Source: an optimization exercise on an open RTL-to-GDS flow (aim: small area, a short achievable clock period and few clock cycles). Production flows keep margins and buffers that such runs may drop. At most, simulation tests tie the RTL to the original design; equivalence was not proved. Some runs may be left out. An edit can pass the tests and still lose a function that they never use. No functional check of the RTL was part of runs 2 to 5.

Fig. 1: run 1, met3 routing
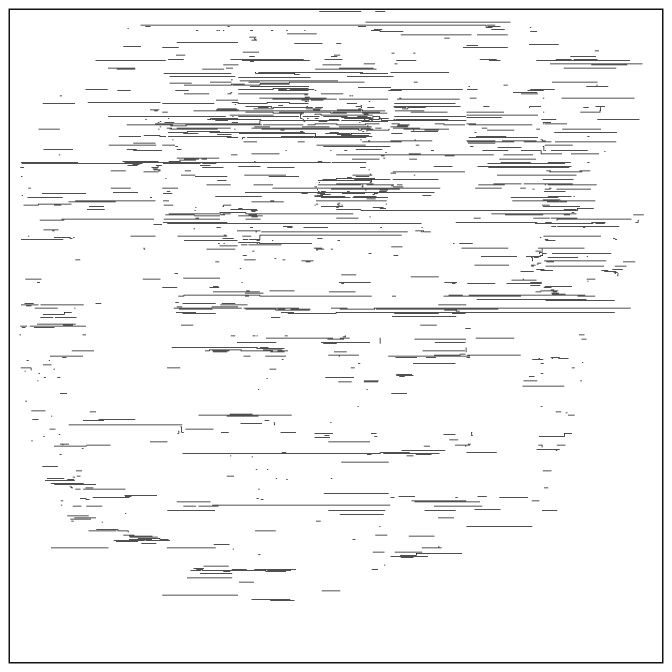
Fig. 2: run 1, I/O nets highlighted
The bar under the picture is 100 um long.
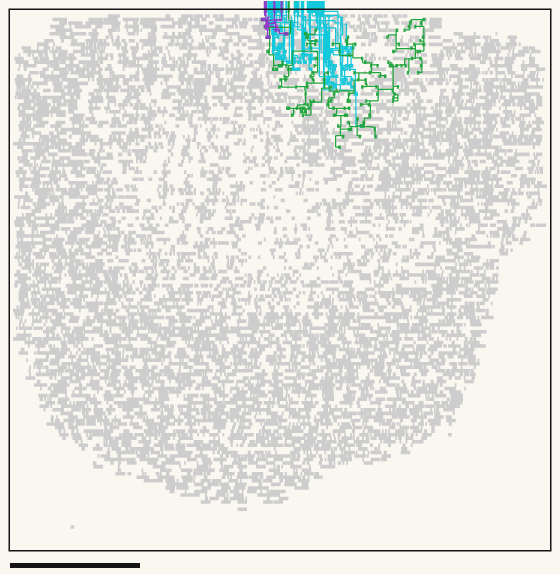
Fig. 3: run 1, full-chip view from the flow's report step
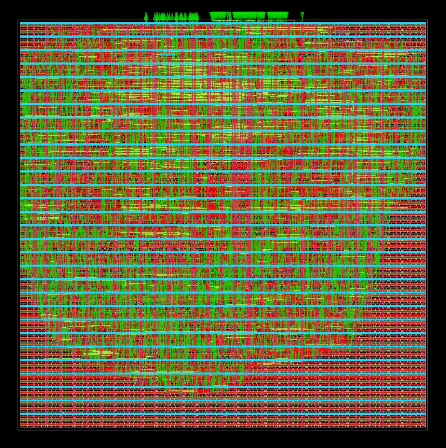
`flow/constraint.sdc`:
```
create_clock -name core_clock -period 14.5 [get_ports {clk}]
set_input_delay 2.9000 -clock core_clock [delete_from_list [all_inputs] [get_ports {clk}]]
set_output_delay 2.9000 -clock core_clock [all_outputs]
set_load 0.01 [all_outputs]
```
`flow/run.sh`:
```
#!/bin/bash
# synth_recipe.tcl (not shown) runs the flow's synth.tcl, then flattens the netlist and writes it again
# the make line also repeats each setting of config.mk as NAME=value (left out here)
make -C /OpenROAD-flow-scripts/flow DESIGN_CONFIG=/design/flow/config.mk WORK_HOME=/design/flow/orfs CLKGATE_MAP_FILE= SYNTH_SCRIPT=/design/flow/synth_recipe.tcl finish
```
`flow/design.v`:
```
typedef enum logic [16-1:0] {
    MTIME_LOW_R     = 16'hbff8,
    MTIME_HIGH_R    = 16'hbffc,
    MTIMECMP_LOW_R  = 16'h4000,
    MTIMECMP_HIGH_R = 16'h4004
} type_mtime_regs_e;
localparam int unsigned CSR_MTVEC_BASE_ALIGN_VECTOR = 6;
localparam int unsigned CSR_MTVEC_BASE_ALIGN_DIRECT = 2;
localparam int unsigned MODE_BIT = 0;
localparam int unsigned CSR_STVEC_BASE_ALIGN_VECTOR = 6;
localparam int unsigned CSR_STVEC_BASE_ALIGN_DIRECT = 2;
typedef enum logic [11:0] {
    CSR_ADDR_MVENDORID  = 12'hF11,
    CSR_ADDR_MARCHID    = 12'hF12,
    CSR_ADDR_MIMPID     = 12'hF13,
    CSR_ADDR_MHARTID    = 12'hF14,
    CSR_ADDR_MSTATUS    = 12'h300,   
    CSR_ADDR_MISA       = 12'h301,   
    CSR_ADDR_MEDELEG    = 12'h302,   
    CSR_ADDR_MIDELEG    = 12'h303,   
    CSR_ADDR_MIE        = 12'h304,   
    CSR_ADDR_MTVEC      = 12'h305,   
    CSR_ADDR_MCOUNTEREN = 12'h306,   
    CSR_ADDR_MSTATUSH   = 12'h310,   
    CSR_ADDR_MSCRATCH   = 12'h340,   
    CSR_ADDR_MEPC       = 12'h341,   
    CSR_ADDR_MCAUSE     = 12'h342,   
    CSR_ADDR_MTVAL      = 12'h343,   
    CSR_ADDR_MIP        = 12'h344,   
    CSR_ADDR_SSTATUS    = 12'h100,
    CSR_ADDR_SIE        = 12'h104,
    CSR_ADDR_STVEC      = 12'h105,
    CSR_ADDR_SCOUNTEREN = 12'h106,
    CSR_ADDR_SSCRATCH   = 12'h140,
    CSR_ADDR_SEPC       = 12'h141,
    CSR_ADDR_SCAUSE     = 12'h142,
    CSR_ADDR_STVAL      = 12'h143,
    CSR_ADDR_SIP        = 12'h144,
    CSR_ADDR_SATP       = 12'h180,
    CSR_ADDR_PMPCFG0   = 12'h3A0,
    CSR_ADDR_PMPADDR0  = 12'h3B0,
    CSR_ADDR_PMPADDR1  = 12'h3B1,
    CSR_ADDR_PMPADDR2  = 12'h3B2,
    CSR_ADDR_PMPADDR3  = 12'h3B3,
    CSR_ADDR_MCYCLE        = 12'hB00,
    CSR_ADDR_MCYCLEH       = 12'hB80,
    CSR_ADDR_MINSTRET      = 12'hB02,
    CSR_ADDR_MINSTRETH     = 12'hB82,
    CSR_ADDR_MHPMCOUNTER3  = 12'hB03,
    CSR_ADDR_MHPMCOUNTER3H = 12'hB83,
    CSR_ADDR_MCOUNTINHIBIT = 12'h320,
    CSR_ADDR_CYCLE         = 12'hC00,
    CSR_ADDR_TIME          = 12'hC01,
    CSR_ADDR_INSTRET       = 12'hC02,
    CSR_ADDR_CYCLEH        = 12'hC80,
    CSR_ADDR_TIMEH         = 12'hC81,
    CSR_ADDR_INSTRETH      = 12'hC82
} type_csr_addr_e;
localparam int unsigned EXC_CODE_WIDTH = 4;
typedef enum logic [EXC_CODE_WIDTH-1:0] {
    EXC_CODE_INSTR_MISALIGN        = 4'd0,      
    EXC_CODE_INSTR_ACCESS_FAULT    = 4'd1,      
    EXC_CODE_ILLEGAL_INSTR         = 4'd2,      
    EXC_CODE_BREAKPOINT            = 4'd3,      
    EXC_CODE_LD_ADDR_MISALIGN      = 4'd4,      
    EXC_CODE_LD_ACCESS_FAULT       = 4'd5,      
    EXC_CODE_ST_ADDR_MISALIGN      = 4'd6,      
    EXC_CODE_ST_ACCESS_FAULT       = 4'd7,      
    EXC_CODE_ECALL_UMODE           = 4'd8,      
    EXC_CODE_ECALL_SMODE           = 4'd9,      
    EXC_CODE_ECALL_MMODE           = 4'd11,     
    EXC_CODE_INST_PAGE_FAULT       = 4'd12,     
    EXC_CODE_LD_PAGE_FAULT         = 4'd13,     
    EXC_CODE_ST_PAGE_FAULT         = 4'd15,     
    EXC_CODE_NO_EXCEPTION          = 4'd14      
} type_exc_code_e;
localparam int unsigned S_SOFT_INT_IDX  = 1;
localparam int unsigned M_SOFT_INT_IDX  = 3;
localparam int unsigned S_TIMER_INT_IDX = 5;
localparam int unsigned M_TIMER_INT_IDX = 7;
localparam int unsigned S_EXT_INT_IDX   = 9;
localparam int unsigned M_EXT_INT_IDX   = 11;
localparam logic [32-1:0] MIE_SSIP = 1 << S_SOFT_INT_IDX;
localparam logic [32-1:0] MIE_MSIP = 1 << M_SOFT_INT_IDX;
localparam logic [32-1:0] MIE_STIP = 1 << S_TIMER_INT_IDX;
localparam logic [32-1:0] MIE_MTIP = 1 << M_TIMER_INT_IDX;
localparam logic [32-1:0] MIE_SEIP = 1 << S_EXT_INT_IDX;
localparam logic [32-1:0] MIE_MEIP = 1 << M_EXT_INT_IDX;
localparam logic [32-1:0] MIE_MASK = MIE_SSIP | MIE_STIP | MIE_SEIP | MIE_MSIP | MIE_MTIP | MIE_MEIP;
localparam logic [32-1:0] MIP_MASK = MIE_MASK;
localparam logic [32-1:0] SIE_MASK = MIE_SSIP | MIE_STIP | MIE_SEIP;
localparam logic [32-1:0] SIP_MASK = SIE_MASK;
localparam logic [32-1:0] SIE_SSIP = MIE_SSIP;
localparam logic [32-1:0] SIP_SSIP = SIE_SSIP;
localparam int unsigned IRQ_CODE_WIDTH = 4;
typedef enum logic [IRQ_CODE_WIDTH-1:0] {
    IRQ_CODE_NONE       = 4'd0,
    IRQ_CODE_S_SOFTWARE = 4'd1,      
    IRQ_CODE_M_SOFTWARE = 4'd3,      
    IRQ_CODE_S_TIMER    = 4'd5,      
    IRQ_CODE_M_TIMER    = 4'd7,      
    IRQ_CODE_S_EXTERNAL = 4'd9,      
    IRQ_CODE_M_EXTERNAL = 4'd11      
} type_irq_code_e;
typedef enum logic[1:0] {
    PRIV_MODE_M = 2'b11,
    PRIV_MODE_S = 2'b01,
    PRIV_MODE_U = 2'b00
} type_priv_mode_e;
 typedef struct packed {
    logic              sd;      
    logic [7:0]        wpri3;   
    logic              tsr;     
    logic              tw;      
    logic              tvm;     
    logic              mxr;     
    logic              sum;     
    logic              mprv;    
    logic [1:0]        xs;      
    logic [1:0]        fs;      
    type_priv_mode_e   mpp;     
    logic [1:0]        vs;      
    logic              spp;     
    logic              mpie;    
    logic              ube;     
    logic              spie;    
    logic              wpri2;   
    logic              mie;     
    logic              wpri1;   
    logic              sie;     
    logic              wpri0;   
} type_status_reg_s;
localparam logic [32-1:0] STATUS_SIE  = 'h00000002;
localparam logic [32-1:0] STATUS_SPIE = 'h00000020;
localparam logic [32-1:0] STATUS_UBE  = 'h00000040;
localparam logic [32-1:0] STATUS_SPP  = 'h00000100;
localparam logic [32-1:0] STATUS_VS   = 'h00000600;
localparam logic [32-1:0] STATUS_FS   = 'h00006000;
localparam logic [32-1:0] STATUS_XS   = 'h00018000;
localparam logic [32-1:0] STATUS_SUM  = 'h00040000;
localparam logic [32-1:0] STATUS_MXR  = 'h00080000;
localparam logic [32-1:0] STATUS_SD   = 'h80000000;
localparam logic [32-1:0] SSTATUS_READ_MASK  = STATUS_SIE | STATUS_SPIE
                                                | STATUS_UBE | STATUS_SPP
                                                | STATUS_VS  | STATUS_FS
                                                | STATUS_XS  | STATUS_SUM
                                                | STATUS_MXR | STATUS_SD;
localparam logic [32-1:0] SSTATUS_WRITE_MASK = STATUS_SIE | STATUS_SPIE
                                                | STATUS_SPP | STATUS_FS
                                                | STATUS_SUM | STATUS_MXR;
localparam logic [32-1:0] SATP_ASID_MASK  = 'h803FFFFF;
localparam SATP_MODE_WIDTH = 1;
localparam SATP_ASID_WIDTH = 9;
localparam SATP_PPN_WIDTH  = 22;
localparam MODE_SV32       = 1;
typedef struct packed {
    logic [SATP_MODE_WIDTH-1:0] mode;
    logic [SATP_ASID_WIDTH-1:0] asid;
    logic [SATP_PPN_WIDTH-1:0]  ppn;
} type_satp_reg_s;
localparam TVEC_MODE_WIDTH = 2;
localparam TVEC_BASE_WIDTH = 30;
typedef struct packed {
    logic [TVEC_BASE_WIDTH-1:0] base;
    logic [TVEC_MODE_WIDTH-1:0] mode;
} type_tvec_reg_s;
typedef struct packed {
    logic [14:0]                warl7;    
    logic                       uart;
    logic [3:0]                 warl6;
    logic                       meie;     
    logic                       warl5;
    logic                       seie;     
    logic                       warl4;
    logic                       mtie;     
    logic                       warl3;
    logic                       stie;     
    logic                       warl2;
    logic                       msie;     
    logic                       warl1;
    logic                       ssie;     
    logic                       warl0;
} type_mie_reg_s;
typedef struct packed {
    logic [14:0]                warl7;    
    logic                       uart;
    logic [3:0]                 warl6;
    logic                       meip;     
    logic                       warl5;
    logic                       seip;     
    logic                       warl4;
    logic                       mtip;     
    logic                       warl3;
    logic                       stip;     
    logic                       warl2;
    logic                       msip;     
    logic                       warl1;
    logic                       ssip;     
    logic                       warl0;
} type_mip_reg_s;
typedef struct packed {
    logic [14:0]                warl10;    
    logic                       uart;
    logic [3:0]                 warl9;
    logic                       warl8;   
    logic                       warl7;
    logic                       seie;     
    logic                       warl6;
    logic                       warl5;    
    logic                       warl4;
    logic                       stie;     
    logic                       warl3;
    logic                       warl2;    
    logic                       warl1;
    logic                       ssie;     
    logic                       warl0;
} type_sie_reg_s;
typedef struct packed {
    logic [14:0]                warl10;    
    logic                       uart;
    logic [3:0]                 warl9;
    logic                       warl8;   
    logic                       warl7;
    logic                       seip;     
    logic                       warl6;
    logic                       warl5;    
    logic                       warl4;
    logic                       stip;     
    logic                       warl3;
    logic                       warl2;    
    logic                       warl1;
    logic                       ssip;     
    logic                       warl0;
} type_sip_reg_s;
typedef struct packed {
    logic [27:0]               warl1;
    logic                       hpm3;
    logic                       ir;
    logic                       warl0;
    logic                       cy;
} type_mcountinhibit_reg_s;
 typedef enum logic [3:0] {
    AMO_OPS_NONE = '0,
    AMO_OPS_LR,
    AMO_OPS_SC,
    AMO_OPS_SWAP,
    AMO_OPS_ADD,
    AMO_OPS_XOR,
    AMO_OPS_AND,
    AMO_OPS_OR,
    AMO_OPS_MIN,
    AMO_OPS_MAX,
    AMO_OPS_MINU,
    AMO_OPS_MAXU
} type_amo_ops_e;
typedef enum logic [2:0] {
    AMO_IDLE  = 3'h0,
    AMO_LOAD  = 3'h1,
    AMO_OP    = 3'h2,
    AMO_ST    = 3'h3,
    AMO_DONE  = 3'h4
} type_amo_states_e;
typedef struct packed {                            
    type_amo_ops_e                   amo_ops;              
    logic                            is_amo; 
    logic                            amo_flush; 
    logic                            ack;  
} type_lsu2amo_ctrl_s;
typedef struct packed {                            
    logic [32-1:0]                lsu_addr;
    logic [32-1:0]                rs2_operand;
    logic [32-1:0]                r_data; 
} type_lsu2amo_data_s;
typedef struct packed {                      
    logic                            amo_done;      
    logic                            ld_req;     
    logic                            st_req; 
    logic                            rd_wr_req;
} type_amo2lsu_ctrl_s;
typedef struct packed {                            
    logic [32-1:0]                w_data; 
    logic [32-1:0]                amo_wrb_data; 
} type_amo2lsu_data_s;
typedef enum logic [4:0] {
    OPCODE_LOAD_INST      = 5'b00000,
    OPCODE_STORE_INST     = 5'b01000,
    OPCODE_MEM_FENCE_INST = 5'b00011,
    OPCODE_IMM_INST       = 5'b00100,
    OPCODE_AUIPC_INST     = 5'b00101,
    OPCODE_ARITH_INST     = 5'b01100,
    OPCODE_LUI_INST       = 5'b01101,
    OPCODE_BRANCH_INST    = 5'b11000,
    OPCODE_JALR_INST      = 5'b11001,
    OPCODE_JAL_INST       = 5'b11011,
    OPCODE_AMO_INST       = 5'b01011,
    OPCODE_SYSTEM_INST    = 5'b11100
} type_rv_opcode_e;
typedef enum logic {
    ALU_OPR1_PC = '0,        
    ALU_OPR1_REG             
} type_alu_opr1_sel_e;
typedef enum logic {
    ALU_OPR2_IMM = '0,      
    ALU_OPR2_REG            
} type_alu_opr2_sel_e;
typedef enum logic {
    ALU_CMP_OPR2_IMM = '0,  
    ALU_CMP_OPR2_REG        
} type_alu_cmp_opr2_sel_e;
typedef enum logic [3:0] {
    ALU_I_OPS_NONE = '0,    
    ALU_I_OPS_ADD,           
    ALU_I_OPS_SUB,           
    ALU_I_OPS_AND,           
    ALU_I_OPS_OR,            
    ALU_I_OPS_XOR,           
    ALU_I_OPS_SLT,           
    ALU_I_OPS_SLTU,          
    ALU_I_OPS_SLL,           
    ALU_I_OPS_SRL,           
    ALU_I_OPS_SRA,           
    ALU_I_OPS_COPY_OPR1,     
    ALU_I_OPS_COPY_OPR2      
} type_alu_i_ops_e;
typedef enum logic [3:0] {
    ALU_M_OPS_NONE = '0,    
    ALU_M_OPS_MUL    =  4'b0100,         
    ALU_M_OPS_MULH   =  4'b0101,         
    ALU_M_OPS_MULHSU =  4'b0110,         
    ALU_M_OPS_MULHU  =  4'b0111,         
    ALU_M_OPS_DIV    =  4'b1000,           
    ALU_M_OPS_DIVU   =  4'b1001,          
    ALU_M_OPS_REM    =  4'b1010,           
    ALU_M_OPS_REMU   =  4'b1011           
} type_alu_m_ops_e;
typedef enum logic [2:0] {
    BR_OPS_NONE = '0,   
    BR_OPS_EQ,           
    BR_OPS_NE,           
    BR_OPS_GE,           
    BR_OPS_GEU,          
    BR_OPS_LT,           
    BR_OPS_LTU           
} type_br_ops_e;
typedef enum logic [2:0] {
    LD_OPS_NONE = '0,
    LD_OPS_LB,
    LD_OPS_LBU,
    LD_OPS_LH,
    LD_OPS_LHU,
    LD_OPS_LW
} type_ld_ops_e;
typedef enum logic [1:0] {
    ST_OPS_NONE = '0,
    ST_OPS_SB,
    ST_OPS_SH,
    ST_OPS_SW
} type_st_ops_e;
typedef enum logic [2:0] {
    RD_WRB_NONE = '0,
    RD_WRB_ALU,                            
    RD_WRB_INC_PC,                         
    RD_WRB_DMEM,                           
    RD_WRB_CSR,                            
    RD_WRB_M_ALU                           
} type_rd_wrb_sel_e;
 typedef enum logic [2:0] {
    SYS_OPS_NONE = '0,
    SYS_OPS_SFENCE_VMA,
    SYS_OPS_SRET,
    SYS_OPS_MRET,
    SYS_OPS_WFI 
} type_sys_ops_e;
 typedef enum logic [1:0] {
    CSR_OPS_NONE = '0,
    CSR_OPS_WRITE,
    CSR_OPS_SET,
    CSR_OPS_CLEAR
} type_csr_ops_e;
typedef enum logic {
    CSR_OPR_REG = '0,        
    CSR_OPR_IMM              
} type_csr_opr_sel_e;
typedef struct packed {                            
    logic [32-1:0]                addr;
    logic                            req; 
} type_if2imem_s;
typedef struct packed {                            
    logic [32-1:0]                r_data;
    logic                            ack;  
} type_imem2if_s;
typedef struct packed {
    logic [32-1:0]                instr;
} type_pref2if_data_s;
typedef struct packed {
    logic                           stall;
    logic [1:0]                     fifo_empty;
    logic                           ack;
} type_pref2if_ctrl_s;
typedef struct packed {
    logic                           pc_ff;
    logic                           instr_req;
    logic                           is_comp;
    logic                           clear;
} type_if2pref_s;
typedef struct packed {                            
    logic [32-1:0]                instr;
    type_exc_code_e                  exc_code;
    logic                            instr_flushed;
} type_if2id_data_s;
typedef struct packed {                            
    logic                            exc_req;
} type_if2id_ctrl_s;
typedef struct packed {                            
    logic [32-1:0]                rs1_data;     
    logic [32-1:0]                rs2_data;
    logic [32-1:0]                instr;
    logic [32-1:0]                pc;
    logic [32-1:0]                pc_next;
    logic [32-1:0]                imm;  
    type_exc_code_e                  exc_code;
    logic                            instr_flushed;   
} type_id2exe_data_s;
typedef struct packed {                           
    type_alu_i_ops_e                 alu_i_ops;
    type_alu_m_ops_e                 alu_m_ops;
    type_ld_ops_e                    ld_ops;
    type_st_ops_e                    st_ops;
    type_br_ops_e                    branch_ops;
    type_csr_ops_e                   csr_ops;
    type_amo_ops_e                   amo_ops;
    type_sys_ops_e                   sys_ops;
    type_alu_opr1_sel_e              alu_opr1_sel;
    type_alu_opr2_sel_e              alu_opr2_sel;
    type_alu_cmp_opr2_sel_e          alu_cmp_opr2_sel;
    type_csr_opr_sel_e               csr_opr_sel;
    type_rd_wrb_sel_e                rd_wrb_sel;
    logic                            exc_req;
    logic                            rd_wr_req;
    logic                            jump_req;
    logic                            branch_req;
    logic                            fence_i_req;
    logic                            fence_req;
} type_id2exe_ctrl_s;
typedef struct packed {                            
    logic [32-1:0]                alu_result;
    logic [32-1:0]                pc_next;
    logic [32-1:0]                rs2_data;
} type_exe2lsu_data_s;
typedef struct packed {  
    logic [4:0]                      rd_addr;                         
    type_rd_wrb_sel_e                rd_wrb_sel;
    type_ld_ops_e                    ld_ops;
    type_st_ops_e                    st_ops;
    type_amo_ops_e                   amo_ops;
    logic                            rd_wr_req;
    logic                            jump_req;
    logic                            branch_req;
    logic                            fence_req;
} type_exe2lsu_ctrl_s;
typedef struct packed {                            
    logic [11:0]                     csr_addr;
    logic [32-1:0]                pc;
    logic [32-1:0]                instr;
    logic [32-1:0]                csr_wdata;  
    type_exc_code_e                  exc_code; 
    logic                            instr_flushed;     
} type_exe2csr_data_s;
typedef struct packed {                           
    type_csr_ops_e                   csr_ops;
    type_sys_ops_e                   sys_ops;
    logic                            exc_req;
    logic                            csr_rd_req;
    logic                            csr_wr_req;
    logic                            fence_i_req;
} type_exe2csr_ctrl_s;
typedef struct packed {                           
    type_ld_ops_e                    ld_ops;
    type_st_ops_e                    st_ops;
    logic                            ld_page_fault;
    logic                            st_page_fault;
    logic                            dcache_flush_ack;  
} type_lsu2csr_ctrl_s;
typedef struct packed {                            
    logic [32-1:0]                dbus_addr;
    logic [32-1:0]                pc_next; 
} type_lsu2csr_data_s;
typedef struct packed {                            
    logic [32-1:0]                csr_rdata;     
} type_csr2wrb_data_s;
typedef struct packed { 
    logic [32-1:0]                csr_mhartid;                           
    logic [1:0]                      ext_irq;   
    logic                            timer_irq;   
    logic                            soft_irq; 
    logic                            uart_irq;    
} type_pipe2csr_s;
typedef struct packed {                            
    logic [32-1:0]                alu_result;
    logic [32-1:0]                pc_next;
    logic [32-1:0]                r_data;  
    logic [5-1:0]           rd_addr; 
} type_lsu2wrb_data_s;
typedef struct packed {                           
    type_rd_wrb_sel_e                rd_wrb_sel;
    logic                            rd_wr_req;
} type_lsu2wrb_ctrl_s;
typedef struct packed {                            
    logic [32-1:0]                addr;
    logic [32-1:0]                w_data;
    type_st_ops_e                    st_ops;
    logic                            ld_req;  
    logic                            st_req;  
} type_lsu2dbus_s;
typedef struct packed {                            
    logic [32-1:0]                r_data;
    logic                            ack;  
} type_dbus2lsu_s;
typedef struct packed {                            
    logic [32-1:0]                addr;
    logic [32-1:0]                w_data;
    logic [3:0]                      sel_byte;  
    logic                            w_en;  
    logic                            req;
} type_dbus2peri_s;
typedef struct packed {                            
    logic [32-1:0]                r_data;
    logic                            ack;  
} type_peri2dbus_s;
typedef struct packed {                            
    logic [32-1:0]                pc_new;
} type_exe2if_fb_s;
typedef struct packed {                            
    logic [32-1:0]                pc_new;
    logic                            icache_flush;  
} type_csr2if_fb_s;
typedef struct packed {                            
    type_priv_mode_e                 priv_mode;
} type_csr2id_fb_s;
typedef struct packed {                            
    logic [32-1:0]                rd_data;
    logic [5-1:0]           rd_addr;
    logic                            rd_wr_req;  
} type_wrb2id_fb_s;
typedef struct packed {                        
    logic [5-1:0]           rd_addr;
    logic                            rd_wr_req;  
    logic                            lsu_req;
    logic                            lsu_ack;   
} type_lsu2fwd_s;
typedef struct packed {                            
    logic [5-1:0]           rd_addr;
    logic                            rd_wr_req;    
} type_wrb2fwd_s;
typedef struct packed {                            
    logic [5-1:0]           rs1_addr;
    logic [5-1:0]           rs2_addr;
    logic                            new_pc_req;  
    logic                            use_rs1;
    logic                            use_rs2; 
} type_exe2fwd_s;
typedef struct packed {                            
    logic                            new_pc_req; 
    logic                            irq_flush_lsu;
    logic                            wfi_req; 
    logic                            csr_read_req;
} type_csr2fwd_s;
typedef struct packed {  
    logic                            exe_new_pc_req;                            
    logic                            csr_new_pc_req;
    logic                            wfi_req; 
    logic                            if_stall;
} type_fwd2if_s;
typedef struct packed {                            
    logic                            fwd_wrb_rs1;
    logic                            fwd_wrb_rs2; 
    logic                            fwd_lsu_rs1;
    logic                            fwd_lsu_rs2; 
} type_fwd2exe_s;
typedef struct packed {  
    logic                            if2id_pipe_flush; 
    logic                            if2id_pipe_stall;
    logic                            id2exe_pipe_flush;  
    logic                            id2exe_pipe_stall; 
    logic                            exe2lsu_pipe_stall;
    logic                            exe2lsu_pipe_flush;
    logic                            lsu2wrb_pipe_flush; 
    logic                            pipe_fwd_wrb_rs1; 
    logic                            pipe_fwd_wrb_rs2;                          
} type_fwd2ptop_s;
typedef struct packed {  
    logic                            pipe_stall; 
    logic                            irq_stall;                           
} type_fwd2csr_s;
typedef struct packed {  
    logic                            lsu_flush;                           
} type_fwd2lsu_s;
typedef struct packed {                            
    logic [22-1:0]           satp_ppn;  
    logic                            en_vaddr;
    logic                            en_ld_st_vaddr;
    logic                            mxr; 
    logic                            tlb_flush;
    logic                            dcache_flush;
} type_csr2lsu_data_s;
typedef struct packed {                            
    logic [32-1:0]                timer_val;  
    logic                            flag;
} type_clint2csr_s;
typedef struct packed {                            
    logic [32-1:0]                reg_data;
    logic [5-1:0]           reg_addr;
    logic                            reg_wr_req;  
} type_debug_port_s;
typedef struct packed {                            
    logic [32-1:0]                alu_operand_1;     
    logic [32-1:0]                alu_operand_2; 
    type_alu_m_ops_e                 alu_m_ops;
} type_exe2mul_s;
typedef struct packed {                            
    logic                            mul_req;
    logic                            mul_ack;
} type_mul2fwd_s;
typedef struct packed {                            
    logic  [32-1:0]                alu_m_result;   
} type_mul2wrb_s;
typedef enum logic [1:0] {
    MULDIV_IDLE  = 2'h0,
    MULDIV_START = 2'h1,
    MULDIV_DONE  = 2'h2
} type_muldiv_states_e;
module divider (     
    input wire logic                        clk,      
    input wire logic                        rst,      
    input wire logic                        start_i,  
    input wire logic [32-1:0]            opr1_i,   
    input wire logic [32-1:0]            opr2_i,   
    output     logic                        done_o,   
    output     logic [32-1:0]            quo_o,    
    output     logic [32-1:0]            rem_o     
);
    logic                       busy_ff;
    logic                       done_ff;
    logic [32-1:0]           opr2_ff;              
    logic [32-1:0]           quo_ff, quo_next;     
    logic [32:0]             acc_ff, acc_next;     
    logic [32:0]             rem_ff;               
    logic [$clog2(32)-1:0]   counter;              
    always_comb begin
        if (acc_ff >= {1'b0, opr2_ff}) begin
            acc_next = acc_ff - opr2_ff;
            {acc_next, quo_next} = {acc_next[32-1:0], quo_ff, 1'b1};
        end else begin
            {acc_next, quo_next} = {acc_ff, quo_ff} << 1;
        end
    end
    always_ff @(posedge clk) begin
        done_ff <= 0;
        if (!rst) begin
            busy_ff <= 0;
            done_ff <= 0;
            quo_ff  <= 0;
            rem_ff  <= 0;
        end else if (busy_ff) begin
            if (counter == 32-1) begin         
                busy_ff <= 0;
                done_ff <= 1;
                quo_ff  <= quo_next;
                rem_ff  <= acc_next[32:1];     
            end else begin                        
                counter <= counter + 1;
                acc_ff  <= acc_next;
                quo_ff  <= quo_next;
            end
        end else if (start_i) begin
            counter <= 0;
            if (opr2_i == 0) begin                
                busy_ff <= 0;
                done_ff <= 1;
                quo_ff  <= {32{1'b1}};
                rem_ff  <= opr1_i;
            end else begin
                busy_ff <= 1;
                opr2_ff <= opr2_i;
                {acc_ff, quo_ff} <= {{32{1'b0}}, opr1_i, 1'b0};   
            end
        end
    end
assign rem_o  = rem_ff;
assign quo_o  = quo_ff;
assign done_o = done_ff;
endmodule
module muldiv (
    input   logic                        rst_n,                     
    input   logic                        clk,                       
    input  wire type_exe2mul_s           exe2mul_i,
    input wire                           fwd2mul_stall_i,
    input wire                           fwd2mul_flush_i,
    output type_mul2fwd_s                mul2fwd_o,
    output type_mul2wrb_s                mul2wrb_o
);
type_exe2mul_s                       exe2mul;
type_mul2fwd_s                       mul2fwd;
type_mul2wrb_s                       mul2wrb;
type_alu_m_ops_e                     alu_m_ops, alu_m_ops_next, alu_m_ops_ff;
logic  [32-1:0]                   alu_opr_1, alu_m_opr_1, alu_m_opr1_next, alu_m_opr1_ff;
logic  [32-1:0]                   alu_opr_2, alu_m_opr_2, alu_m_opr2_next, alu_m_opr2_ff;
logic                                alu_m_opr1_sign_next, alu_m_opr1_sign_ff;
logic                                alu_m_opr2_sign_next, alu_m_opr2_sign_ff;
logic                                alu_m_req;
logic                                alu_m_ack_next, alu_m_ack_ff;
logic  [32-1:0]                   alu_m_result_next;
logic  [2*32-1:0]                 mult;
logic  [2*32-1:0]                 mult_ss;
logic  [2*32-1:0]                 mult_su;
logic  [2*32-1:0]                 mult_su_int;
logic  [32-1:0]                   div;
logic  [32-1:0]                   div_u;
logic  [32-1:0]                   rem;
logic  [32-1:0]                   rem_u;
logic                                div_done;
logic                                div_valid;
assign exe2mul = exe2mul_i;
assign alu_m_ops = type_alu_m_ops_e'(exe2mul.alu_m_ops);
assign alu_opr_1 = exe2mul.alu_operand_1;
assign alu_opr_2 = exe2mul.alu_operand_2;
assign alu_m_req = |alu_m_ops_ff;
always_comb begin
    if (alu_m_ops == ALU_M_OPS_DIV || alu_m_ops == ALU_M_OPS_REM || alu_m_ops == ALU_M_OPS_MULHSU) begin
        alu_m_opr_1 = alu_opr_1[32-1] ? (~alu_opr_1 + 1) : alu_opr_1;
    end else begin
        alu_m_opr_1 = alu_opr_1;
    end
end
always_comb begin
    if (alu_m_ops == ALU_M_OPS_DIV || alu_m_ops == ALU_M_OPS_REM) begin
        alu_m_opr_2 = alu_opr_2[32-1] ? (~alu_opr_2+1) : alu_opr_2;
    end else begin
        alu_m_opr_2 = alu_opr_2;
    end
end
always_ff @(negedge rst_n, posedge clk ) begin
    if (~rst_n) begin
        alu_m_ops_ff       <= type_alu_m_ops_e'(0);
        alu_m_opr1_ff      <= '0;
        alu_m_opr2_ff      <= '0;
        alu_m_opr1_sign_ff <= '0;
        alu_m_opr2_sign_ff <= '0;
    end else if (fwd2mul_flush_i) begin
        alu_m_ops_ff       <= type_alu_m_ops_e'(0);
        alu_m_opr1_ff      <= '0;
        alu_m_opr2_ff      <= '0;
        alu_m_opr1_sign_ff <= '0;
        alu_m_opr2_sign_ff <= '0;
    end else begin
        alu_m_ops_ff       <= alu_m_ops_next; 
        alu_m_opr1_ff      <= alu_m_opr1_next;
        alu_m_opr2_ff      <= alu_m_opr2_next;
        alu_m_opr1_sign_ff <= alu_m_opr1_sign_next;
        alu_m_opr2_sign_ff <= alu_m_opr2_sign_next;
    end 
end
always_comb begin
    if (fwd2mul_stall_i) begin
        alu_m_ops_next       = alu_m_ops_ff; 
        alu_m_opr1_next      = alu_m_opr1_ff;
        alu_m_opr2_next      = alu_m_opr2_ff;
        alu_m_opr1_sign_next = alu_m_opr1_sign_ff;
        alu_m_opr2_sign_next = alu_m_opr2_sign_ff;
    end else begin
        alu_m_ops_next       = alu_m_ops;
        alu_m_opr1_next      = alu_m_opr_1;
        alu_m_opr2_next      = alu_m_opr_2;
        alu_m_opr1_sign_next = alu_opr_1[32-1];
        alu_m_opr2_sign_next = alu_opr_2[32-1];
    end
end
always_comb begin
    mult    = alu_m_opr1_ff          * alu_m_opr2_ff;
    mult_ss = $signed(alu_m_opr1_ff) * $signed(alu_m_opr2_ff);
end
always_comb begin
    alu_m_result_next = '0;
    alu_m_ack_next    = '0;
    mult_su_int       = alu_m_opr1_sign_ff ? (~mult + 1) : mult;
    case (alu_m_ops_ff)
        ALU_M_OPS_MUL    : begin
            alu_m_ack_next    = 1'b1;
            alu_m_result_next = mult_ss[31:0];
        end
        ALU_M_OPS_MULH   : begin
            alu_m_ack_next    = 1'b1;
            alu_m_result_next = mult_ss[63:32];
        end
        ALU_M_OPS_MULHSU : begin
            alu_m_ack_next    = 1'b1;
            alu_m_result_next = mult_su_int[63:32];
        end
        ALU_M_OPS_MULHU  : begin
            alu_m_ack_next    = 1'b1;
            alu_m_result_next = mult[63:32];
        end
        ALU_M_OPS_DIV  : begin
            alu_m_ack_next    = div_done; 
            alu_m_result_next = ((alu_m_opr1_sign_ff ^ alu_m_opr2_sign_ff) && ~div_u[32-1]) 
                              ? (~div_u+1): div_u;
        end
        ALU_M_OPS_DIVU  : begin
            alu_m_ack_next    = div_done; 
            alu_m_result_next = div_u;
        end
        ALU_M_OPS_REM  : begin
            alu_m_ack_next    = div_done; 
            alu_m_result_next = ((alu_m_opr1_sign_ff && ~alu_m_opr2_sign_ff) || (alu_m_opr1_sign_ff && alu_m_opr2_sign_ff)) 
                              ? (~rem_u+1): rem_u;
        end
        ALU_M_OPS_REMU  : begin
            alu_m_ack_next    = div_done; 
            alu_m_result_next = rem_u;
        end
        default : begin
            alu_m_ack_next    = 1'b0;
            alu_m_result_next = '0;
        end
    endcase
end
always_ff @(negedge rst_n, posedge clk ) begin
    if (~rst_n) begin
        alu_m_ack_ff <= 1'b0;       
    end else begin
        alu_m_ack_ff <= alu_m_ack_next & fwd2mul_stall_i & ~fwd2mul_flush_i;
    end
end
assign mul2fwd.mul_req = alu_m_req; 
assign mul2wrb.alu_m_result = alu_m_result_next; 
assign mul2fwd.mul_ack      = alu_m_ack_ff;
assign mul2fwd_o = mul2fwd;
assign mul2wrb_o = mul2wrb;
divider divider_module(                                                         
    .clk                (clk),                                                  
    .rst                (rst_n & ~fwd2mul_flush_i),                                                
    .start_i            (alu_m_ops_ff[3] & ~(alu_m_ack_next | alu_m_ack_ff)),   
    .opr1_i             (alu_m_opr1_ff),                                        
    .opr2_i             (alu_m_opr2_ff),                                        
    .done_o             (div_done),                                             
    .quo_o              (div_u),                                                
    .rem_o              (rem_u)                                                 
);
endmodule
module mext_top (
    input  logic        rst_n,           
    input  logic        clk,             
    input  logic [31:0] alu_operand_1,
    input  logic [31:0] alu_operand_2,
    input  logic [3:0]  alu_m_ops,
    input  logic        stall_i,
    input  logic        flush_i,
    output logic        mul_req_o,
    output logic        mul_ack_o,
    output logic [31:0] alu_m_result_o
);
type_exe2mul_s  exe2mul;
type_mul2fwd_s  mul2fwd;
type_mul2wrb_s  mul2wrb;
assign exe2mul.alu_operand_1 = alu_operand_1;
assign exe2mul.alu_operand_2 = alu_operand_2;
assign exe2mul.alu_m_ops     = type_alu_m_ops_e'(alu_m_ops);
muldiv muldiv_module (
    .rst_n            (rst_n),
    .clk              (clk),
    .exe2mul_i        (exe2mul),
    .fwd2mul_stall_i  (stall_i),
    .fwd2mul_flush_i  (flush_i),
    .mul2fwd_o        (mul2fwd),
    .mul2wrb_o        (mul2wrb)
);
assign mul_req_o      = mul2fwd.mul_req;
assign mul_ack_o      = mul2fwd.mul_ack;
assign alu_m_result_o = mul2wrb.alu_m_result;
endmodule
```
`flow/config.mk`:
```
export PLATFORM = sky130hd
export DESIGN_NAME = mext_top
export DESIGN_NICKNAME = mext_top
export VERILOG_FILES = /design/flow/design.v
export SDC_FILE = /design/flow/constraint.sdc
export NUM_CORES = 4
export LEC_CHECK = 0
export CAP_MARGIN = 20
export CORE_MARGIN = 2
export CORE_UTILIZATION = 40
export SETUP_SLACK_MARGIN = 0.3
export SLEW_MARGIN = 20
```
==> metrics.md, run 1 <==
| Metric | Value |
|---|---|
| Status | timing/DRC/antenna clean |
| Worst R2R End | muldiv_module.divider_module.rem_ff[0]$_SDFFE_PN0P_ |
| Seq cells post-synth | 207 |
| Htree depth | 1 |
| Critical path's top delay family | adder cells |
| Fin Setup TNS | 0 ps |
| Hold Path End | muldiv_module.divider_module.rem_ff[11]$_SDFFE_PN0P_ |
| Syn. warnings | 2 |
| Total grt overflow | 0 |
| 1st-iter DRT viols | 4388 |
| FF-to-FF Start | muldiv_module.divider_module.opr2_ff[1]$_DFFE_PP_ |
| First-pass GRT wire length | 351000 um |
| Setup Crit Path Kind | register to output pin |
| Layout Skew | 27.1 ps |
| F_max | 71.6 MHz |
| Final Setup Violations | 0 |
| Ys flop type | dfrtp_1 |
| DR pass1 iterations | 6 |
| Cell Area, Synth | 67200 sq um |
| Count of pins over their slew limit | 0 |
| RSZ-0062 raised after global routing | true |
| DRC viols | 0 |
| Hold WS | 495 ps |
| Final #Nets | 9449 |
| Routed WL per cell | 23.7 um |
| R2r setup slk | 9790 ps |
| Clock tree buffer depth | 3 |
| # rows | 150 |
| Synth area leaders | fa_1 (44%), inv_1 (9.6%), ha_1 (8.0%) |
| Total track usage | 27.3% |
| Hold Vio Cnt, Final | 0 |
| Largest area contributor in the netlist | fa_1 |
| FF+latch area | 5290 sq um |
| Initial core utilization | 40.2% |
| CP Data Required Time | 11600 ps |
| Most common cell on crit path | fa_1 |
| Crit path DAT | 11070 ps |
| Post-DRT Antenna Nets | 0 |
| Max-cap violation count | 0 |
| CP max stage cell | dfrtp_1 |
| Worst-path maximum fanout | 17 |
| Area of the multi-input gates | 54200 sq um |
| Number of cells on the critical path | 29 |
| Syn_area_per_cell | 8.92 sq um |
| Setup crit end kind | output pin |
| Worst-Skew Late Latency | 550 ps |
| Syn Nets | 9509 |
| Slew headroom | 26.7% |
| Yosys cell types | 98 |
| Root buffer cell | clkbuf_16 |
| Async S/R FF share, synth | 34.3% |
| Path depth of the worst reg2reg path | 14 |
| GPL Wtd Cong | 0.972 |
| Buf+Inv Stages, Crit Path | 7 |
| Period utilisation layout | 96.3% |
| Hold Crit Depth | 2 |
| Yosys top cell area share | 43.9% |
| Worst hold path class | register to register |
| Cells after synthesis | 7534 |
| Hold path start | muldiv_module.divider_module.rem_ff[11]$_SDFFE_PN0P_ |
| Clock transition at path regs | 70 ps |
| Largest net degree at the start of global routing | 104 |
| Core area | 167000 sq um |
| Fillers | 16.5k |
| Initial antenna violation count | 18 |
| CTS sink count | 207 |
| Post-synth EDFFs | 70 |
| Measured slew at the worst slew-check pin | 1090 ps |
| CTS tree | done |
| Most frequent cells in the layout | inv_1 (1715), fa_1 (1473), nand2_1 (699) |
| Peak per-stage delay on the critical path | 1030 ps |
| Startpoint types | register |
| CTS Buf Count | 22 |
| # hold bufs at CTS | 0 |
| Commonest non-fill, non-tap cell in the layout | inv_1 |
| Vias in the first global route | 55.9k |
| Layout cell share with drive strength beyond 1 | 4.74% |
| Area grow syn2layout | 7.02% |
| Final worst path period need | 13970 ps |
| DP HPWL | 195000 um |
| Register area share after synthesis | 7.74% |
| DR vias/cell | 5.39 |
Testbench counts for the RTL of run 1, summed over its fixed seeds: cycles 140,943.
Back to the opening pictures, Fig. 1:
longest straight run: 219 um
wire length on this layer: 15000 um
nets with wire on the layer: 525
WL final: 230000 um
met3 usage: 2.84%
via count: 52.3k

Back to the opening pictures, Fig. 2:
[cyan] alu_operand_1 | bits: 32 | direction: input | end cells: 71 | buffers: 32 | wire: 2020 um
[purple] alu_m_ops | bits: 4 | direction: input | end cells: 8 | buffers: 4 | wire: 121 um
[green] stall_i | bits: 1 | direction: input | end cells: 133 | buffers: 2 | wire: 1020 um
num ports: 106
Port Buffers: 105

Back to the opening pictures, Fig. 3:
Finished Core Util: 43.1%
Die Width: 414 um
total die area: 171000 sq um
non-filler cells, final: 9698

run 1: cell usage after synthesis (46+ instances only):
| cell type | instances |
|---|---|
| inv_1 | 1715 |
| fa_1 | 1473 |
| nand2_1 | 700 |
| and2_1 | 571 |
| ha_1 | 430 |
| nor2_1 | 393 |
| clkbuf_1 | 352 |
| a21oi_1 | 314 |
| xnor2_1 | 160 |
| o21ai_0 | 158 |
| xor2_1 | 103 |
| a21o_1 | 80 |
| a211oi_1 | 77 |
| dfrtp_1 | 71 |
| edfxtp_1 | 70 |
| dfxtp_1 | 66 |
| nor3_1 | 56 |
| nand2b_1 | 47 |
| nand3_1 | 47 |
| mux2i_1 | 46 |
run 1: cell families (layout without fill, tap and decap cells):
family,after synthesis,count (layout),share of synthesized area [%]
buffers and inverters,2099,2055,11.8
and+or+nand+nor,2034,2034,15.0
adders and majority gates,1903,1903,51.9
AOI/OAI and AO/OA,976,976,9.42
xor gates and xnor gates,263,263,3.43
DFF,207,207,7.74
muxes,52,52,0.785
other,0,4,0
run 1: cell type report:
cell class / instances / area share [%]
sequential: 207 / 7.36
antenna: 4 / 0.0139
timing repair buffer: 299 / 3.53
tap: 2204 / 3.83
clock buffer: 35 / 0.962
multi-input combinational: 5228 / 75.3
inverter: 1716 / 8.95
clock inverter: 5 / 0.0470
run 1: metrics by stage:
| stage | cells | setup WS [ps] | area, sq um |
|---|---|---|---|
| 6_report | 9698 | 533 | 71900 |
| 5_1_grt | 9694 | 277 | 71900 |
| 4_1_cts | 9686 | 310 | 71800 |
| 3_5_place_dp | 9646 | 328 | 71000 |
| 3_3_place_gp | 9646 | 170 | 71000 |
| 2_1_floorplan | 7534 | 2750 | 67200 |
run 1: flip-flops by register name, summed over array words and instances (netlist names):
name                                  flops
muldiv_module.alu_m_ack_ff                1
muldiv_module.divider_module.counter      5
muldiv_module.divider_module.quo_ff      32
muldiv_module.alu_m_opr2_sign_ff          1
muldiv_module.divider_module.opr2_ff     32
muldiv_module.divider_module.rem_ff      32
muldiv_module.alu_m_opr1_ff              32
muldiv_module.divider_module.acc_ff      33
muldiv_module.alu_m_opr2_ff              32
muldiv_module.alu_m_opr1_sign_ff          1
muldiv_module.divider_module.busy_ff      1
muldiv_module.alu_m_ops_ff                4
muldiv_module.divider_module.done_ff      1
run 1: worst max path at each step:
stage	startpoint	end	slack, ps
after floorplan	muldiv_module.alu_m_opr1_ff[16]$_DFFE_PN0P_	alu_m_result_o[29]	2750
after global placement	muldiv_module.alu_m_opr1_ff[17]$_DFFE_PN0P_	alu_m_result_o[3]	170
after detailed placement	muldiv_module.alu_m_opr2_ff[6]$_DFFE_PN0P_	alu_m_result_o[3]	330
after CTS	muldiv_module.alu_m_opr1_ff[16]$_DFFE_PN0P_	alu_m_result_o[30]	310
after global routing	muldiv_module.alu_m_opr2_ff[5]$_DFFE_PN0P_	alu_m_result_o[8]	280
final	muldiv_module.alu_m_opr1_ff[2]$_DFFE_PN0P_	alu_m_result_o[8]	530
run 1: what timing repair did:
action	4_1_cts	5_1_grt
resized for setup	31	24
setup endpoints to repair	32	31
pin swaps	0	3
buffers inserted	0	8
run 1: metal layers:
layer  GRT usage [%]  up-vias  routed length, um
met1            37.7    27200              96800
met3            2.84      359              15000
met5               0        -                 12
met4            8.91        2               9570
li1                -    22900                  -
met2            45.1     1777             108000
run 1: tightest hold or removal path, cell delays in order (launching register included):
cell and delay [ps]:
dfxtp_1 330, nand2_1 60, a21oi_1 50
Fig. 4: run 1, routed clock nets over the placement
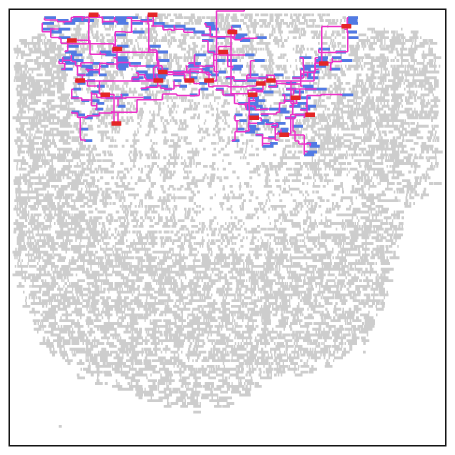

==> run 2, diff against run 1 <==
--- a/flow/design.v
+++ b/flow/design.v
@@ -629,223 +629,46 @@
     MULDIV_START = 2'h1,
     MULDIV_DONE  = 2'h2
 } type_muldiv_states_e;
-module divider (     
-    input wire logic                        clk,      
-    input wire logic                        rst,      
-    input wire logic                        start_i,  
-    input wire logic [32-1:0]            opr1_i,   
-    input wire logic [32-1:0]            opr2_i,   
-    output     logic                        done_o,   
-    output     logic [32-1:0]            quo_o,    
-    output     logic [32-1:0]            rem_o     
+module lzc32 (
+    input  logic [31:0] x,
+    output logic [5:0]  n
 );
-    logic                       busy_ff;
-    logic                       done_ff;
-    logic [32-1:0]           opr2_ff;              
-    logic [32-1:0]           quo_ff, quo_next;     
-    logic [32:0]             acc_ff, acc_next;     
-    logic [32:0]             rem_ff;               
-    logic [$clog2(32)-1:0]   counter;              
-    always_comb begin
-        if (acc_ff >= {1'b0, opr2_ff}) begin
-            acc_next = acc_ff - opr2_ff;
-            {acc_next, quo_next} = {acc_next[32-1:0], quo_ff, 1'b1};
-        end else begin
-            {acc_next, quo_next} = {acc_ff, quo_ff} << 1;
-        end
-    end
-    always_ff @(posedge clk) begin
-        done_ff <= 0;
-        if (!rst) begin
-            busy_ff <= 0;
-            done_ff <= 0;
-            quo_ff  <= 0;
-            rem_ff  <= 0;
-        end else if (busy_ff) begin
-            if (counter == 32-1) begin         
-                busy_ff <= 0;
-                done_ff <= 1;
-                quo_ff  <= quo_next;
-                rem_ff  <= acc_next[32:1];     
-            end else begin                        
-                counter <= counter + 1;
-                acc_ff  <= acc_next;
-                quo_ff  <= quo_next;
-            end
-        end else if (start_i) begin
-            counter <= 0;
-            if (opr2_i == 0) begin                
-                busy_ff <= 0;
-                done_ff <= 1;
-                quo_ff  <= {32{1'b1}};
-                rem_ff  <= opr1_i;
-            end else begin
-                busy_ff <= 1;
-                opr2_ff <= opr2_i;
-                {acc_ff, quo_ff} <= {{32{1'b0}}, opr1_i, 1'b0};   
-            end
-        end
-    end
-assign rem_o  = rem_ff;
-assign quo_o  = quo_ff;
-assign done_o = done_ff;
-endmodule
-module muldiv (
-    input   logic                        rst_n,                     
-    input   logic                        clk,                       
-    input  wire type_exe2mul_s           exe2mul_i,
-    input wire                           fwd2mul_stall_i,
-    input wire                           fwd2mul_flush_i,
-    output type_mul2fwd_s                mul2fwd_o,
-    output type_mul2wrb_s                mul2wrb_o
-);
-type_exe2mul_s                       exe2mul;
-type_mul2fwd_s                       mul2fwd;
-type_mul2wrb_s                       mul2wrb;
-type_alu_m_ops_e                     alu_m_ops, alu_m_ops_next, alu_m_ops_ff;
-logic  [32-1:0]                   alu_opr_1, alu_m_opr_1, alu_m_opr1_next, alu_m_opr1_ff;
-logic  [32-1:0]                   alu_opr_2, alu_m_opr_2, alu_m_opr2_next, alu_m_opr2_ff;
-logic                                alu_m_opr1_sign_next, alu_m_opr1_sign_ff;
-logic                                alu_m_opr2_sign_next, alu_m_opr2_sign_ff;
-logic                                alu_m_req;
-logic                                alu_m_ack_next, alu_m_ack_ff;
-logic  [32-1:0]                   alu_m_result_next;
-logic  [2*32-1:0]                 mult;
-logic  [2*32-1:0]                 mult_ss;
-logic  [2*32-1:0]                 mult_su;
-logic  [2*32-1:0]                 mult_su_int;
-logic  [32-1:0]                   div;
-logic  [32-1:0]                   div_u;
-logic  [32-1:0]                   rem;
-logic  [32-1:0]                   rem_u;
-logic                                div_done;
-logic                                div_valid;
-assign exe2mul = exe2mul_i;
-assign alu_m_ops = type_alu_m_ops_e'(exe2mul.alu_m_ops);
-assign alu_opr_1 = exe2mul.alu_operand_1;
-assign alu_opr_2 = exe2mul.alu_operand_2;
-assign alu_m_req = |alu_m_ops_ff;
-always_comb begin
-    if (alu_m_ops == ALU_M_OPS_DIV || alu_m_ops == ALU_M_OPS_REM || alu_m_ops == ALU_M_OPS_MULHSU) begin
-        alu_m_opr_1 = alu_opr_1[32-1] ? (~alu_opr_1 + 1) : alu_opr_1;
-    end else begin
-        alu_m_opr_1 = alu_opr_1;
-    end
-end
 always_comb begin
-    if (alu_m_ops == ALU_M_OPS_DIV || alu_m_ops == ALU_M_OPS_REM) begin
-        alu_m_opr_2 = alu_opr_2[32-1] ? (~alu_opr_2+1) : alu_opr_2;
-    end else begin
-        alu_m_opr_2 = alu_opr_2;
-    end
-end
-always_ff @(negedge rst_n, posedge clk ) begin
-    if (~rst_n) begin
-        alu_m_ops_ff       <= type_alu_m_ops_e'(0);
-        alu_m_opr1_ff      <= '0;
-        alu_m_opr2_ff      <= '0;
-        alu_m_opr1_sign_ff <= '0;
-        alu_m_opr2_sign_ff <= '0;
-    end else if (fwd2mul_flush_i) begin
-        alu_m_ops_ff       <= type_alu_m_ops_e'(0);
-        alu_m_opr1_ff      <= '0;
-        alu_m_opr2_ff      <= '0;
-        alu_m_opr1_sign_ff <= '0;
-        alu_m_opr2_sign_ff <= '0;
-    end else begin
-        alu_m_ops_ff       <= alu_m_ops_next; 
-        alu_m_opr1_ff      <= alu_m_opr1_next;
-        alu_m_opr2_ff      <= alu_m_opr2_next;
-        alu_m_opr1_sign_ff <= alu_m_opr1_sign_next;
-        alu_m_opr2_sign_ff <= alu_m_opr2_sign_next;
-    end 
+    n = 6'd32;
+    for (int i = 0; i < 32; i++)
+        if (x[i]) n = 6'(31 - i);
 end
+endmodule
+module mul33 (
+    input  logic [32:0] a,
+    input  logic [32:0] b,
+    output logic [63:0] p
+);
+localparam int NR = 17;
+localparam logic [63:0] SEXT = 64'h5555555600000000;
+logic [34:0] bx;        
+logic [34:0] ax;        
+assign bx = {b[32], b, 1'b0};
+assign ax = {a[32], a, 1'b0};
+logic [63:0]   rows [NR+1];
+logic [NR-1:0] one, two, neg;
+logic [33:0]   pp [NR];
 always_comb begin
-    if (fwd2mul_stall_i) begin
-        alu_m_ops_next       = alu_m_ops_ff; 
-        alu_m_opr1_next      = alu_m_opr1_ff;
-        alu_m_opr2_next      = alu_m_opr2_ff;
-        alu_m_opr1_sign_next = alu_m_opr1_sign_ff;
-        alu_m_opr2_sign_next = alu_m_opr2_sign_ff;
-    end else begin
-        alu_m_ops_next       = alu_m_ops;
-        alu_m_opr1_next      = alu_m_opr_1;
-        alu_m_opr2_next      = alu_m_opr_2;
-        alu_m_opr1_sign_next = alu_opr_1[32-1];
-        alu_m_opr2_sign_next = alu_opr_2[32-1];
+    for (int i = 0; i < NR; i++) begin
+        one[i] = bx[2*i+1] ^ bx[2*i];
+        two[i] = (bx[2*i+2] & ~bx[2*i+1] & ~bx[2*i]) | (~bx[2*i+2] & bx[2*i+1] & bx[2*i]);
+        neg[i] = bx[2*i+2];
+        for (int j = 0; j < 34; j++)
+            pp[i][j] = ((one[i] & ax[j+1]) | (two[i] & ax[j])) ^ neg[i];
+        rows[i] = 64'({~pp[i][33], pp[i][32:0]}) << (2*i);
     end
+    rows[NR] = '0;
+    for (int i = 0; i < NR; i++) rows[NR][2*i] = neg[i];
 end
 always_comb begin
-    mult    = alu_m_opr1_ff          * alu_m_opr2_ff;
-    mult_ss = $signed(alu_m_opr1_ff) * $signed(alu_m_opr2_ff);
+    p = SEXT;
+    for (int i = 0; i <= NR; i++) p = p + rows[i];
 end
-always_comb begin
-    alu_m_result_next = '0;
-    alu_m_ack_next    = '0;
-    mult_su_int       = alu_m_opr1_sign_ff ? (~mult + 1) : mult;
-    case (alu_m_ops_ff)
-        ALU_M_OPS_MUL    : begin
-            alu_m_ack_next    = 1'b1;
-            alu_m_result_next = mult_ss[31:0];
-        end
-        ALU_M_OPS_MULH   : begin
-            alu_m_ack_next    = 1'b1;
-            alu_m_result_next = mult_ss[63:32];
-        end
-        ALU_M_OPS_MULHSU : begin
-            alu_m_ack_next    = 1'b1;
-            alu_m_result_next = mult_su_int[63:32];
-        end
-        ALU_M_OPS_MULHU  : begin
-            alu_m_ack_next    = 1'b1;
-            alu_m_result_next = mult[63:32];
-        end
-        ALU_M_OPS_DIV  : begin
-            alu_m_ack_next    = div_done; 
-            alu_m_result_next = ((alu_m_opr1_sign_ff ^ alu_m_opr2_sign_ff) && ~div_u[32-1]) 
-                              ? (~div_u+1): div_u;
-        end
-        ALU_M_OPS_DIVU  : begin
-            alu_m_ack_next    = div_done; 
-            alu_m_result_next = div_u;
-        end
-        ALU_M_OPS_REM  : begin
-            alu_m_ack_next    = div_done; 
-            alu_m_result_next = ((alu_m_opr1_sign_ff && ~alu_m_opr2_sign_ff) || (alu_m_opr1_sign_ff && alu_m_opr2_sign_ff)) 
-                              ? (~rem_u+1): rem_u;
-        end
-        ALU_M_OPS_REMU  : begin
-            alu_m_ack_next    = div_done; 
-            alu_m_result_next = rem_u;
-        end
-        default : begin
-            alu_m_ack_next    = 1'b0;
-            alu_m_result_next = '0;
-        end
-    endcase
-end
-always_ff @(negedge rst_n, posedge clk ) begin
-    if (~rst_n) begin
-        alu_m_ack_ff <= 1'b0;       
-    end else begin
-        alu_m_ack_ff <= alu_m_ack_next & fwd2mul_stall_i & ~fwd2mul_flush_i;
-    end
-end
-assign mul2fwd.mul_req = alu_m_req; 
-assign mul2wrb.alu_m_result = alu_m_result_next; 
-assign mul2fwd.mul_ack      = alu_m_ack_ff;
-assign mul2fwd_o = mul2fwd;
-assign mul2wrb_o = mul2wrb;
-divider divider_module(                                                         
-    .clk                (clk),                                                  
-    .rst                (rst_n & ~fwd2mul_flush_i),                                                
-    .start_i            (alu_m_ops_ff[3] & ~(alu_m_ack_next | alu_m_ack_ff)),   
-    .opr1_i             (alu_m_opr1_ff),                                        
-    .opr2_i             (alu_m_opr2_ff),                                        
-    .done_o             (div_done),                                             
-    .quo_o              (div_u),                                                
-    .rem_o              (rem_u)                                                 
-);
 endmodule
 module mext_top (
     input  logic        rst_n,           
@@ -859,22 +682,108 @@
     output logic        mul_ack_o,
     output logic [31:0] alu_m_result_o
 );
-type_exe2mul_s  exe2mul;
-type_mul2fwd_s  mul2fwd;
-type_mul2wrb_s  mul2wrb;
-assign exe2mul.alu_operand_1 = alu_operand_1;
-assign exe2mul.alu_operand_2 = alu_operand_2;
-assign exe2mul.alu_m_ops     = type_alu_m_ops_e'(alu_m_ops);
-muldiv muldiv_module (
-    .rst_n            (rst_n),
-    .clk              (clk),
-    .exe2mul_i        (exe2mul),
-    .fwd2mul_stall_i  (stall_i),
-    .fwd2mul_flush_i  (flush_i),
-    .mul2fwd_o        (mul2fwd),
-    .mul2wrb_o        (mul2wrb)
-);
-assign mul_req_o      = mul2fwd.mul_req;
-assign mul_ack_o      = mul2fwd.mul_ack;
-assign alu_m_result_o = mul2wrb.alu_m_result;
+localparam int K  = 3;           
+localparam int DW = 32 + K;      
+localparam int CW = 4;           
+logic [3:0]  op;
+logic [31:0] a, b;
+assign op = alu_m_ops;
+assign a  = alu_operand_1;
+assign b  = alu_operand_2;
+logic is_div, is_mul, div_sgn, a_neg, b_neg, b_zero;
+assign is_div  = op[3];
+assign is_mul  = ~op[3] & op[2];
+assign div_sgn = is_div & ~op[0];
+assign a_neg   = div_sgn & a[31];
+assign b_neg   = div_sgn & b[31];
+assign b_zero  = (b == 32'd0);
+logic [31:0] a_abs, b_abs;
+assign a_abs = a_neg ? (~a + 32'd1) : a;
+assign b_abs = b_neg ? (~b + 32'd1) : b;
+logic [5:0] lza, lzb;    
+lzc32 u_lza (.x(a_neg ? ~a : a), .n(lza));
+lzc32 u_lzb (.x(b_neg ? ~b : b), .n(lzb));
+logic signed [7:0] nbits;
+assign nbits = $signed({2'b0, lzb}) - $signed({2'b0, lza}) + $signed({7'b0, a_neg}) + 8'sd1;
+logic        div_now;      
+assign div_now = b_zero | (nbits <= 0);
+logic [CW-1:0] ncyc;
+logic [5:0]    shamt;
+always_comb begin
+    ncyc  = '0;
+    shamt = '0;
+    if (is_div && !div_now) begin
+        ncyc  = CW'((nbits + K - 1) / K);
+        shamt = 6'(ncyc * K - 1);
+    end
+end
+logic [DW-1:0] b_al;
+assign b_al = DW'({{(DW-32){1'b0}}, b_abs} << shamt);
+logic          held_ff, ack_ff;
+logic [CW-1:0] cnt_ff;
+logic [31:0]   r_ff;        
+logic [DW-1:0] d_ff;        
+logic [31:0]   q_ff;        
+logic          xa_ff, xb_ff;    
+logic [1:0]    sel_ff;      
+logic          neg_ff;      
+logic take;
+assign take = ~stall_i;
+logic          iter;
+logic [31:0]   r_it;
+logic [31:0]   q_it;
+assign iter = (cnt_ff != '0);
+always_comb begin
+    logic [DW-1:0] t;
+    logic [32:0]   diff;
+    logic          ge;
+    r_it = r_ff;
+    q_it = q_ff;
+    for (int j = 0; j < K; j++) begin
+        t    = d_ff >> j;
+        diff = {1'b0, r_it} - {1'b0, t[31:0]};
+        ge   = ~diff[32] & (t[DW-1:32] == '0);
+        if (ge) r_it = diff[31:0];
+        q_it = {q_it[30:0], ge};
+    end
+end
+always_ff @(posedge clk or negedge rst_n) begin
+    if (~rst_n) begin
+        held_ff <= 1'b0;
+        ack_ff  <= 1'b0;
+    end else if (flush_i) begin
+        held_ff <= 1'b0;
+        ack_ff  <= 1'b0;
+    end else if (take) begin
+        held_ff <= is_div | is_mul;
+        ack_ff  <= is_mul | (is_div & div_now);
+    end else begin
+        ack_ff  <= ack_ff | (held_ff & (cnt_ff == CW'(1)));
+    end
+end
+always_ff @(posedge clk) begin
+    if (take) begin
+        cnt_ff <= ncyc;
+        r_ff   <= a_abs;
+        d_ff   <= b_al;
+        q_ff   <= {32{b_zero}};
+        xa_ff  <= is_mul & ~(op[1] & op[0]) & a[31];
+        xb_ff  <= is_mul & ~op[1] & b[31];
+        sel_ff <= {is_div, is_div ? op[1] : (op[1:0] != 2'b00)};
+        neg_ff <= op[1] ? a_neg : ((a_neg ^ b_neg) & ~b_zero);
+    end else if (iter) begin
+        cnt_ff <= cnt_ff - CW'(1);
+        r_ff   <= r_it;
+        d_ff   <= d_ff >> K;
+        q_ff   <= q_it;
+    end
+end
+logic [63:0] prod;
+mul33 u_mul (.a({xa_ff, r_ff}), .b({xb_ff, d_ff[31:0]}), .p(prod));
+logic [31:0] dv, dv_o;
+assign dv   = sel_ff[0] ? r_ff : q_ff;
+assign dv_o = neg_ff ? (~dv + 32'd1) : dv;
+assign alu_m_result_o = sel_ff[1] ? dv_o : (sel_ff[0] ? prod[63:32] : prod[31:0]);
+assign mul_req_o      = held_ff;
+assign mul_ack_o      = ack_ff;
 endmodule
--- a/flow/config.mk
+++ b/flow/config.mk
@@ -5,6 +5,7 @@
 export SDC_FILE = /design/flow/constraint.sdc
 export NUM_CORES = 4
 export LEC_CHECK = 0
+export ABC_AREA = 1
 export CAP_MARGIN = 20
 export CORE_MARGIN = 2
 export CORE_UTILIZATION = 40
Fig. 5: run 2, routed clock nets over the placement
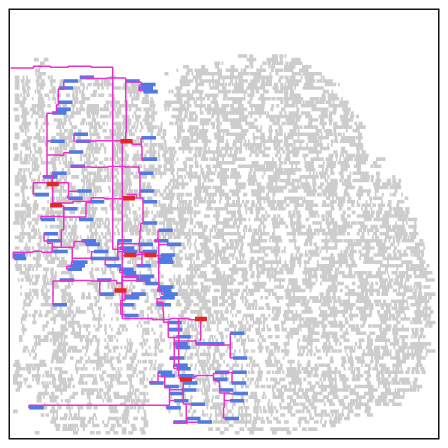
[magenta] clock wires | length: 2160 um
[blue] flip-flops | count: 110
[red] clock-net drivers | count: 9
routed clock nets: 10

Fig. 6: run 2, clock wiring as the flow saved it
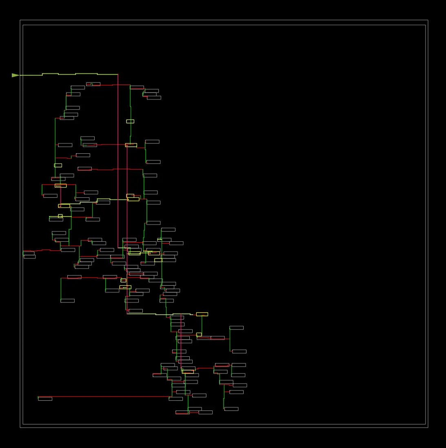
Layout Skew: 30.7 ps
clock buffers: 9
Worst-Skew Late Latency: 410 ps
CTS Buf Count: 9

==> run 2 against run 1 <==
Effect of this change:
- still clean
- die area is 37% lower
- clock-buffer cell count is 26 lower
- routed wire length is 26% lower
- register-to-register slack worse by 7900 ps
- utilization is 0.30 points higher
- area after synthesis is 38% lower
- via count is 21% lower
- sequential share of layout area hardly changed
- final cell count is 28% lower
- global-route usage is 3.7 points higher
- critical path type unchanged
- critical endpoint is now alu_m_result_o[20]
==> metrics.md, run 2 <==
| Metric | Value |
|---|---|
| Status | timing/DRC/antenna clean |
| Die Width | 328 um (-21%) |
| Final worst path period need | 13480 ps (-488 ps) |
| WL final | 169000 um (-26%) |
| Initial core utilization | 40.4% (+0.13 points) |
| Crit path DAT | 10580 ps (-490 ps) |
| Core area | 104000 sq um (-38%) |
| Yosys top cell area share | 21.8% (-22 points) |
| Num ports | 106 (unchanged) |
| CP Data Required Time | 11600 ps (about the same) |
| Synth area leaders | fa_1 (22%), xor2_1 (14%), ha_1 (10%) |
| DRC viols | 0 (unchanged) |
| Clock transition at path regs | 120 ps (+50 ps) |
| Area grow syn2layout | 7.42% |
| Total grt overflow | 0 (unchanged) |
| Most common cell on crit path | a21oi_1 |
| Cells after synthesis | 5683 (-25%) |
| Routed WL per cell | 24.1 um (+2.0%) |
| CP Capture Point | alu_m_result_o[20] |
| Syn. warnings | 5 (+3) |
| Worst R2R End | r_ff[6]$_DFFE_PP_ |
| Htree depth | 3 (+2) |
| Commonest non-fill, non-tap cell in the layout | nand2_1 |
| DR vias/cell | 5.94 (+10%) |
| Setup Crit Path Kind | register to output pin |
| Startpoint types | register |
| Max reg flops | 35 (+6.1%) |
| Total die area | 107000 sq um (-37%) |
| Measured slew at the worst slew-check pin | 1160 ps (+62.7 ps) |
| Max-cap violation count | 0 (unchanged) |
| Worst hold path class | register to register |
| Seq cells post-synth | 110 (-47%) |
| Commonest cells in the netlist | nand2_1 (934), inv_1 (731), xor2_1 (655) |
| First-pass GRT wire length | 254000 um (-28%) |
| Hold Vio Cnt, Final | 0 (unchanged) |
| Top Registers | d_ff (35), q_ff (32), r_ff (32) |
| Worst Setup SP | d_ff[3]$_DFFE_PP_ |
| Period utilisation layout | 93.0% (-3.4 points) |
| Fin Setup TNS | 0 ps (unchanged) |
| Post-DRT Antenna Nets | 0 (unchanged) |
| Hold WS | 539 ps (+43.6 ps) |
| Largest area contributor in the netlist | fa_1 |
| R2r setup slk | 1840 ps (-7950 ps) |
| Path depth of the worst reg2reg path | 80 (+66) |
| Layout cell share with drive strength beyond 1 | 5.20% (+0.46 points) |
| CP max stage cell | nand2_1 |
| Port Buffers | 105 (unchanged) |
| CTS tree | done |
| # hold bufs at CTS | 0 (unchanged) |
| Top-count cell post-synth | nand2_1 |
| Register area share after synthesis | 7.86% (+0.12 points) |
| Syn Nets | 6550 (-31%) |
| Via count | 41.5k (-21%) |
| Yosys cell types | 59 (-40%) |
| Final Setup Violations | 0 (unchanged) |
| DR pass1 iterations | 8 (+2) |
| Async S/R FF share, synth | 1.82% (-32 points) |
| Largest net degree at the start of global routing | 80 (-23%) |
| 1st-iter DRT viols | 4465 (+1.8%) |
| F_max | 74.2 MHz (+3.6%) |
| RSZ-0062 raised after global routing | false |
| GPL Wtd Cong | 1.05 (+8.0%) |
| Slew headroom | 22.7% (-4.0 points) |
| DP HPWL | 130000 um (-33%) |
| Clock tree buffer depth | 2 (-1) |
| Top reg by flops | d_ff |
| Worst-path maximum fanout | 29 (+12) |
| Peak per-stage delay on the critical path | 750 ps (-280 ps) |
| Syn_area_per_cell | 7.37 sq um (-17%) |
| Final #Nets | 6473 (-31%) |
| Count of pins over their slew limit | 0 (unchanged) |
| Cell Area, Synth | 41900 sq um (-38%) |
| Ys flop type | edfxtp_1 |
| Post-synth EDFFs | 108 (+54%) |
| Root buffer cell | clkbuf_16 |
| Vias in the first global route | 40.7k (-27%) |
| Setup crit end kind | output pin |
| Initial antenna violation count | 4 (-14) |
| Most frequent cells in the layout | nand2_1 (932), inv_1 (728), xor2_1 (654) |
| Total track usage | 31.0% (+3.7 points) |
| FF-to-FF Start | r_ff[0]$_DFFE_PP_ |
Fig. 7: run 2, full-chip view from the flow's report step
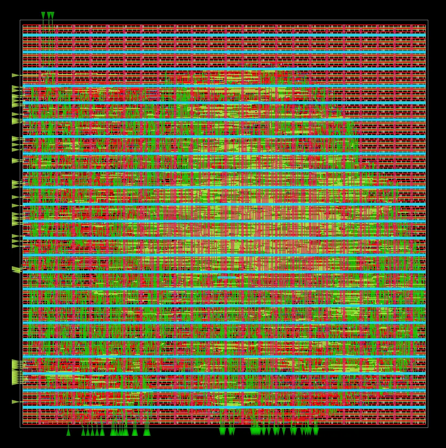
die height: 328 um
Final Cell Area: 45000 sq um
Finished Core Util: 43.4%
# rows: 118

Fig. 8: run 2, met3 routing
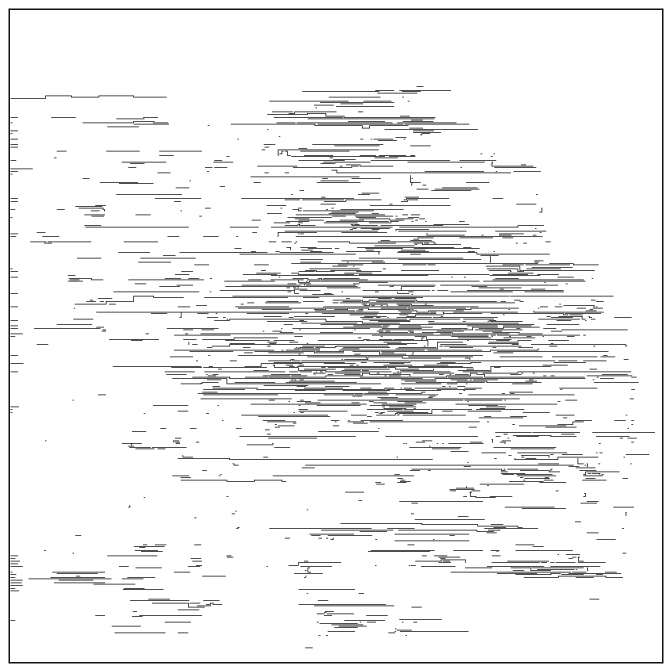
longest straight run: 142 um
main direction: horizontal
share of all routed wire: 11%
nets with wire on the layer: 573
wire length on this layer: 18400 um

## run 2: how the worst min path moves through the flow
stage | startpoint | to | depth (start not counted)
global placement | q_ff[28]$_DFFE_PP_ | q_ff[31]$_DFFE_PP_ | 2
detailed placement | q_ff[19]$_DFFE_PP_ | q_ff[22]$_DFFE_PP_ | 2
CTS | q_ff[26]$_DFFE_PP_ | q_ff[29]$_DFFE_PP_ | 2
finish | q_ff[26]$_DFFE_PP_ | q_ff[29]$_DFFE_PP_ | 2
global route | q_ff[28]$_DFFE_PP_ | q_ff[31]$_DFFE_PP_ | 2
floorplan | q_ff[28]$_DFFE_PP_ | q_ff[31]$_DFFE_PP_ | 2
## run 2: worst max-delay path: cells and delay by family, from the launching register on
family	cells	cell delay [ps]
AOI/OAI and AO/OA	16	3250
xor gates and xnor gates	2	360
adders and majority gates	7	2810
buffers and inverters	8	1870
DFF	1	370
and+or+nand+nor	6	1510
## run 2: layout make-up
class | instances | area (sq um)
Clock buffer | 9 | 225
Inverter | 754 | 2840
Antenna cell | 2 | 5.00
Timing Repair inverter | 1 | 7.51
Multi-Input combinational cell | 4452 | 34500
Sequential cell | 110 | 3290
Tap cell | 1380 | 1730
Clock inverter | 7 | 96.3
Timing Repair Buffer | 278 | 2340
Fill cell | 10700 | 58800
## run 2: what timing repair did
item,in CTS,in global routing
buffers inserted,0,2
gates resized for setup,0,13
setup endpoints to repair,0,66
## run 2: cell families (layout without fill, tap and decap cells)
| group | count (synthesis) | in the layout | synth area share (%) |
|---|---|---|---|
| DFF | 110 | 110 | 7.86 |
| buffers and inverters | 1121 | 1049 | 10.2 |
| other | 0 | 2 | 0 |
| AOI/OAI and AO/OA | 1328 | 1328 | 18.5 |
| xor gates and xnor gates | 737 | 737 | 15.4 |
| and+or+nand+nor | 1592 | 1592 | 16.2 |
| adders and majority gates | 795 | 795 | 31.9 |
## run 2: through the flow
step                      setup slack (ps)  std cells  utilization [%]  area [sq um]
after floorplan                       2100       5683                -         41900
after global placement                1010       6972             43.0         44600
after global routing                   387       6992             43.4         45000
after detailed placement               862       6972             43.0         44600
final                                 1020       6993             43.4         45000
after CTS                             1220       6988             43.3         44900
## run 2: layer usage
| layer | track usage, % | up-vias | routed length, um |
|---|---|---|---|
| met5 | 0 | - | 12 |
| met4 | 18.2 | 2 | 12000 |
| met3 | 7.49 | 559 | 18400 |
| met2 | 49.0 | 2285 | 74300 |
| met1 | 38.5 | 19900 | 64200 |
| li1 | - | 18800 | - |
Fig. 9: run 2, M4 wires
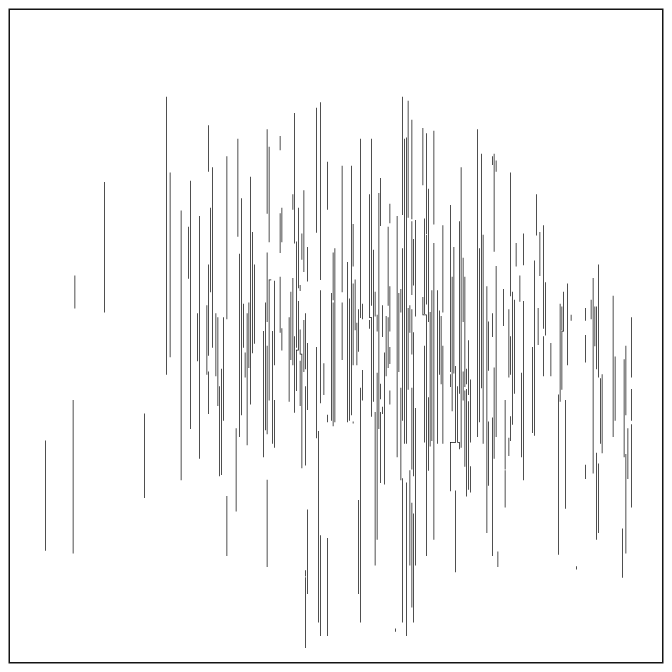

==> run 3: too many edits to list; what changed since run 2 <==
flow/design.v: 789 -> 4271 lines; modules unchanged: 0
  lzc32: edited, 10 -> 31 lines
  mul33cs: new, 3485 lines
  mext_top: edited, 117 -> 124 lines
  removed: mul33
==> module lzc32 as of run 3 <==
module lzc32 (
    input  logic [31:0] x,
    output logic [5:0]  n
);
logic [15:0] v1;  logic [15:0][0:0] p1;
logic [7:0]  v2;  logic [7:0][1:0]  p2;
logic [3:0]  v3;  logic [3:0][2:0]  p3;
logic [1:0]  v4;  logic [1:0][3:0]  p4;
logic        v5;  logic [4:0]       p5;
always_comb begin
    for (int i = 0; i < 16; i++) begin
        v1[i] = x[2*i+1] | x[2*i];
        p1[i] = ~x[2*i+1];
    end
    for (int i = 0; i < 8; i++) begin
        v2[i] = v1[2*i+1] | v1[2*i];
        p2[i] = v1[2*i+1] ? {1'b0, p1[2*i+1]} : {1'b1, p1[2*i]};
    end
    for (int i = 0; i < 4; i++) begin
        v3[i] = v2[2*i+1] | v2[2*i];
        p3[i] = v2[2*i+1] ? {1'b0, p2[2*i+1]} : {1'b1, p2[2*i]};
    end
    for (int i = 0; i < 2; i++) begin
        v4[i] = v3[2*i+1] | v3[2*i];
        p4[i] = v3[2*i+1] ? {1'b0, p3[2*i+1]} : {1'b1, p3[2*i]};
    end
    v5 = v4[1] | v4[0];
    p5 = v4[1] ? {1'b0, p4[1]} : {1'b1, p4[0]};
    n  = v5 ? {1'b0, p5} : 6'd32;
end
endmodule
==> module mext_top as of run 3 <==
module mext_top (
    input  logic        rst_n,           
    input  logic        clk,             
    input  logic [31:0] alu_operand_1,
    input  logic [31:0] alu_operand_2,
    input  logic [3:0]  alu_m_ops,
    input  logic        stall_i,
    input  logic        flush_i,
    output logic        mul_req_o,
    output logic        mul_ack_o,
    output logic [31:0] alu_m_result_o
);
localparam int LK = 2;          
localparam int K  = 1 << LK;    
localparam int DW = 32 + K;      
localparam int CW = 4;           
logic [3:0]  op;
logic [31:0] a, b;
assign op = alu_m_ops;
assign a  = alu_operand_1;
assign b  = alu_operand_2;
logic is_div, is_mul, div_sgn, a_neg, b_neg, b_zero;
assign is_div  = op[3];
assign is_mul  = ~op[3] & op[2];
assign div_sgn = is_div & ~op[0];
assign a_neg   = div_sgn & a[31];
assign b_neg   = div_sgn & b[31];
assign b_zero  = (b == 32'd0);
logic        xa, xb;
logic [63:0] ms, mc;
assign xa = ~(op[1] & op[0]) & a[31];
assign xb = ~op[1] & b[31];
mul33cs u_mul (.a({xa, a}), .b({xb, b}), .s(ms), .c(mc));
logic [31:0] a_abs, b_abs;
assign a_abs = a_neg ? (~a + 32'd1) : a;
assign b_abs = b_neg ? (~b + 32'd1) : b;
logic [5:0] lza, lzb;
lzc32 u_lza (.x(a_neg ? ~a : a), .n(lza));
lzc32 u_lzb (.x(b_neg ? ~b : b), .n(lzb));
logic signed [7:0] nbits;
assign nbits = $signed({2'b0, lzb}) - $signed({2'b0, lza}) + $signed({7'b0, a_neg}) + 8'sd1;
logic div_now;       
assign div_now = b_zero | (nbits <= 0);
logic [CW-1:0] ncyc;
logic [5:0]    shamt;
always_comb begin
    ncyc  = '0;
    shamt = '0;
    if (!div_now) begin
        shamt = 6'(nbits - 8'sd1) | 6'(K - 1);
        ncyc  = CW'(shamt >> LK) + CW'(1);
    end
end
logic [DW-1:0] b_al;
assign b_al = DW'({{(DW-32){1'b0}}, b_abs} << shamt);
logic          held_ff, ack_ff;
logic [CW-1:0] cnt_ff;
logic [63:0]   s_ff;        
logic [63:0]   c_ff;        
logic [1:0]    sel_ff;      
logic          neg_ff;      
logic take;
assign take = ~stall_i;
logic          iter;
logic [31:0]   r_it, q_it;
logic [DW-1:0] d_cur;
assign iter  = (cnt_ff != '0);
assign d_cur = c_ff[DW-1:0];
always_comb begin
    logic [DW-1:0] t;
    logic [32:0]   diff;
    logic          ge;
    r_it = s_ff[31:0];
    q_it = s_ff[63:32];
    for (int j = 0; j < K; j++) begin
        t    = d_cur >> j;
        diff = {1'b0, r_it} - {1'b0, t[31:0]};
        ge   = ~diff[32] & (t[DW-1:32] == '0);
        if (ge) r_it = diff[31:0];
        q_it = {q_it[30:0], ge};
    end
end
always_ff @(posedge clk or negedge rst_n) begin
    if (~rst_n) begin
        held_ff <= 1'b0;
        ack_ff  <= 1'b0;
    end else if (flush_i) begin
        held_ff <= 1'b0;
        ack_ff  <= 1'b0;
    end else if (take) begin
        held_ff <= is_div | is_mul;
        ack_ff  <= is_mul | (is_div & div_now);
    end else begin
        ack_ff  <= ack_ff | (held_ff & (cnt_ff == CW'(1)));
    end
end
always_ff @(posedge clk) begin
    if (take) begin
        cnt_ff <= is_div ? ncyc : '0;
        sel_ff <= {is_div, is_div ? op[1] : (op[1:0] != 2'b00)};
        neg_ff <= op[1] ? a_neg : ((a_neg ^ b_neg) & ~b_zero);
        if (is_div) begin
            s_ff           <= {{32{b_zero}}, a_abs};
            c_ff[DW-1:0]   <= b_al;
        end else begin
            s_ff           <= ms;
            c_ff[DW-1:0]   <= mc[DW-1:0];
        end
        c_ff[63:DW] <= mc[63:DW];
    end else if (iter) begin
        cnt_ff       <= cnt_ff - CW'(1);
        s_ff         <= {q_it, r_it};
        c_ff[DW-1:0] <= d_cur >> K;
    end
end
logic [63:0] prod;
assign prod = s_ff + c_ff;
logic [31:0] dv, dv_o;
assign dv   = sel_ff[0] ? s_ff[31:0] : s_ff[63:32];
assign dv_o = neg_ff ? (~dv + 32'd1) : dv;
assign alu_m_result_o = sel_ff[1] ? dv_o : (sel_ff[0] ? prod[63:32] : prod[31:0]);
assign mul_req_o      = held_ff;
assign mul_ack_o      = ack_ff;
endmodule
Fig. 10: run 3, M4 wires
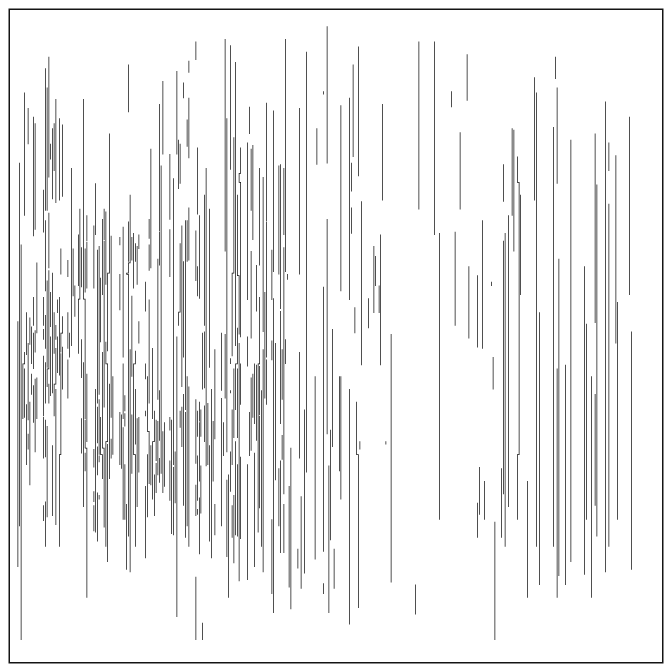
main direction: vertical
share of all routed wire: 8.1%
longest straight run: 250 um
wire length on this layer: 20000 um
via count: 50.4k
WL final: 248000 um

Fig. 11: run 3, met3 routing
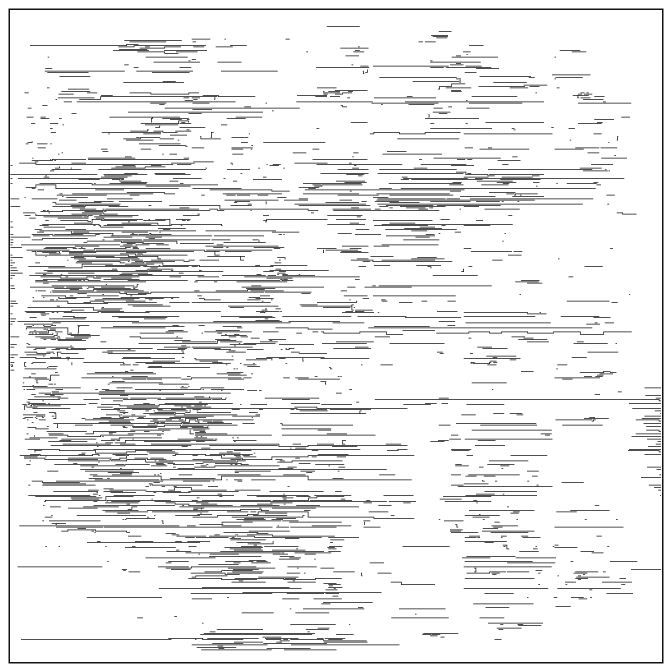
longest straight run: 163 um
wire length on this layer: 26.6 mm
met3 usage: 9.07%

Fig. 12: run 3, I/O nets highlighted
The bar under the picture is 100 um long.
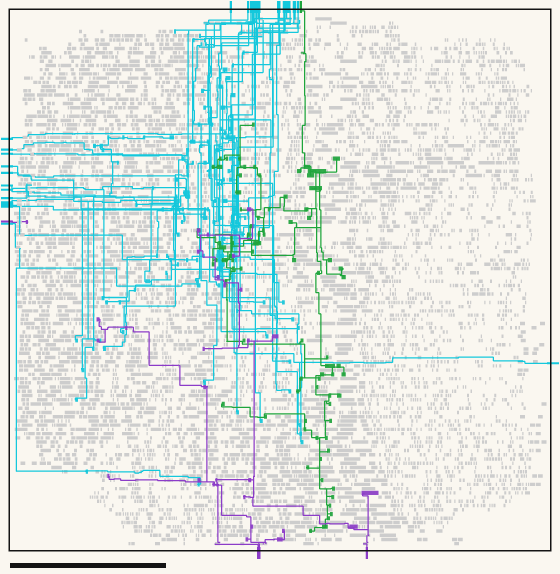
[purple] alu_m_ops | bits: 4 | direction: input | end cells: 32 | buffers: 6 | wire: 965 um
[cyan] alu_operand_1 | bits: 32 | direction: input | end cells: 152 | buffers: 34 | wire: 8930 um
[green] stall_i | bits: 1 | direction: input | end cells: 92 | buffers: 2 | wire: 1370 um

Fig. 13: run 3, full-chip view from the flow's report step
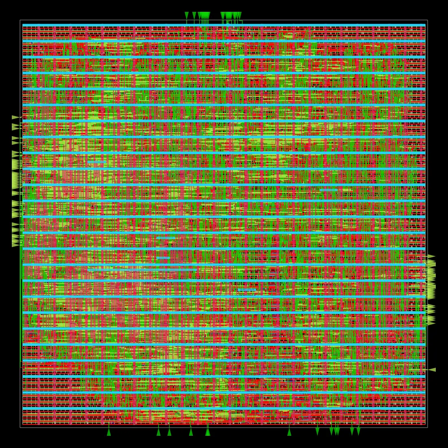
# rows: 125
Die Width: 347 um
total die area: 120000 sq um
Finished Core Util: 43.0%

==> run 3 against run 2 <==
Effect of this change:
- highest routed layer unchanged
- non-clock buffer count decreased by 39
- cell area increased by 11%
- first-iteration DRC count grew 38%
- worst hold slack gained 130 ps
- largest cell class unchanged
- sequential share of layout area grew 0.88 points
==> metrics.md, run 3 <==
| Metric | Value |
|---|---|
| Status | timing/DRC/antenna clean |
| Synth area leaders | fa_1 (20%), xor2_1 (12%), edfxtp_1 (8.6%) |
| Top-count cell post-synth | nand2_1 |
| Most common cell on crit path | nand2_1 |
| DR pass1 iterations | 10 (+2) |
| Yosys top cell area share | 19.8% (-2.0 points) |
| Routed WL per cell | 30.2 um (+25%) |
| Final #Nets | 7471 (+15%) |
| Register area share after synthesis | 8.72% (+0.86 points) |
| Layout cell share with drive strength beyond 1 | 4.05% (-1.2 points) |
| Post-CTS setup buffer count | 0 (unchanged) |
| Final worst path period need | 12070 ps (-1410 ps) |
| Worst hold path class | register to register |
| Syn. warnings | 2 (-3) |
| Non-filler cells, final | 8192 (+17%) |
| Measured slew at the worst slew-check pin | 1060 ps (-93.4 ps) |
| Largest area contributor in the netlist | fa_1 |
| CP max stage cell | inv_1 |
| Root buffer cell | clkbuf_16 |
| Fin Setup TNS | 0 ps (unchanged) |
| Layout Skew | 18.5 ps (-12.2 ps) |
| Cells after synthesis | 6783 (+19%) |
| DP HPWL | 192000 um (+48%) |
| Commonest cells in the netlist | nand2_1 (1078), inv_1 (1046), xor2_1 (664) |
| Async S/R FF share, synth | 1.46% (-0.36 points) |
| First-pass GRT wire length | 350000 um (+38%) |
| Syn_area_per_cell | 6.94 sq um (-5.9%) |
| CTS Buf Count | 17 (+8) |
| Ys flop type | edfxtp_1 |
| Post-DRT Antenna Nets | 0 (unchanged) |
| Cells resized by post-CTS repair | 0 (unchanged) |
| Area grow syn2layout | 6.37% |
| RSZ-0062 raised after global routing | false |
| Clock tree buffer depth | 2 (unchanged) |
| DRC viols | 0 (unchanged) |
| Most frequent cells in the layout | nand2_1 (1077), inv_1 (1027), xor2_1 (664) |
| Hold Vio Cnt, Final | 0 (unchanged) |
| Peak per-stage delay on the critical path | 540 ps (-210 ps) |
| GPL Wtd Cong | 1.07 (+2.2%) |
| CTS sink count | 137 |
| # hold bufs at CTS | 0 (unchanged) |
| Final Setup Violations | 0 (unchanged) |
| Cell Area, Synth | 47100 sq um (+12%) |
| Setup Crit Path Kind | register to register |
| CTS tree | done |
| CP Data Required Time | 14810 ps (+3210 ps) |
| Htree depth | 4 (+1) |
| Startpoint types | register |
| Initial antenna violation count | 8 (+4) |
| Seq cells post-synth | 137 (+25%) |
| Commonest non-fill, non-tap cell in the layout | nand2_1 |
| 1st-iter DRT viols | 6171 (+38%) |
| Total track usage | 40.0% (+8.9 points) |
| Fillers | 12.3k (+15%) |
| Top Registers | c_ff (64), s_ff (64), cnt_ff (4) |
| Num ports | 106 (unchanged) |
| Setup crit end kind | register |
| F_max | 82.9 MHz (+12%) |
| Post-synth EDFFs | 135 (+25%) |
| Core area | 117000 sq um (+12%) |
| DR vias/cell | 6.16 (+3.7%) |
| Largest net degree at the start of global routing | 84 (+5.0%) |
| Dpl cells | 8157 (+17%) |
| Clock transition at path regs | 70 ps (-50 ps) |
| Total grt overflow | 0 (unchanged) |
| Slew headroom | 28.3% (+5.6 points) |
| Final worst-path setup slack | 2430 ps (+1410 ps) |
| Worst-Skew Late Latency | 460 ps (+50 ps) |
| Period utilisation layout | 83.2% (-9.7 points) |
| Syn Nets | 7600 (+16%) |
| Worst-path maximum fanout | 35 (+21%) |
| Worst slack at placement | 2760 ps (+1900 ps) |
| Crit path DAT | 12380 ps (+1800 ps) |
| Yosys cell types | 65 (+10%) |
| Max-cap violation count | 0 (unchanged) |
| Count of pins over their slew limit | 0 (unchanged) |
| Initial core utilization | 40.4% (about the same) |
| Port Buffers | 105 (unchanged) |
| Vias in the first global route | 49.0k (+20%) |
-- run 3: cell families (layout without fill, tap and decap cells) --
family,Yosys count,after routing,share of synthesized area [%]
other cells,0,1,0
xor+xnor,707,707,13.2
simple gates,2052,2052,18.5
buf+inv,1480,1364,12.0
fa+ha+maj,745,745,27.2
flops,137,137,8.72
mux,3,3,0.0691
compound gates,1659,1659,20.3
-- run 3: path summary, 6_finish.rpt --
check / slack [ps] / cells past startpoint / from / end
hold reg to reg: 670 / 2 / c_ff[28]$_DFFE_PP_ / c_ff[24]$_DFFE_PP_
max in group asynchronous: 11540 / 1 / rst_n / ack_ff$_DFF_PN0_
hold / removal: 670 / 2 / c_ff[28]$_DFFE_PP_ / c_ff[24]$_DFFE_PP_
setup / recovery: 2430 / 65 / c_ff[23]$_DFFE_PP_ / s_ff[8]$_DFFE_PP_
setup reg to reg: 2430 / 65 / c_ff[23]$_DFFE_PP_ / s_ff[8]$_DFFE_PP_
min in group asynchronous: 2720 / 1 / rst_n / held_ff$_DFFE_PN0P_
-- run 3: critical path: cells and delay by family, from the launching register on --
kind                     cells  cell delay, ps
AND/OR/NAND/NOR             34            4090
buffers and inverters       14            3260
AO/OA/AOI/OAI               11            2170
adder cells (fa/ha/maj)      6            1890
flip-flops                   1             430
-- run 3: metrics by stage --
stage	area (sq um)	hold WS, ps
detailed placement	49500	643
finish	50100	671
floorplan	47100	544
global route	50100	690
CTS	50000	662
global placement	49500	630
-- run 3: final cells by class --
class	count	area, sq um	share of cell area [%]
Multi-Input combinational cell	5166	37300	74.6
Inverter	1093	4110	8.21
Sequential cell	137	4100	8.20
Timing Repair Buffer	239	2050	4.09
Tap cell	1524	1910	3.81
Clock buffer	17	425	0.850
Clock inverter	15	133	0.265
Antenna cell	1	2.50	0.00500
-- run 3: layer usage --
layer  GRT usage, %  vias up  share of wire, %
li1               -    22100                 -
met1           50.3    24100                38
met2           61.7     3401                43
met3           9.07      869                11
met4           25.4       12               8.1
met5              0        -             0.062
Fig. 14: run 3, routed clock nets over the placement
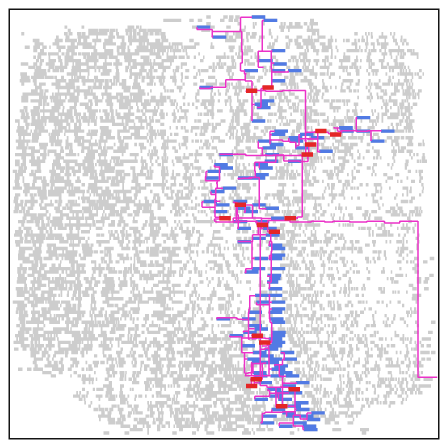

==> run 4, diff against run 3 <==
--- a/flow/config.mk
+++ b/flow/config.mk
@@ -8,6 +8,6 @@
 export ABC_AREA = 1
 export CAP_MARGIN = 20
 export CORE_MARGIN = 2
-export CORE_UTILIZATION = 40
-export SETUP_SLACK_MARGIN = 0.3
+export CORE_UTILIZATION = 60
+export SETUP_SLACK_MARGIN = 4.5
 export SLEW_MARGIN = 20
Fig. 15: run 4, routed clock nets over the placement
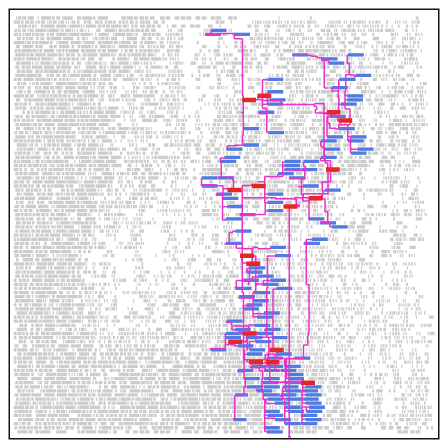
[red] clock-net drivers | count: 17
[magenta] clock wires | length: 2280 um
[blue] flip-flops | count: 137
routed clock nets: 18

Fig. 16: run 4, clock wiring as the flow saved it
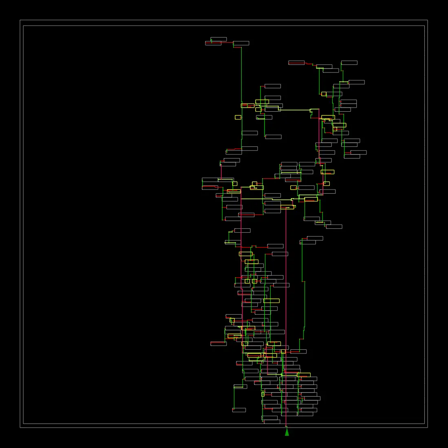
CTS sink count: 137
clock buffers: 17
Worst-Skew Late Latency: 470 ps
Seq Cell Count: 137

==> run 4 against run 3 <==
Effect of this change:
- still clean on timing, DRC and antenna
- non-clock buffer count grew 43
- global-route usage grew 14 points
- area after synthesis is the same
- highest routed layer unchanged
- flip-flop and latch count is the same
- critical path type unchanged
- synthesized cell count is the same
- largest cell class unchanged
- via count grew 5.3%
==> metrics.md, run 4 <==
| Metric | Value |
|---|---|
| GPL Wtd Cong | 1.11 (+3.5%) |
| CTS tree | done |
| Final Setup Violations | 0 (unchanged) |
| Initial core utilization | 60.7% (+20 points) |
| Most common cell on crit path | nand2_1 |
| Hold WS | 660 ps (-10.8 ps) |
| Num ports | 106 (unchanged) |
| Status | timing/DRC/antenna clean |
| Core area | 77600 sq um (-33%) |
| Largest net degree at the start of global routing | 84 (unchanged) |
| CP Data Required Time | 14700 ps (-110 ps) |
| Syn Nets | 7600 (unchanged) |
| Commonest non-fill, non-tap cell in the layout | nand2_1 |
| Layout Skew | 17.2 ps (-1.25 ps) |
| Commonest cells in the netlist | nand2_1 (1078), inv_1 (1046), xor2_1 (664) |
| Setup crit end kind | register |
| Most frequent cells in the layout | nand2_1 (1064), inv_1 (1029), xor2_1 (663) |
| Cells after synthesis | 6783 (unchanged) |
| First-pass GRT wire length | 324000 um (-7.4%) |
| Fin Setup TNS | 0 ps (unchanged) |
| DR pass1 iterations | 12 (+2) |
| CTS Buf Count | 17 (unchanged) |
| Register area share after synthesis | 8.72% (unchanged) |
| Fillers | 6871 (-44%) |
| F_max | 102 MHz (+23%) |
| FF+latch area | 4100 sq um (unchanged) |
| Yosys cell types | 65 (unchanged) |
| Port Buffers | 105 (unchanged) |
| Post-synth EDFFs | 135 (unchanged) |
| CP max stage cell | nor2_2 |
| DP HPWL | 167000 um (-13%) |
| Vias in the first global route | 50.9k (+3.9%) |
| DR vias/cell | 6.84 (+11%) |
| Root buffer cell | clkbuf_16 |
| Largest area contributor in the netlist | fa_1 |
| Seq cells post-synth | 137 (unchanged) |
| Syn. warnings | 2 (unchanged) |
| Worst hold path class | register to register |
| Final #Nets | 7521 (+0.67%) |
| Synth area leaders | fa_1 (20%), xor2_1 (12%), edfxtp_1 (8.6%) |
| Post-DRT Antenna Nets | 0 (unchanged) |
| Final worst path period need | 9850 ps (-2220 ps) |
| Top-count cell post-synth | nand2_1 |
| Ys flop type | edfxtp_1 |
| Initial antenna violation count | 11 (+3) |
| Routed WL per cell | 29.0 um (-4.1%) |
| Startpoint types | register |
| DRC viols | 0 (unchanged) |
| WL final | 225000 um (-9.1%) |
| Async S/R FF share, synth | 1.46% (unchanged) |
| RSZ-0062 raised after global routing | false |
| Yosys top cell area share | 19.8% (unchanged) |
| Hold Vio Cnt, Final | 0 (unchanged) |
| Syn_area_per_cell | 6.94 sq um (unchanged) |
| Crit path DAT | 10050 ps (-2330 ps) |
| Peak per-stage delay on the critical path | 800 ps (+260 ps) |
| Setup Crit Path Kind | register to register |
| Slew headroom | 22.4% (-6.0 points) |
| Total track usage | 53.8% (+14 points) |
| Total grt overflow | 0 (unchanged) |
| Measured slew at the worst slew-check pin | 1160 ps (+101 ps) |
| Max-cap violation count | 0 (unchanged) |
| 1st-iter DRT viols | 8426 (+37%) |
Fig. 17: run 4, full-chip view from the flow's report step
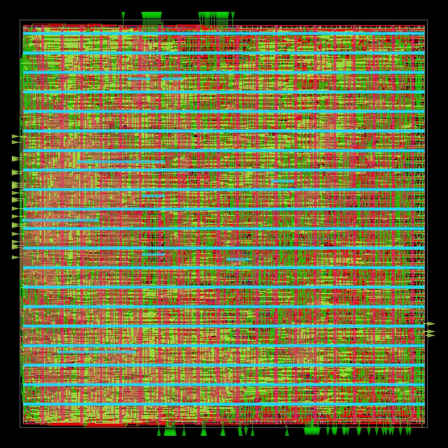
Die Width: 284 um
total die area: 80700 sq um
Finished Core Util: 65.1%
# rows: 102

Fig. 18: run 4, I/O nets highlighted
The bar under the picture is 100 um long.
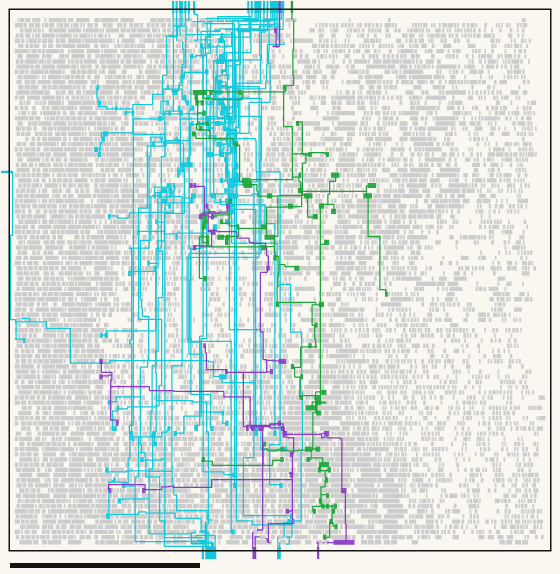
[purple] alu_m_ops | bits: 4 | direction: input | end cells: 32 | buffers: 6 | wire: 899 um
[green] stall_i | bits: 1 | direction: input | end cells: 92 | buffers: 2 | wire: 1320 um
[cyan] alu_operand_1 | bits: 32 | direction: input | end cells: 152 | buffers: 36 | wire: 8470 um

## run 4: metal layers
layer  track usage [%]  vias to the layer above  routed length, um  part of all wire [%]
met3              20.5                     1812              35300                    16
met4              47.6                       18              26900                    12
met1              62.1                    24100              72600                    32
met2              77.4                     5009              90000                    40
met5              1.25                        -                244                  0.11
li1                  -                    22200                  -                     -
## run 4: worst paths after layout
check,startpoint,endpoint,slack (ps),cells past startpoint
max in group asynchronous,rst_n,held_ff$_DFFE_PN0P_,11760,1
min in group asynchronous,rst_n,ack_ff$_DFF_PN0_,2610,1
worst max-delay path,c_ff[35]$_SDFFCE_PP0P_,s_ff[1]$_DFFE_PP_,4650,50
worst max register to register,c_ff[35]$_SDFFCE_PP0P_,s_ff[1]$_DFFE_PP_,4650,50
worst min register to register,cnt_ff[0]$_DFFE_PP_,cnt_ff[0]$_DFFE_PP_,660,1
worst min-delay path,cnt_ff[0]$_DFFE_PP_,cnt_ff[0]$_DFFE_PP_,660,1
## run 4: worst reg2reg max path: cells and delay by family, from the launching register on
family / cells / cell delay (ps)
buffers and inverters: 6 / 870
flip-flops: 1 / 580
AND/OR/NAND/NOR: 28 / 4430
adder cells (fa/ha/maj): 5 / 1560
AO/OA/AOI/OAI: 11 / 2180
## run 4: final cells by class
type | count | area share, %
diodes | 6 | 0.0297
clock buffers | 17 | 0.843
clock inverters | 15 | 0.315
inverters | 1093 | 8.27
multi-input cells | 5172 | 74.9
flip-flops and latches | 137 | 8.13
well taps | 1040 | 2.58
repair buffers | 282 | 4.92
repair inverters | 1 | 0.0149
## run 4: cell families after synthesis
group | Yosys count | share of synthesized area, %
compound gates | 1659 | 20.3
buf+inv | 1480 | 12.0
fa+ha+maj | 745 | 27.2
flops | 137 | 8.72
mux | 3 | 0.0691
simple gates | 2052 | 18.5
xor+xnor | 707 | 13.2
## run 4: repair_timing
| action | in CTS | in global routing |
|---|---|---|
| hold buffers | 0 | 0 |
| setup endpoints to repair | 65 | 66 |
| resized for setup | 46 | 101 |
| buffers inserted | 9 | 46 |
| cloned | 2 | 8 |
| pin swaps | 3 | 18 |
| hold endpoints to repair | 0 | 0 |
## run 4: through the flow
stage               std cells  instance area, sq um  worst slack (ps)
floorplan                6783                 47100              5870
global placement         7660                 48800              2000
detailed placement       7660                 48800              1680
CTS                      7703                 49600              4530
global route             7758                 50500              4410
finish                   7763                 50500              4650
Fig. 19: run 4, met3 routing
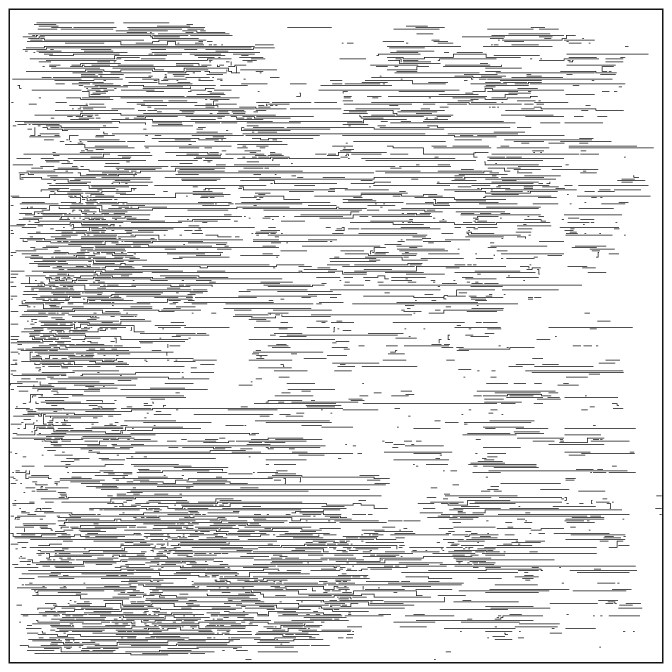

==> run 5, diff against run 4 <==
--- a/flow/config.mk
+++ b/flow/config.mk
@@ -8,6 +8,6 @@
 export ABC_AREA = 1
 export CAP_MARGIN = 20
 export CORE_MARGIN = 2
-export CORE_UTILIZATION = 60
-export SETUP_SLACK_MARGIN = 4.5
+export CORE_UTILIZATION = 50
+export SETUP_SLACK_MARGIN = 5
 export SLEW_MARGIN = 20
Fig. 20: run 5, met3 routing
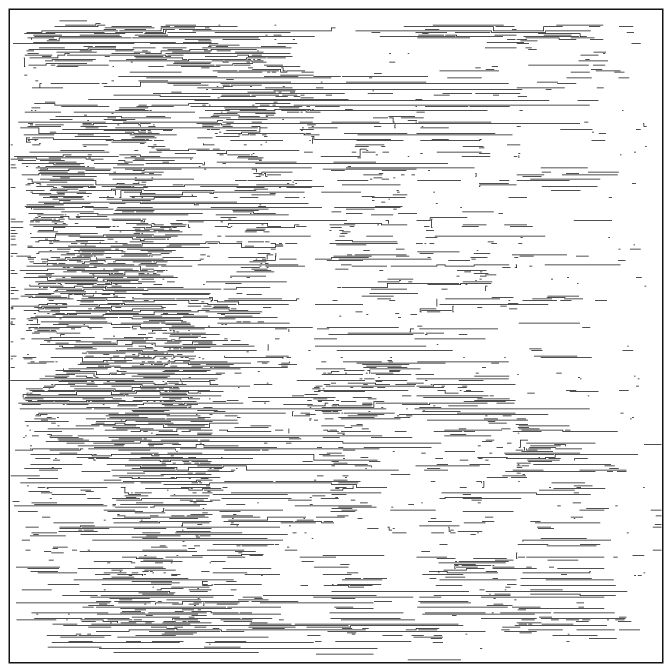
wire length on this layer: 32.5 mm
share of all routed wire: 14%
WL final: 240000 um
met3 usage: 15.9%
via count: 52.1k

Fig. 21: run 5, clock wiring as the flow saved it
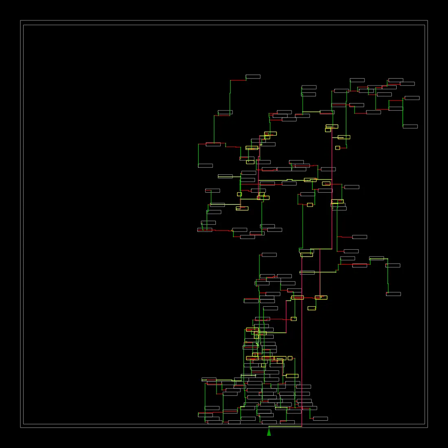
Layout Skew: 21.1 ps

==> run 5 against run 4 <==
Effect of this change:
- routed wire length rose by 6.5%
- die area rose by 20%
- highest routed layer unchanged
- clock skew rose by 3.9 ps
- flip-flop and latch count did not move
- non-clock buffer count rose by 27
- critical endpoint is now s_ff[37]$_DFFE_PP_
- global-route usage fell by 6.0 points
==> metrics.md, run 5 <==
| Metric | Value |
|---|---|
| Initial core utilization | 50.4% (-10 points) |
| Commonest cells in the netlist | nand2_1 (1078), inv_1 (1046), xor2_1 (664) |
| Total track usage | 47.8% (-6.0 points) |
| Seq cells post-synth | 137 (unchanged) |
| CTS tree | done |
| FF-to-FF Start | s_ff[0]$_DFFE_PP_ |
| 1st-iter DRT viols | 7094 (-16%) |
| Worst Setup SP | alu_operand_1[31] |
| Post-DRT Antenna Nets | 0 (unchanged) |
| CTS Buf Count | 17 (unchanged) |
| F_max | 103 MHz (+1.0%) |
| Register area share after synthesis | 8.72% (unchanged) |
| Hold WS | 560 ps (-100 ps) |
| Synth area leaders | fa_1 (20%), xor2_1 (12%), edfxtp_1 (8.6%) |
| Met3 WL post-DR | 32500 um (-8.0%) |
| CP max stage cell | clkdlybuf4s50_1 |
| Largest net degree at the start of global routing | 81 (-3.6%) |
| Async S/R FF share, synth | 1.46% (unchanged) |
| Top sig layer | met5 |
| R2r setup slk | 5310 ps (+660 ps) |
| Yosys cell types | 65 (unchanged) |
| Largest area contributor in the netlist | fa_1 |
| Num ports | 106 (unchanged) |
| Vias in the first global route | 49.5k (-2.7%) |
| Worst R2R End | s_ff[0]$_DFFE_PP_ |
| DP HPWL | 180000 um (+7.3%) |
| Fillers | 9314 (+36%) |
| Setup Crit Path Kind | input port to register |
| Status | timing/DRC/antenna clean |
| Slew headroom | 17.0% (-5.3 points) |
| Measured slew at the worst slew-check pin | 1230 ps (+66.8 ps) |
| Mux contribution to synthesized area | 0.0691% (unchanged) |
| Peak per-stage delay on the critical path | 1030 ps (+230 ps) |
| Post-Synth Adder-Cell Area | 27.2% (unchanged) |
| Most frequent cells in the layout | nand2_1 (1056), inv_1 (1002), xor2_1 (664) |
| Syn_area_per_cell | 6.94 sq um (unchanged) |
| Path depth of the worst reg2reg path | 62 (+24%) |
| Syn Nets | 7600 (unchanged) |
| CP Data Required Time | 14690 ps (about the same) |
| Yosys top cell area share | 19.8% (unchanged) |
| Final Setup Violations | 0 (unchanged) |
| Ys flop type | edfxtp_1 |
| Initial antenna violation count | 14 (+3) |
| Root buffer cell | clkbuf_16 |
| Startpoint types | input port |
| GPL Wtd Cong | 1.06 (-4.2%) |
| Worst hold path class | register to register |
| Synth Area in Compound Gates | 20.3% (unchanged) |
| Total grt overflow | 0 (unchanged) |
| Final worst path period need | 9750 ps (-99.8 ps) |
| Setup crit end kind | register |
| Final #Nets | 7546 (+0.33%) |
| Hold path start | held_ff$_DFFE_PN0P_ |
| Routed WL per cell | 29.9 um (+3.3%) |
| First-pass GRT wire length | 340000 um (+4.8%) |
| Core area | 93300 sq um (+20%) |
| Post-Synth Simple-Gate Area | 18.5% (unchanged) |
| RSZ-0062 raised after global routing | true |
| Total die area | 96600 sq um (+20%) |
| Die Width | 311 um (+9.4%) |
| Max-cap violation count | 0 (unchanged) |
| # hold bufs at CTS | 0 (unchanged) |
| Combinational family with the most area after synthesis | adder cells |
| Hold Path End | held_ff$_DFFE_PN0P_ |
| Fin Setup TNS | 0 ps (unchanged) |
| Post-synth EDFFs | 135 (unchanged) |
Fig. 22: run 5, routed clock nets over the placement
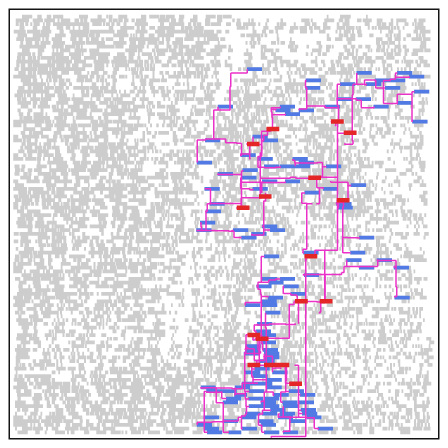
[red] clock-net drivers | count: 17
[blue] flip-flops | count: 137
[magenta] clock wires | length: 2730 um
routed clock nets: 18

Fig. 23: run 5, I/O nets highlighted
The bar under the picture is 100 um long.
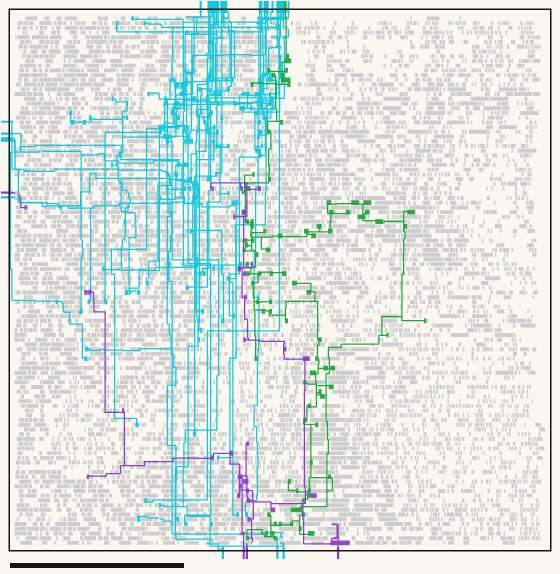
[green] stall_i | bits: 1 | direction: input | end cells: 92 | buffers: 3 | wire: 1180 um
[purple] alu_m_ops | bits: 4 | direction: input | end cells: 32 | buffers: 6 | wire: 802 um
[cyan] alu_operand_1 | bits: 32 | direction: input | end cells: 152 | buffers: 35 | wire: 8340 um

[run 5: cell counts after synthesis]
Identical to the previous run, type by type.
[run 5: cell type report]
class                   instances  area [sq um]  area share (%)
diodes                         12          30.0          0.0581
well taps                    1254          1570            3.04
inverters                    1093          4200            8.12
flip-flops and latches        137          4100            7.94
repair buffers                309          2880            5.57
clock inverters                15           171           0.332
multi-input cells            5171         38300            74.1
clock buffers                  17           425           0.823
[run 5: worst max-delay path by stage]
| stage | end | slack [ps] | cells after the start |
|---|---|---|---|
| after floorplan | s_ff[18]$_DFFE_PP_ | 5870 | 72 |
| after global placement | s_ff[0]$_DFFE_PP_ | 2920 | 68 |
| after detailed placement | s_ff[29]$_DFFE_PP_ | 2690 | 68 |
| after CTS | s_ff[0]$_DFFE_PP_ | 5040 | 69 |
| after global routing | s_ff[28]$_DFFE_PP_ | 4910 | 60 |
| final | s_ff[37]$_DFFE_PP_ | 4750 | 16 |
[run 5: layer usage]
layer / vias to the layer above / global-route usage (%)
met2: 4132 / 70.9
met5: - / 0
met4: 6 / 34.9
met1: 24500 / 57.8
li1: 22300 / -
met3: 1157 / 15.9
[run 5: logic make-up (layout without fill, tap and decap cells)]
kind of cell,count (synthesis),count (layout)
AOI/OAI and AO/OA,1659,1659
xor gates and xnor gates,707,707
adders and majority gates,745,745
buffers and inverters,1480,1434
DFF,137,137
muxes,3,3
other,0,12
and+or+nand+nor,2052,2057
[run 5: stage by stage]
stage / util [%] / instance area, sq um / setup WS [ps] / instances
3_5_place_dp: 52.6 / 49100 / 2690 / 7878
3_3_place_gp: 52.6 / 49100 / 2920 / 7878
2_1_floorplan: - / 47100 / 5870 / 6783
4_1_cts: 54.1 / 50500 / 5040 / 7946
6_report: 55.4 / 51700 / 4750 / 8008
5_1_grt: 55.4 / 51700 / 4910 / 7999
[run 5: repair_timing]
item,4_1_cts,5_1_grt
endpoints found under the hold margin,0,0
pin swaps,13,33
resized for setup,97,197
gates cloned,10,1
setup buffers,26,49
setup endpoints to repair,76,75
[run 5: worst register-to-register path: cells and delay by family (launching register included)]
kind                       cells  cell delay (ps)
AOI/OAI and AO/OA              8             1220
DFF                            1              370
and+or+nand+nor               35             3960
adders and majority gates      6             1780
buffers and inverters         13             1730
Fig. 24: run 5, full-chip view from the flow's report step
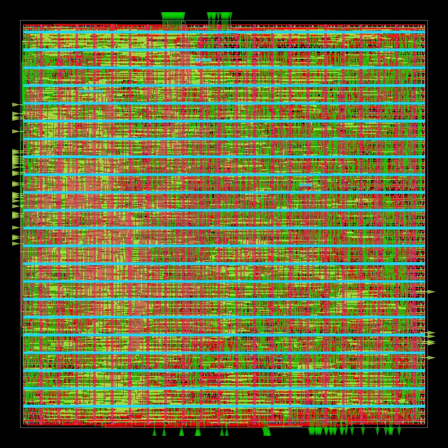

==> run 6, diff against run 5 <==
--- a/flow/design.v
+++ b/flow/design.v
@@ -4187,15 +4187,15 @@
 logic signed [7:0] nbits;
 assign nbits = $signed({2'b0, lzb}) - $signed({2'b0, lza}) + $signed({7'b0, a_neg}) + 8'sd1;
 logic div_now;       
-assign div_now = b_zero | (nbits <= 0);
+assign div_now = b_zero | (nbits <= 2);
 logic [CW-1:0] ncyc;
 logic [5:0]    shamt;
 always_comb begin
     ncyc  = '0;
-    shamt = '0;
+    shamt = 6'd1;
     if (!div_now) begin
-        shamt = 6'(nbits - 8'sd1) | 6'(K - 1);
-        ncyc  = CW'(shamt >> LK) + CW'(1);
+        shamt = (6'(nbits - 8'sd3) | 6'(K - 1)) + 6'd2;
+        ncyc  = CW'((shamt - 6'd1) >> LK);
     end
 end
 logic [DW-1:0] b_al;
@@ -4262,8 +4262,23 @@
 end
 logic [63:0] prod;
 assign prod = s_ff + c_ff;
+logic [31:0] rlast, qlast;
+always_comb begin
+    logic [DW-1:0] t;
+    logic [32:0]   diff;
+    logic          ge;
+    rlast = s_ff[31:0];
+    qlast = s_ff[63:32];
+    for (int j = 0; j < 2; j++) begin
+        t    = d_cur >> j;
+        diff = {1'b0, rlast} - {1'b0, t[31:0]};
+        ge   = ~diff[32] & (t[DW-1:32] == '0);
+        if (ge) rlast = diff[31:0];
+        qlast = {qlast[30:0], ge};
+    end
+end
 logic [31:0] dv, dv_o;
-assign dv   = sel_ff[0] ? s_ff[31:0] : s_ff[63:32];
+assign dv   = sel_ff[0] ? rlast : qlast;
 assign dv_o = neg_ff ? (~dv + 32'd1) : dv;
 assign alu_m_result_o = sel_ff[1] ? dv_o : (sel_ff[0] ? prod[63:32] : prod[31:0]);
 assign mul_req_o      = held_ff;
--- a/flow/config.mk
+++ b/flow/config.mk
@@ -8,6 +8,6 @@
 export ABC_AREA = 1
 export CAP_MARGIN = 20
 export CORE_MARGIN = 2
-export CORE_UTILIZATION = 50
+export CORE_UTILIZATION = 40
 export SETUP_SLACK_MARGIN = 5
 export SLEW_MARGIN = 20
Fig. 25: run 6, full-chip view from the flow's report step
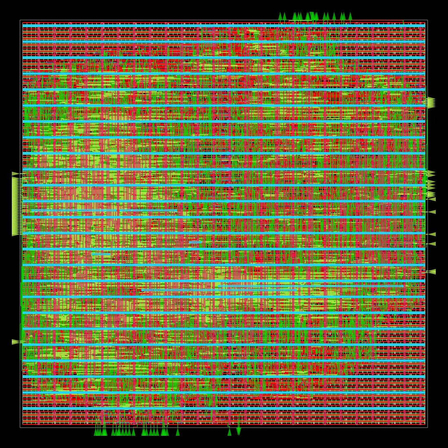
total die area: 121000 sq um
Finished Core Util: 44.5%
Die Width: 348 um
die height: 348 um
WL final: 242000 um

Fig. 26: run 6, clock wiring as the flow saved it
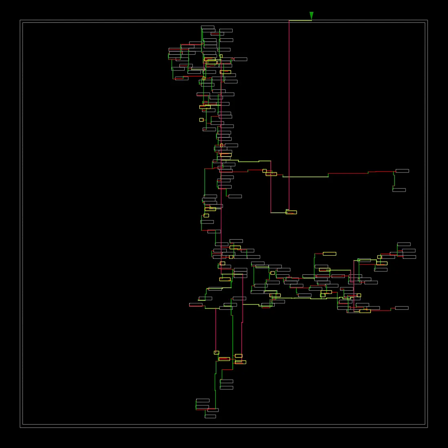
CTS Buf Count: 17

==> run 6 against run 5 <==
Effect of this change:
- still clean on timing, DRC and antenna
- cell area rose by 1.4%
- via count fell by 1.0%
- die area rose by 25%
- critical path type is now register to output pin
- largest cell class unchanged
==> metrics.md, run 6 <==
| Metric | Value |
|---|---|
| Status | timing/DRC/antenna clean |
| Cells after synthesis | 6851 |
| Placement Cell Area | 49500 sq um (+0.93%) |
| # rows | 126 |
| Worst hold path class | register to register |
| Crit path DAT | 6430 ps |
| Total grt overflow | 0 (unchanged) |
| Buf+Inv Stages, Crit Path | 8 |
| Syn. warnings | 2 |
| Measured slew at the worst slew-check pin | 1170 ps (-65.7 ps) |
| CTS sink count | 137 |
| Largest net degree at the start of global routing | 71 (-12%) |
| Commonest non-fill, non-tap cell in the layout | nand2_1 |
| Commonest cells in the netlist | nand2_1 (1219), inv_1 (1105), xor2_1 (642) |
| Period utilisation layout | 64.3% |
| Worst-path maximum fanout | 17 |
| RSZ-0062 raised after global routing | true |
| Vias in the first global route | 49.2k (-0.50%) |
| Port Buffers | 105 |
| Root buffer cell | clkbuf_16 |
| Setup crit end kind | output pin |
| Post-DRT Antenna Nets | 0 (unchanged) |
| Peak per-stage delay on the critical path | 540 ps (-490 ps) |
| Layout Skew | 19.8 ps (-1.33 ps) |
| Initial core utilization | 40.2% (-10 points) |
| Register area share after synthesis | 8.69% (-0.031 points) |
| Final #Nets | 7621 (+0.99%) |
| Count of pins over their slew limit | 0 |
| Top Registers | c_ff (64), s_ff (64), cnt_ff (4) |
| Fin Setup TNS | 0 ps (unchanged) |
| Most frequent cells in the layout | nand2_1 (1160), inv_1 (1060), xor2_1 (641) |
| Total track usage | 38.8% (-8.9 points) |
| Num ports | 106 (unchanged) |
| Hold Vio Cnt, Final | 0 |
| Async S/R FF share, synth | 1.46% (unchanged) |
| Final Setup Violations | 0 (unchanged) |
| F_max | 107 MHz (+4.6%) |
| CP Data Required Time | 11600 ps (-3090 ps) |
| Max-cap violation count | 0 (unchanged) |
| Yosys cell types | 62 (-4.6%) |
| CP max stage cell | edfxtp_1 |
| CTS tree | done |
| Core area | 118000 sq um (+26%) |
| # hold bufs at CTS | 0 (unchanged) |
| Routed WL per cell | 29.0 um (-3.2%) |
| Fillers | 12.4k (+33%) |
| Initial antenna violation count | 7 (-7) |
| Syn Nets | 7668 (+0.89%) |
| Yosys top cell area share | 19.7% (-0.071 points) |
| Largest area contributor in the netlist | fa_1 |
| Worst-Skew Late Latency | 500 ps |
| Syn_area_per_cell | 6.90 sq um (-0.64%) |
| First-pass GRT wire length | 342000 um (+0.75%) |
| Ys flop type | edfxtp_1 |
| Startpoint types | register |
| Seq cells post-synth | 137 (unchanged) |
| Layout cell share with drive strength beyond 1 | 9.18% |
| 1st-iter DRT viols | 6899 (-2.7%) |
| DRC viols | 0 |
| Area grow syn2layout | 10.9% |
| Clock tree buffer depth | 2 |
| DR pass1 iterations | 9 |
| Synth area leaders | fa_1 (20%), xor2_1 (12%), nand2_1 (9.7%) |
| GPL Wtd Cong | 1.11 (+4.0%) |
| Htree depth | 4 |
| Final worst path period need | 9330 ps (-425 ps) |
| DR vias/cell | 6.17 |
| Setup Crit Path Kind | register to output pin |
| Final Cell Area | 52400 sq um (+1.4%) |
| Clock transition at path regs | 80 ps |
| Post-synth EDFFs | 135 (unchanged) |
| Critical path's top delay family | simple AND/OR/NAND/NOR gates |
| Cell Area, Synth | 47200 sq um |
| Top-count cell post-synth | nand2_1 |
| Slew headroom | 22.2% (+5.1 points) |
| DP HPWL | 180000 um (about the same) |
Testbench counts for the RTL of run 6, summed over its fixed seeds: cycles 15,872.
Fig. 27: run 6, I/O nets highlighted
The bar under the picture is 100 um long.
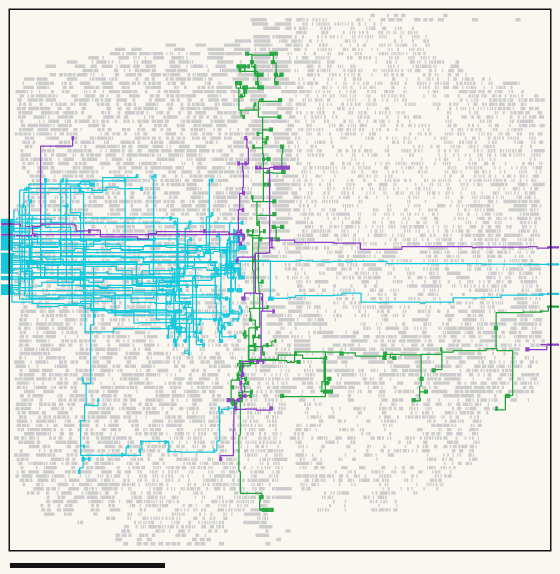
[purple] alu_m_ops | bits: 4 | direction: input | end cells: 33 | buffers: 6 | wire: 1020 um
[cyan] alu_operand_1 | bits: 32 | direction: input | end cells: 151 | buffers: 33 | wire: 7300 um
[green] stall_i | bits: 1 | direction: input | end cells: 110 | buffers: 3 | wire: 1390 um

Fig. 28: run 6, M4 wires
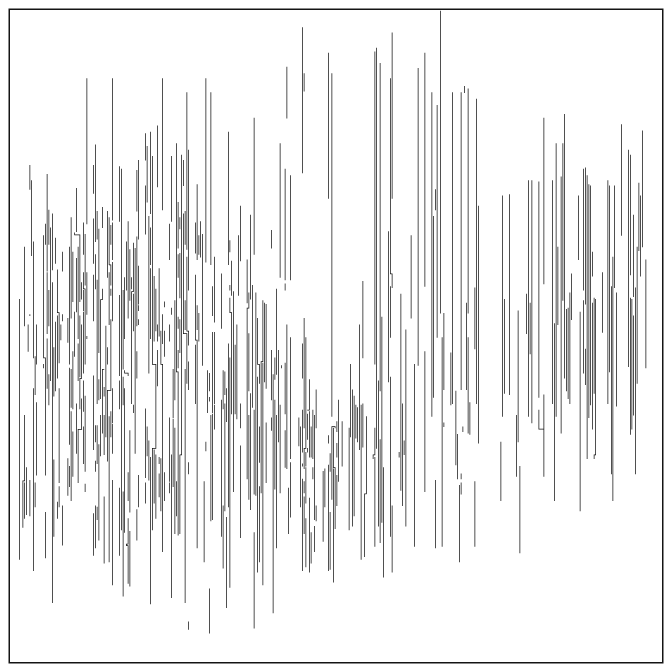
main direction: vertical
longest straight run: 214 um
via count: 51.5k

## run 6: changes by cell type after synthesis, moves of 25 or more
cell and delta:
a21oi_1 -36, nand2_1 +141, inv_1 +59, o21ai_0 -81, nand2_2 +25
## run 6: per-layer routing
layer	share of wire (%)	routed length, um	up-vias	global-route usage (%)
met2	42	101000	3657	58.2
li1	-	-	22300	-
met5	0.18	427	-	0.640
met4	8.9	21700	12	27.3
met3	12	29700	1033	12.0
met1	37	89600	24500	47.3
## run 6: logic make-up (layout without fill, tap and decap cells)
group | after synthesis | after routing | share of synthesized area (%)
fa+ha+maj | 745 | 745 | 27.1
simple gates | 2147 | 2152 | 19.1
other cells | 0 | 3 | 0
mux | 2 | 2 | 0.0477
buf+inv | 1545 | 1506 | 12.7
compound gates | 1595 | 1595 | 19.7
xor+xnor | 680 | 680 | 12.6
flops | 137 | 137 | 8.69
## run 6: through the flow
stage                     worst slack (ps)  cells  utilization [%]  hold slack (ps)
final                                 5170   8356             44.5              574
after global routing                  4890   8353             44.5              619
after CTS                             4820   8302             43.4              586
after detailed placement              2500   8224             42.1              569
after global placement                2600   8223             42.1              559
after floorplan                       5980   6851                -              540
## run 6: final timing paths
| path | from | endpoint | slack (ps) | cells after the start |
|---|---|---|---|---|
| max | c_ff[9]$_DFFE_PP_ | alu_m_result_o[21] | 5170 | 38 |
| min | held_ff$_DFFE_PN0P_ | held_ff$_DFFE_PN0P_ | 570 | 2 |
| max reg2reg | c_ff[9]$_DFFE_PP_ | s_ff[21]$_DFFE_PP_ | 5240 | 50 |
| min reg2reg | held_ff$_DFFE_PN0P_ | held_ff$_DFFE_PN0P_ | 570 | 2 |
| max in group asynchronous | rst_n | ack_ff$_DFF_PN0_ | 11820 | 1 |
| min in group asynchronous | rst_n | held_ff$_DFFE_PN0P_ | 2560 | 1 |
## run 6: final cells by class
| type | instances | area (sq um) | area share [%] |
|---|---|---|---|
| repair buffers | 315 | 2850 | 5.44 |
| multi-input cells | 5174 | 38500 | 73.4 |
| clock inverters | 15 | 159 | 0.303 |
| well taps | 1536 | 1920 | 3.67 |
| flip-flops and latches | 137 | 4100 | 7.83 |
| inverters | 1156 | 4450 | 8.49 |
| clock buffers | 17 | 425 | 0.812 |
| repair inverters | 3 | 27.5 | 0.0525 |
| diodes | 3 | 7.51 | 0.0143 |
## run 6: worst register-to-register path, delay by kind of cell, from the launching register on
family	cells	cell delay [ps]
AO/OA/AOI/OAI	13	2390
adder cells (fa/ha/maj)	4	1320
buffers and inverters	10	1500
flip-flops	1	540
AND/OR/NAND/NOR	23	3250
## run 6: timing repair
item / 4_1_cts / 5_1_grt
gates resized for setup: 179 / 241
cloned: 8 / 3
endpoints found under the setup margin: 100 / 99
buffers inserted: 38 / 48
pin swaps: 20 / 44

==> port drivers added, routing unchanged <==
The results above use ideal ports. As a check the final layouts listed here were re-extracted and re-timed, cells and wires unchanged. Step 1 assumes that a clkbuf_16 drives the clock port and a buf_2 every other input. Step 2, shift: input delay + t, output delay - t, t = (earliest + latest rising clock arrival at the registers) / 2. This alone moves slack from input paths to output paths. Three values: ideal ports, drivers, drivers and shift; two values: the first two.
run | shift t [ns] | setup slack, ns | clock arrival spread, ns | pins driven straight from the clock port
run 1 | 0.577 | 0.533 / 0.491 / 1.068 | 0.027 / 0.027 | 1
run 2 | 0.460 | 1.020 / 0.960 / 1.095 | 0.033 / 0.033 | 1
run 3 | 0.522 | 2.430 / 2.430 / 2.430 | 0.019 / 0.019 | 1
run 4 | 0.512 | 4.649 / 4.649 / 4.199 | 0.018 / 0.017 | 1
run 5 | 0.512 | 4.749 / 4.778 / 4.267 | 0.021 / 0.021 | 1
run 6 | 0.544 | 5.174 / 5.120 / 4.712 | 0.020 / 0.020 | 1
After both steps every run listed still meets setup and hold. For run 5, which loses most, drivers alone change the setup slack by +0.029 ns; drivers and shift together by -0.482 ns.
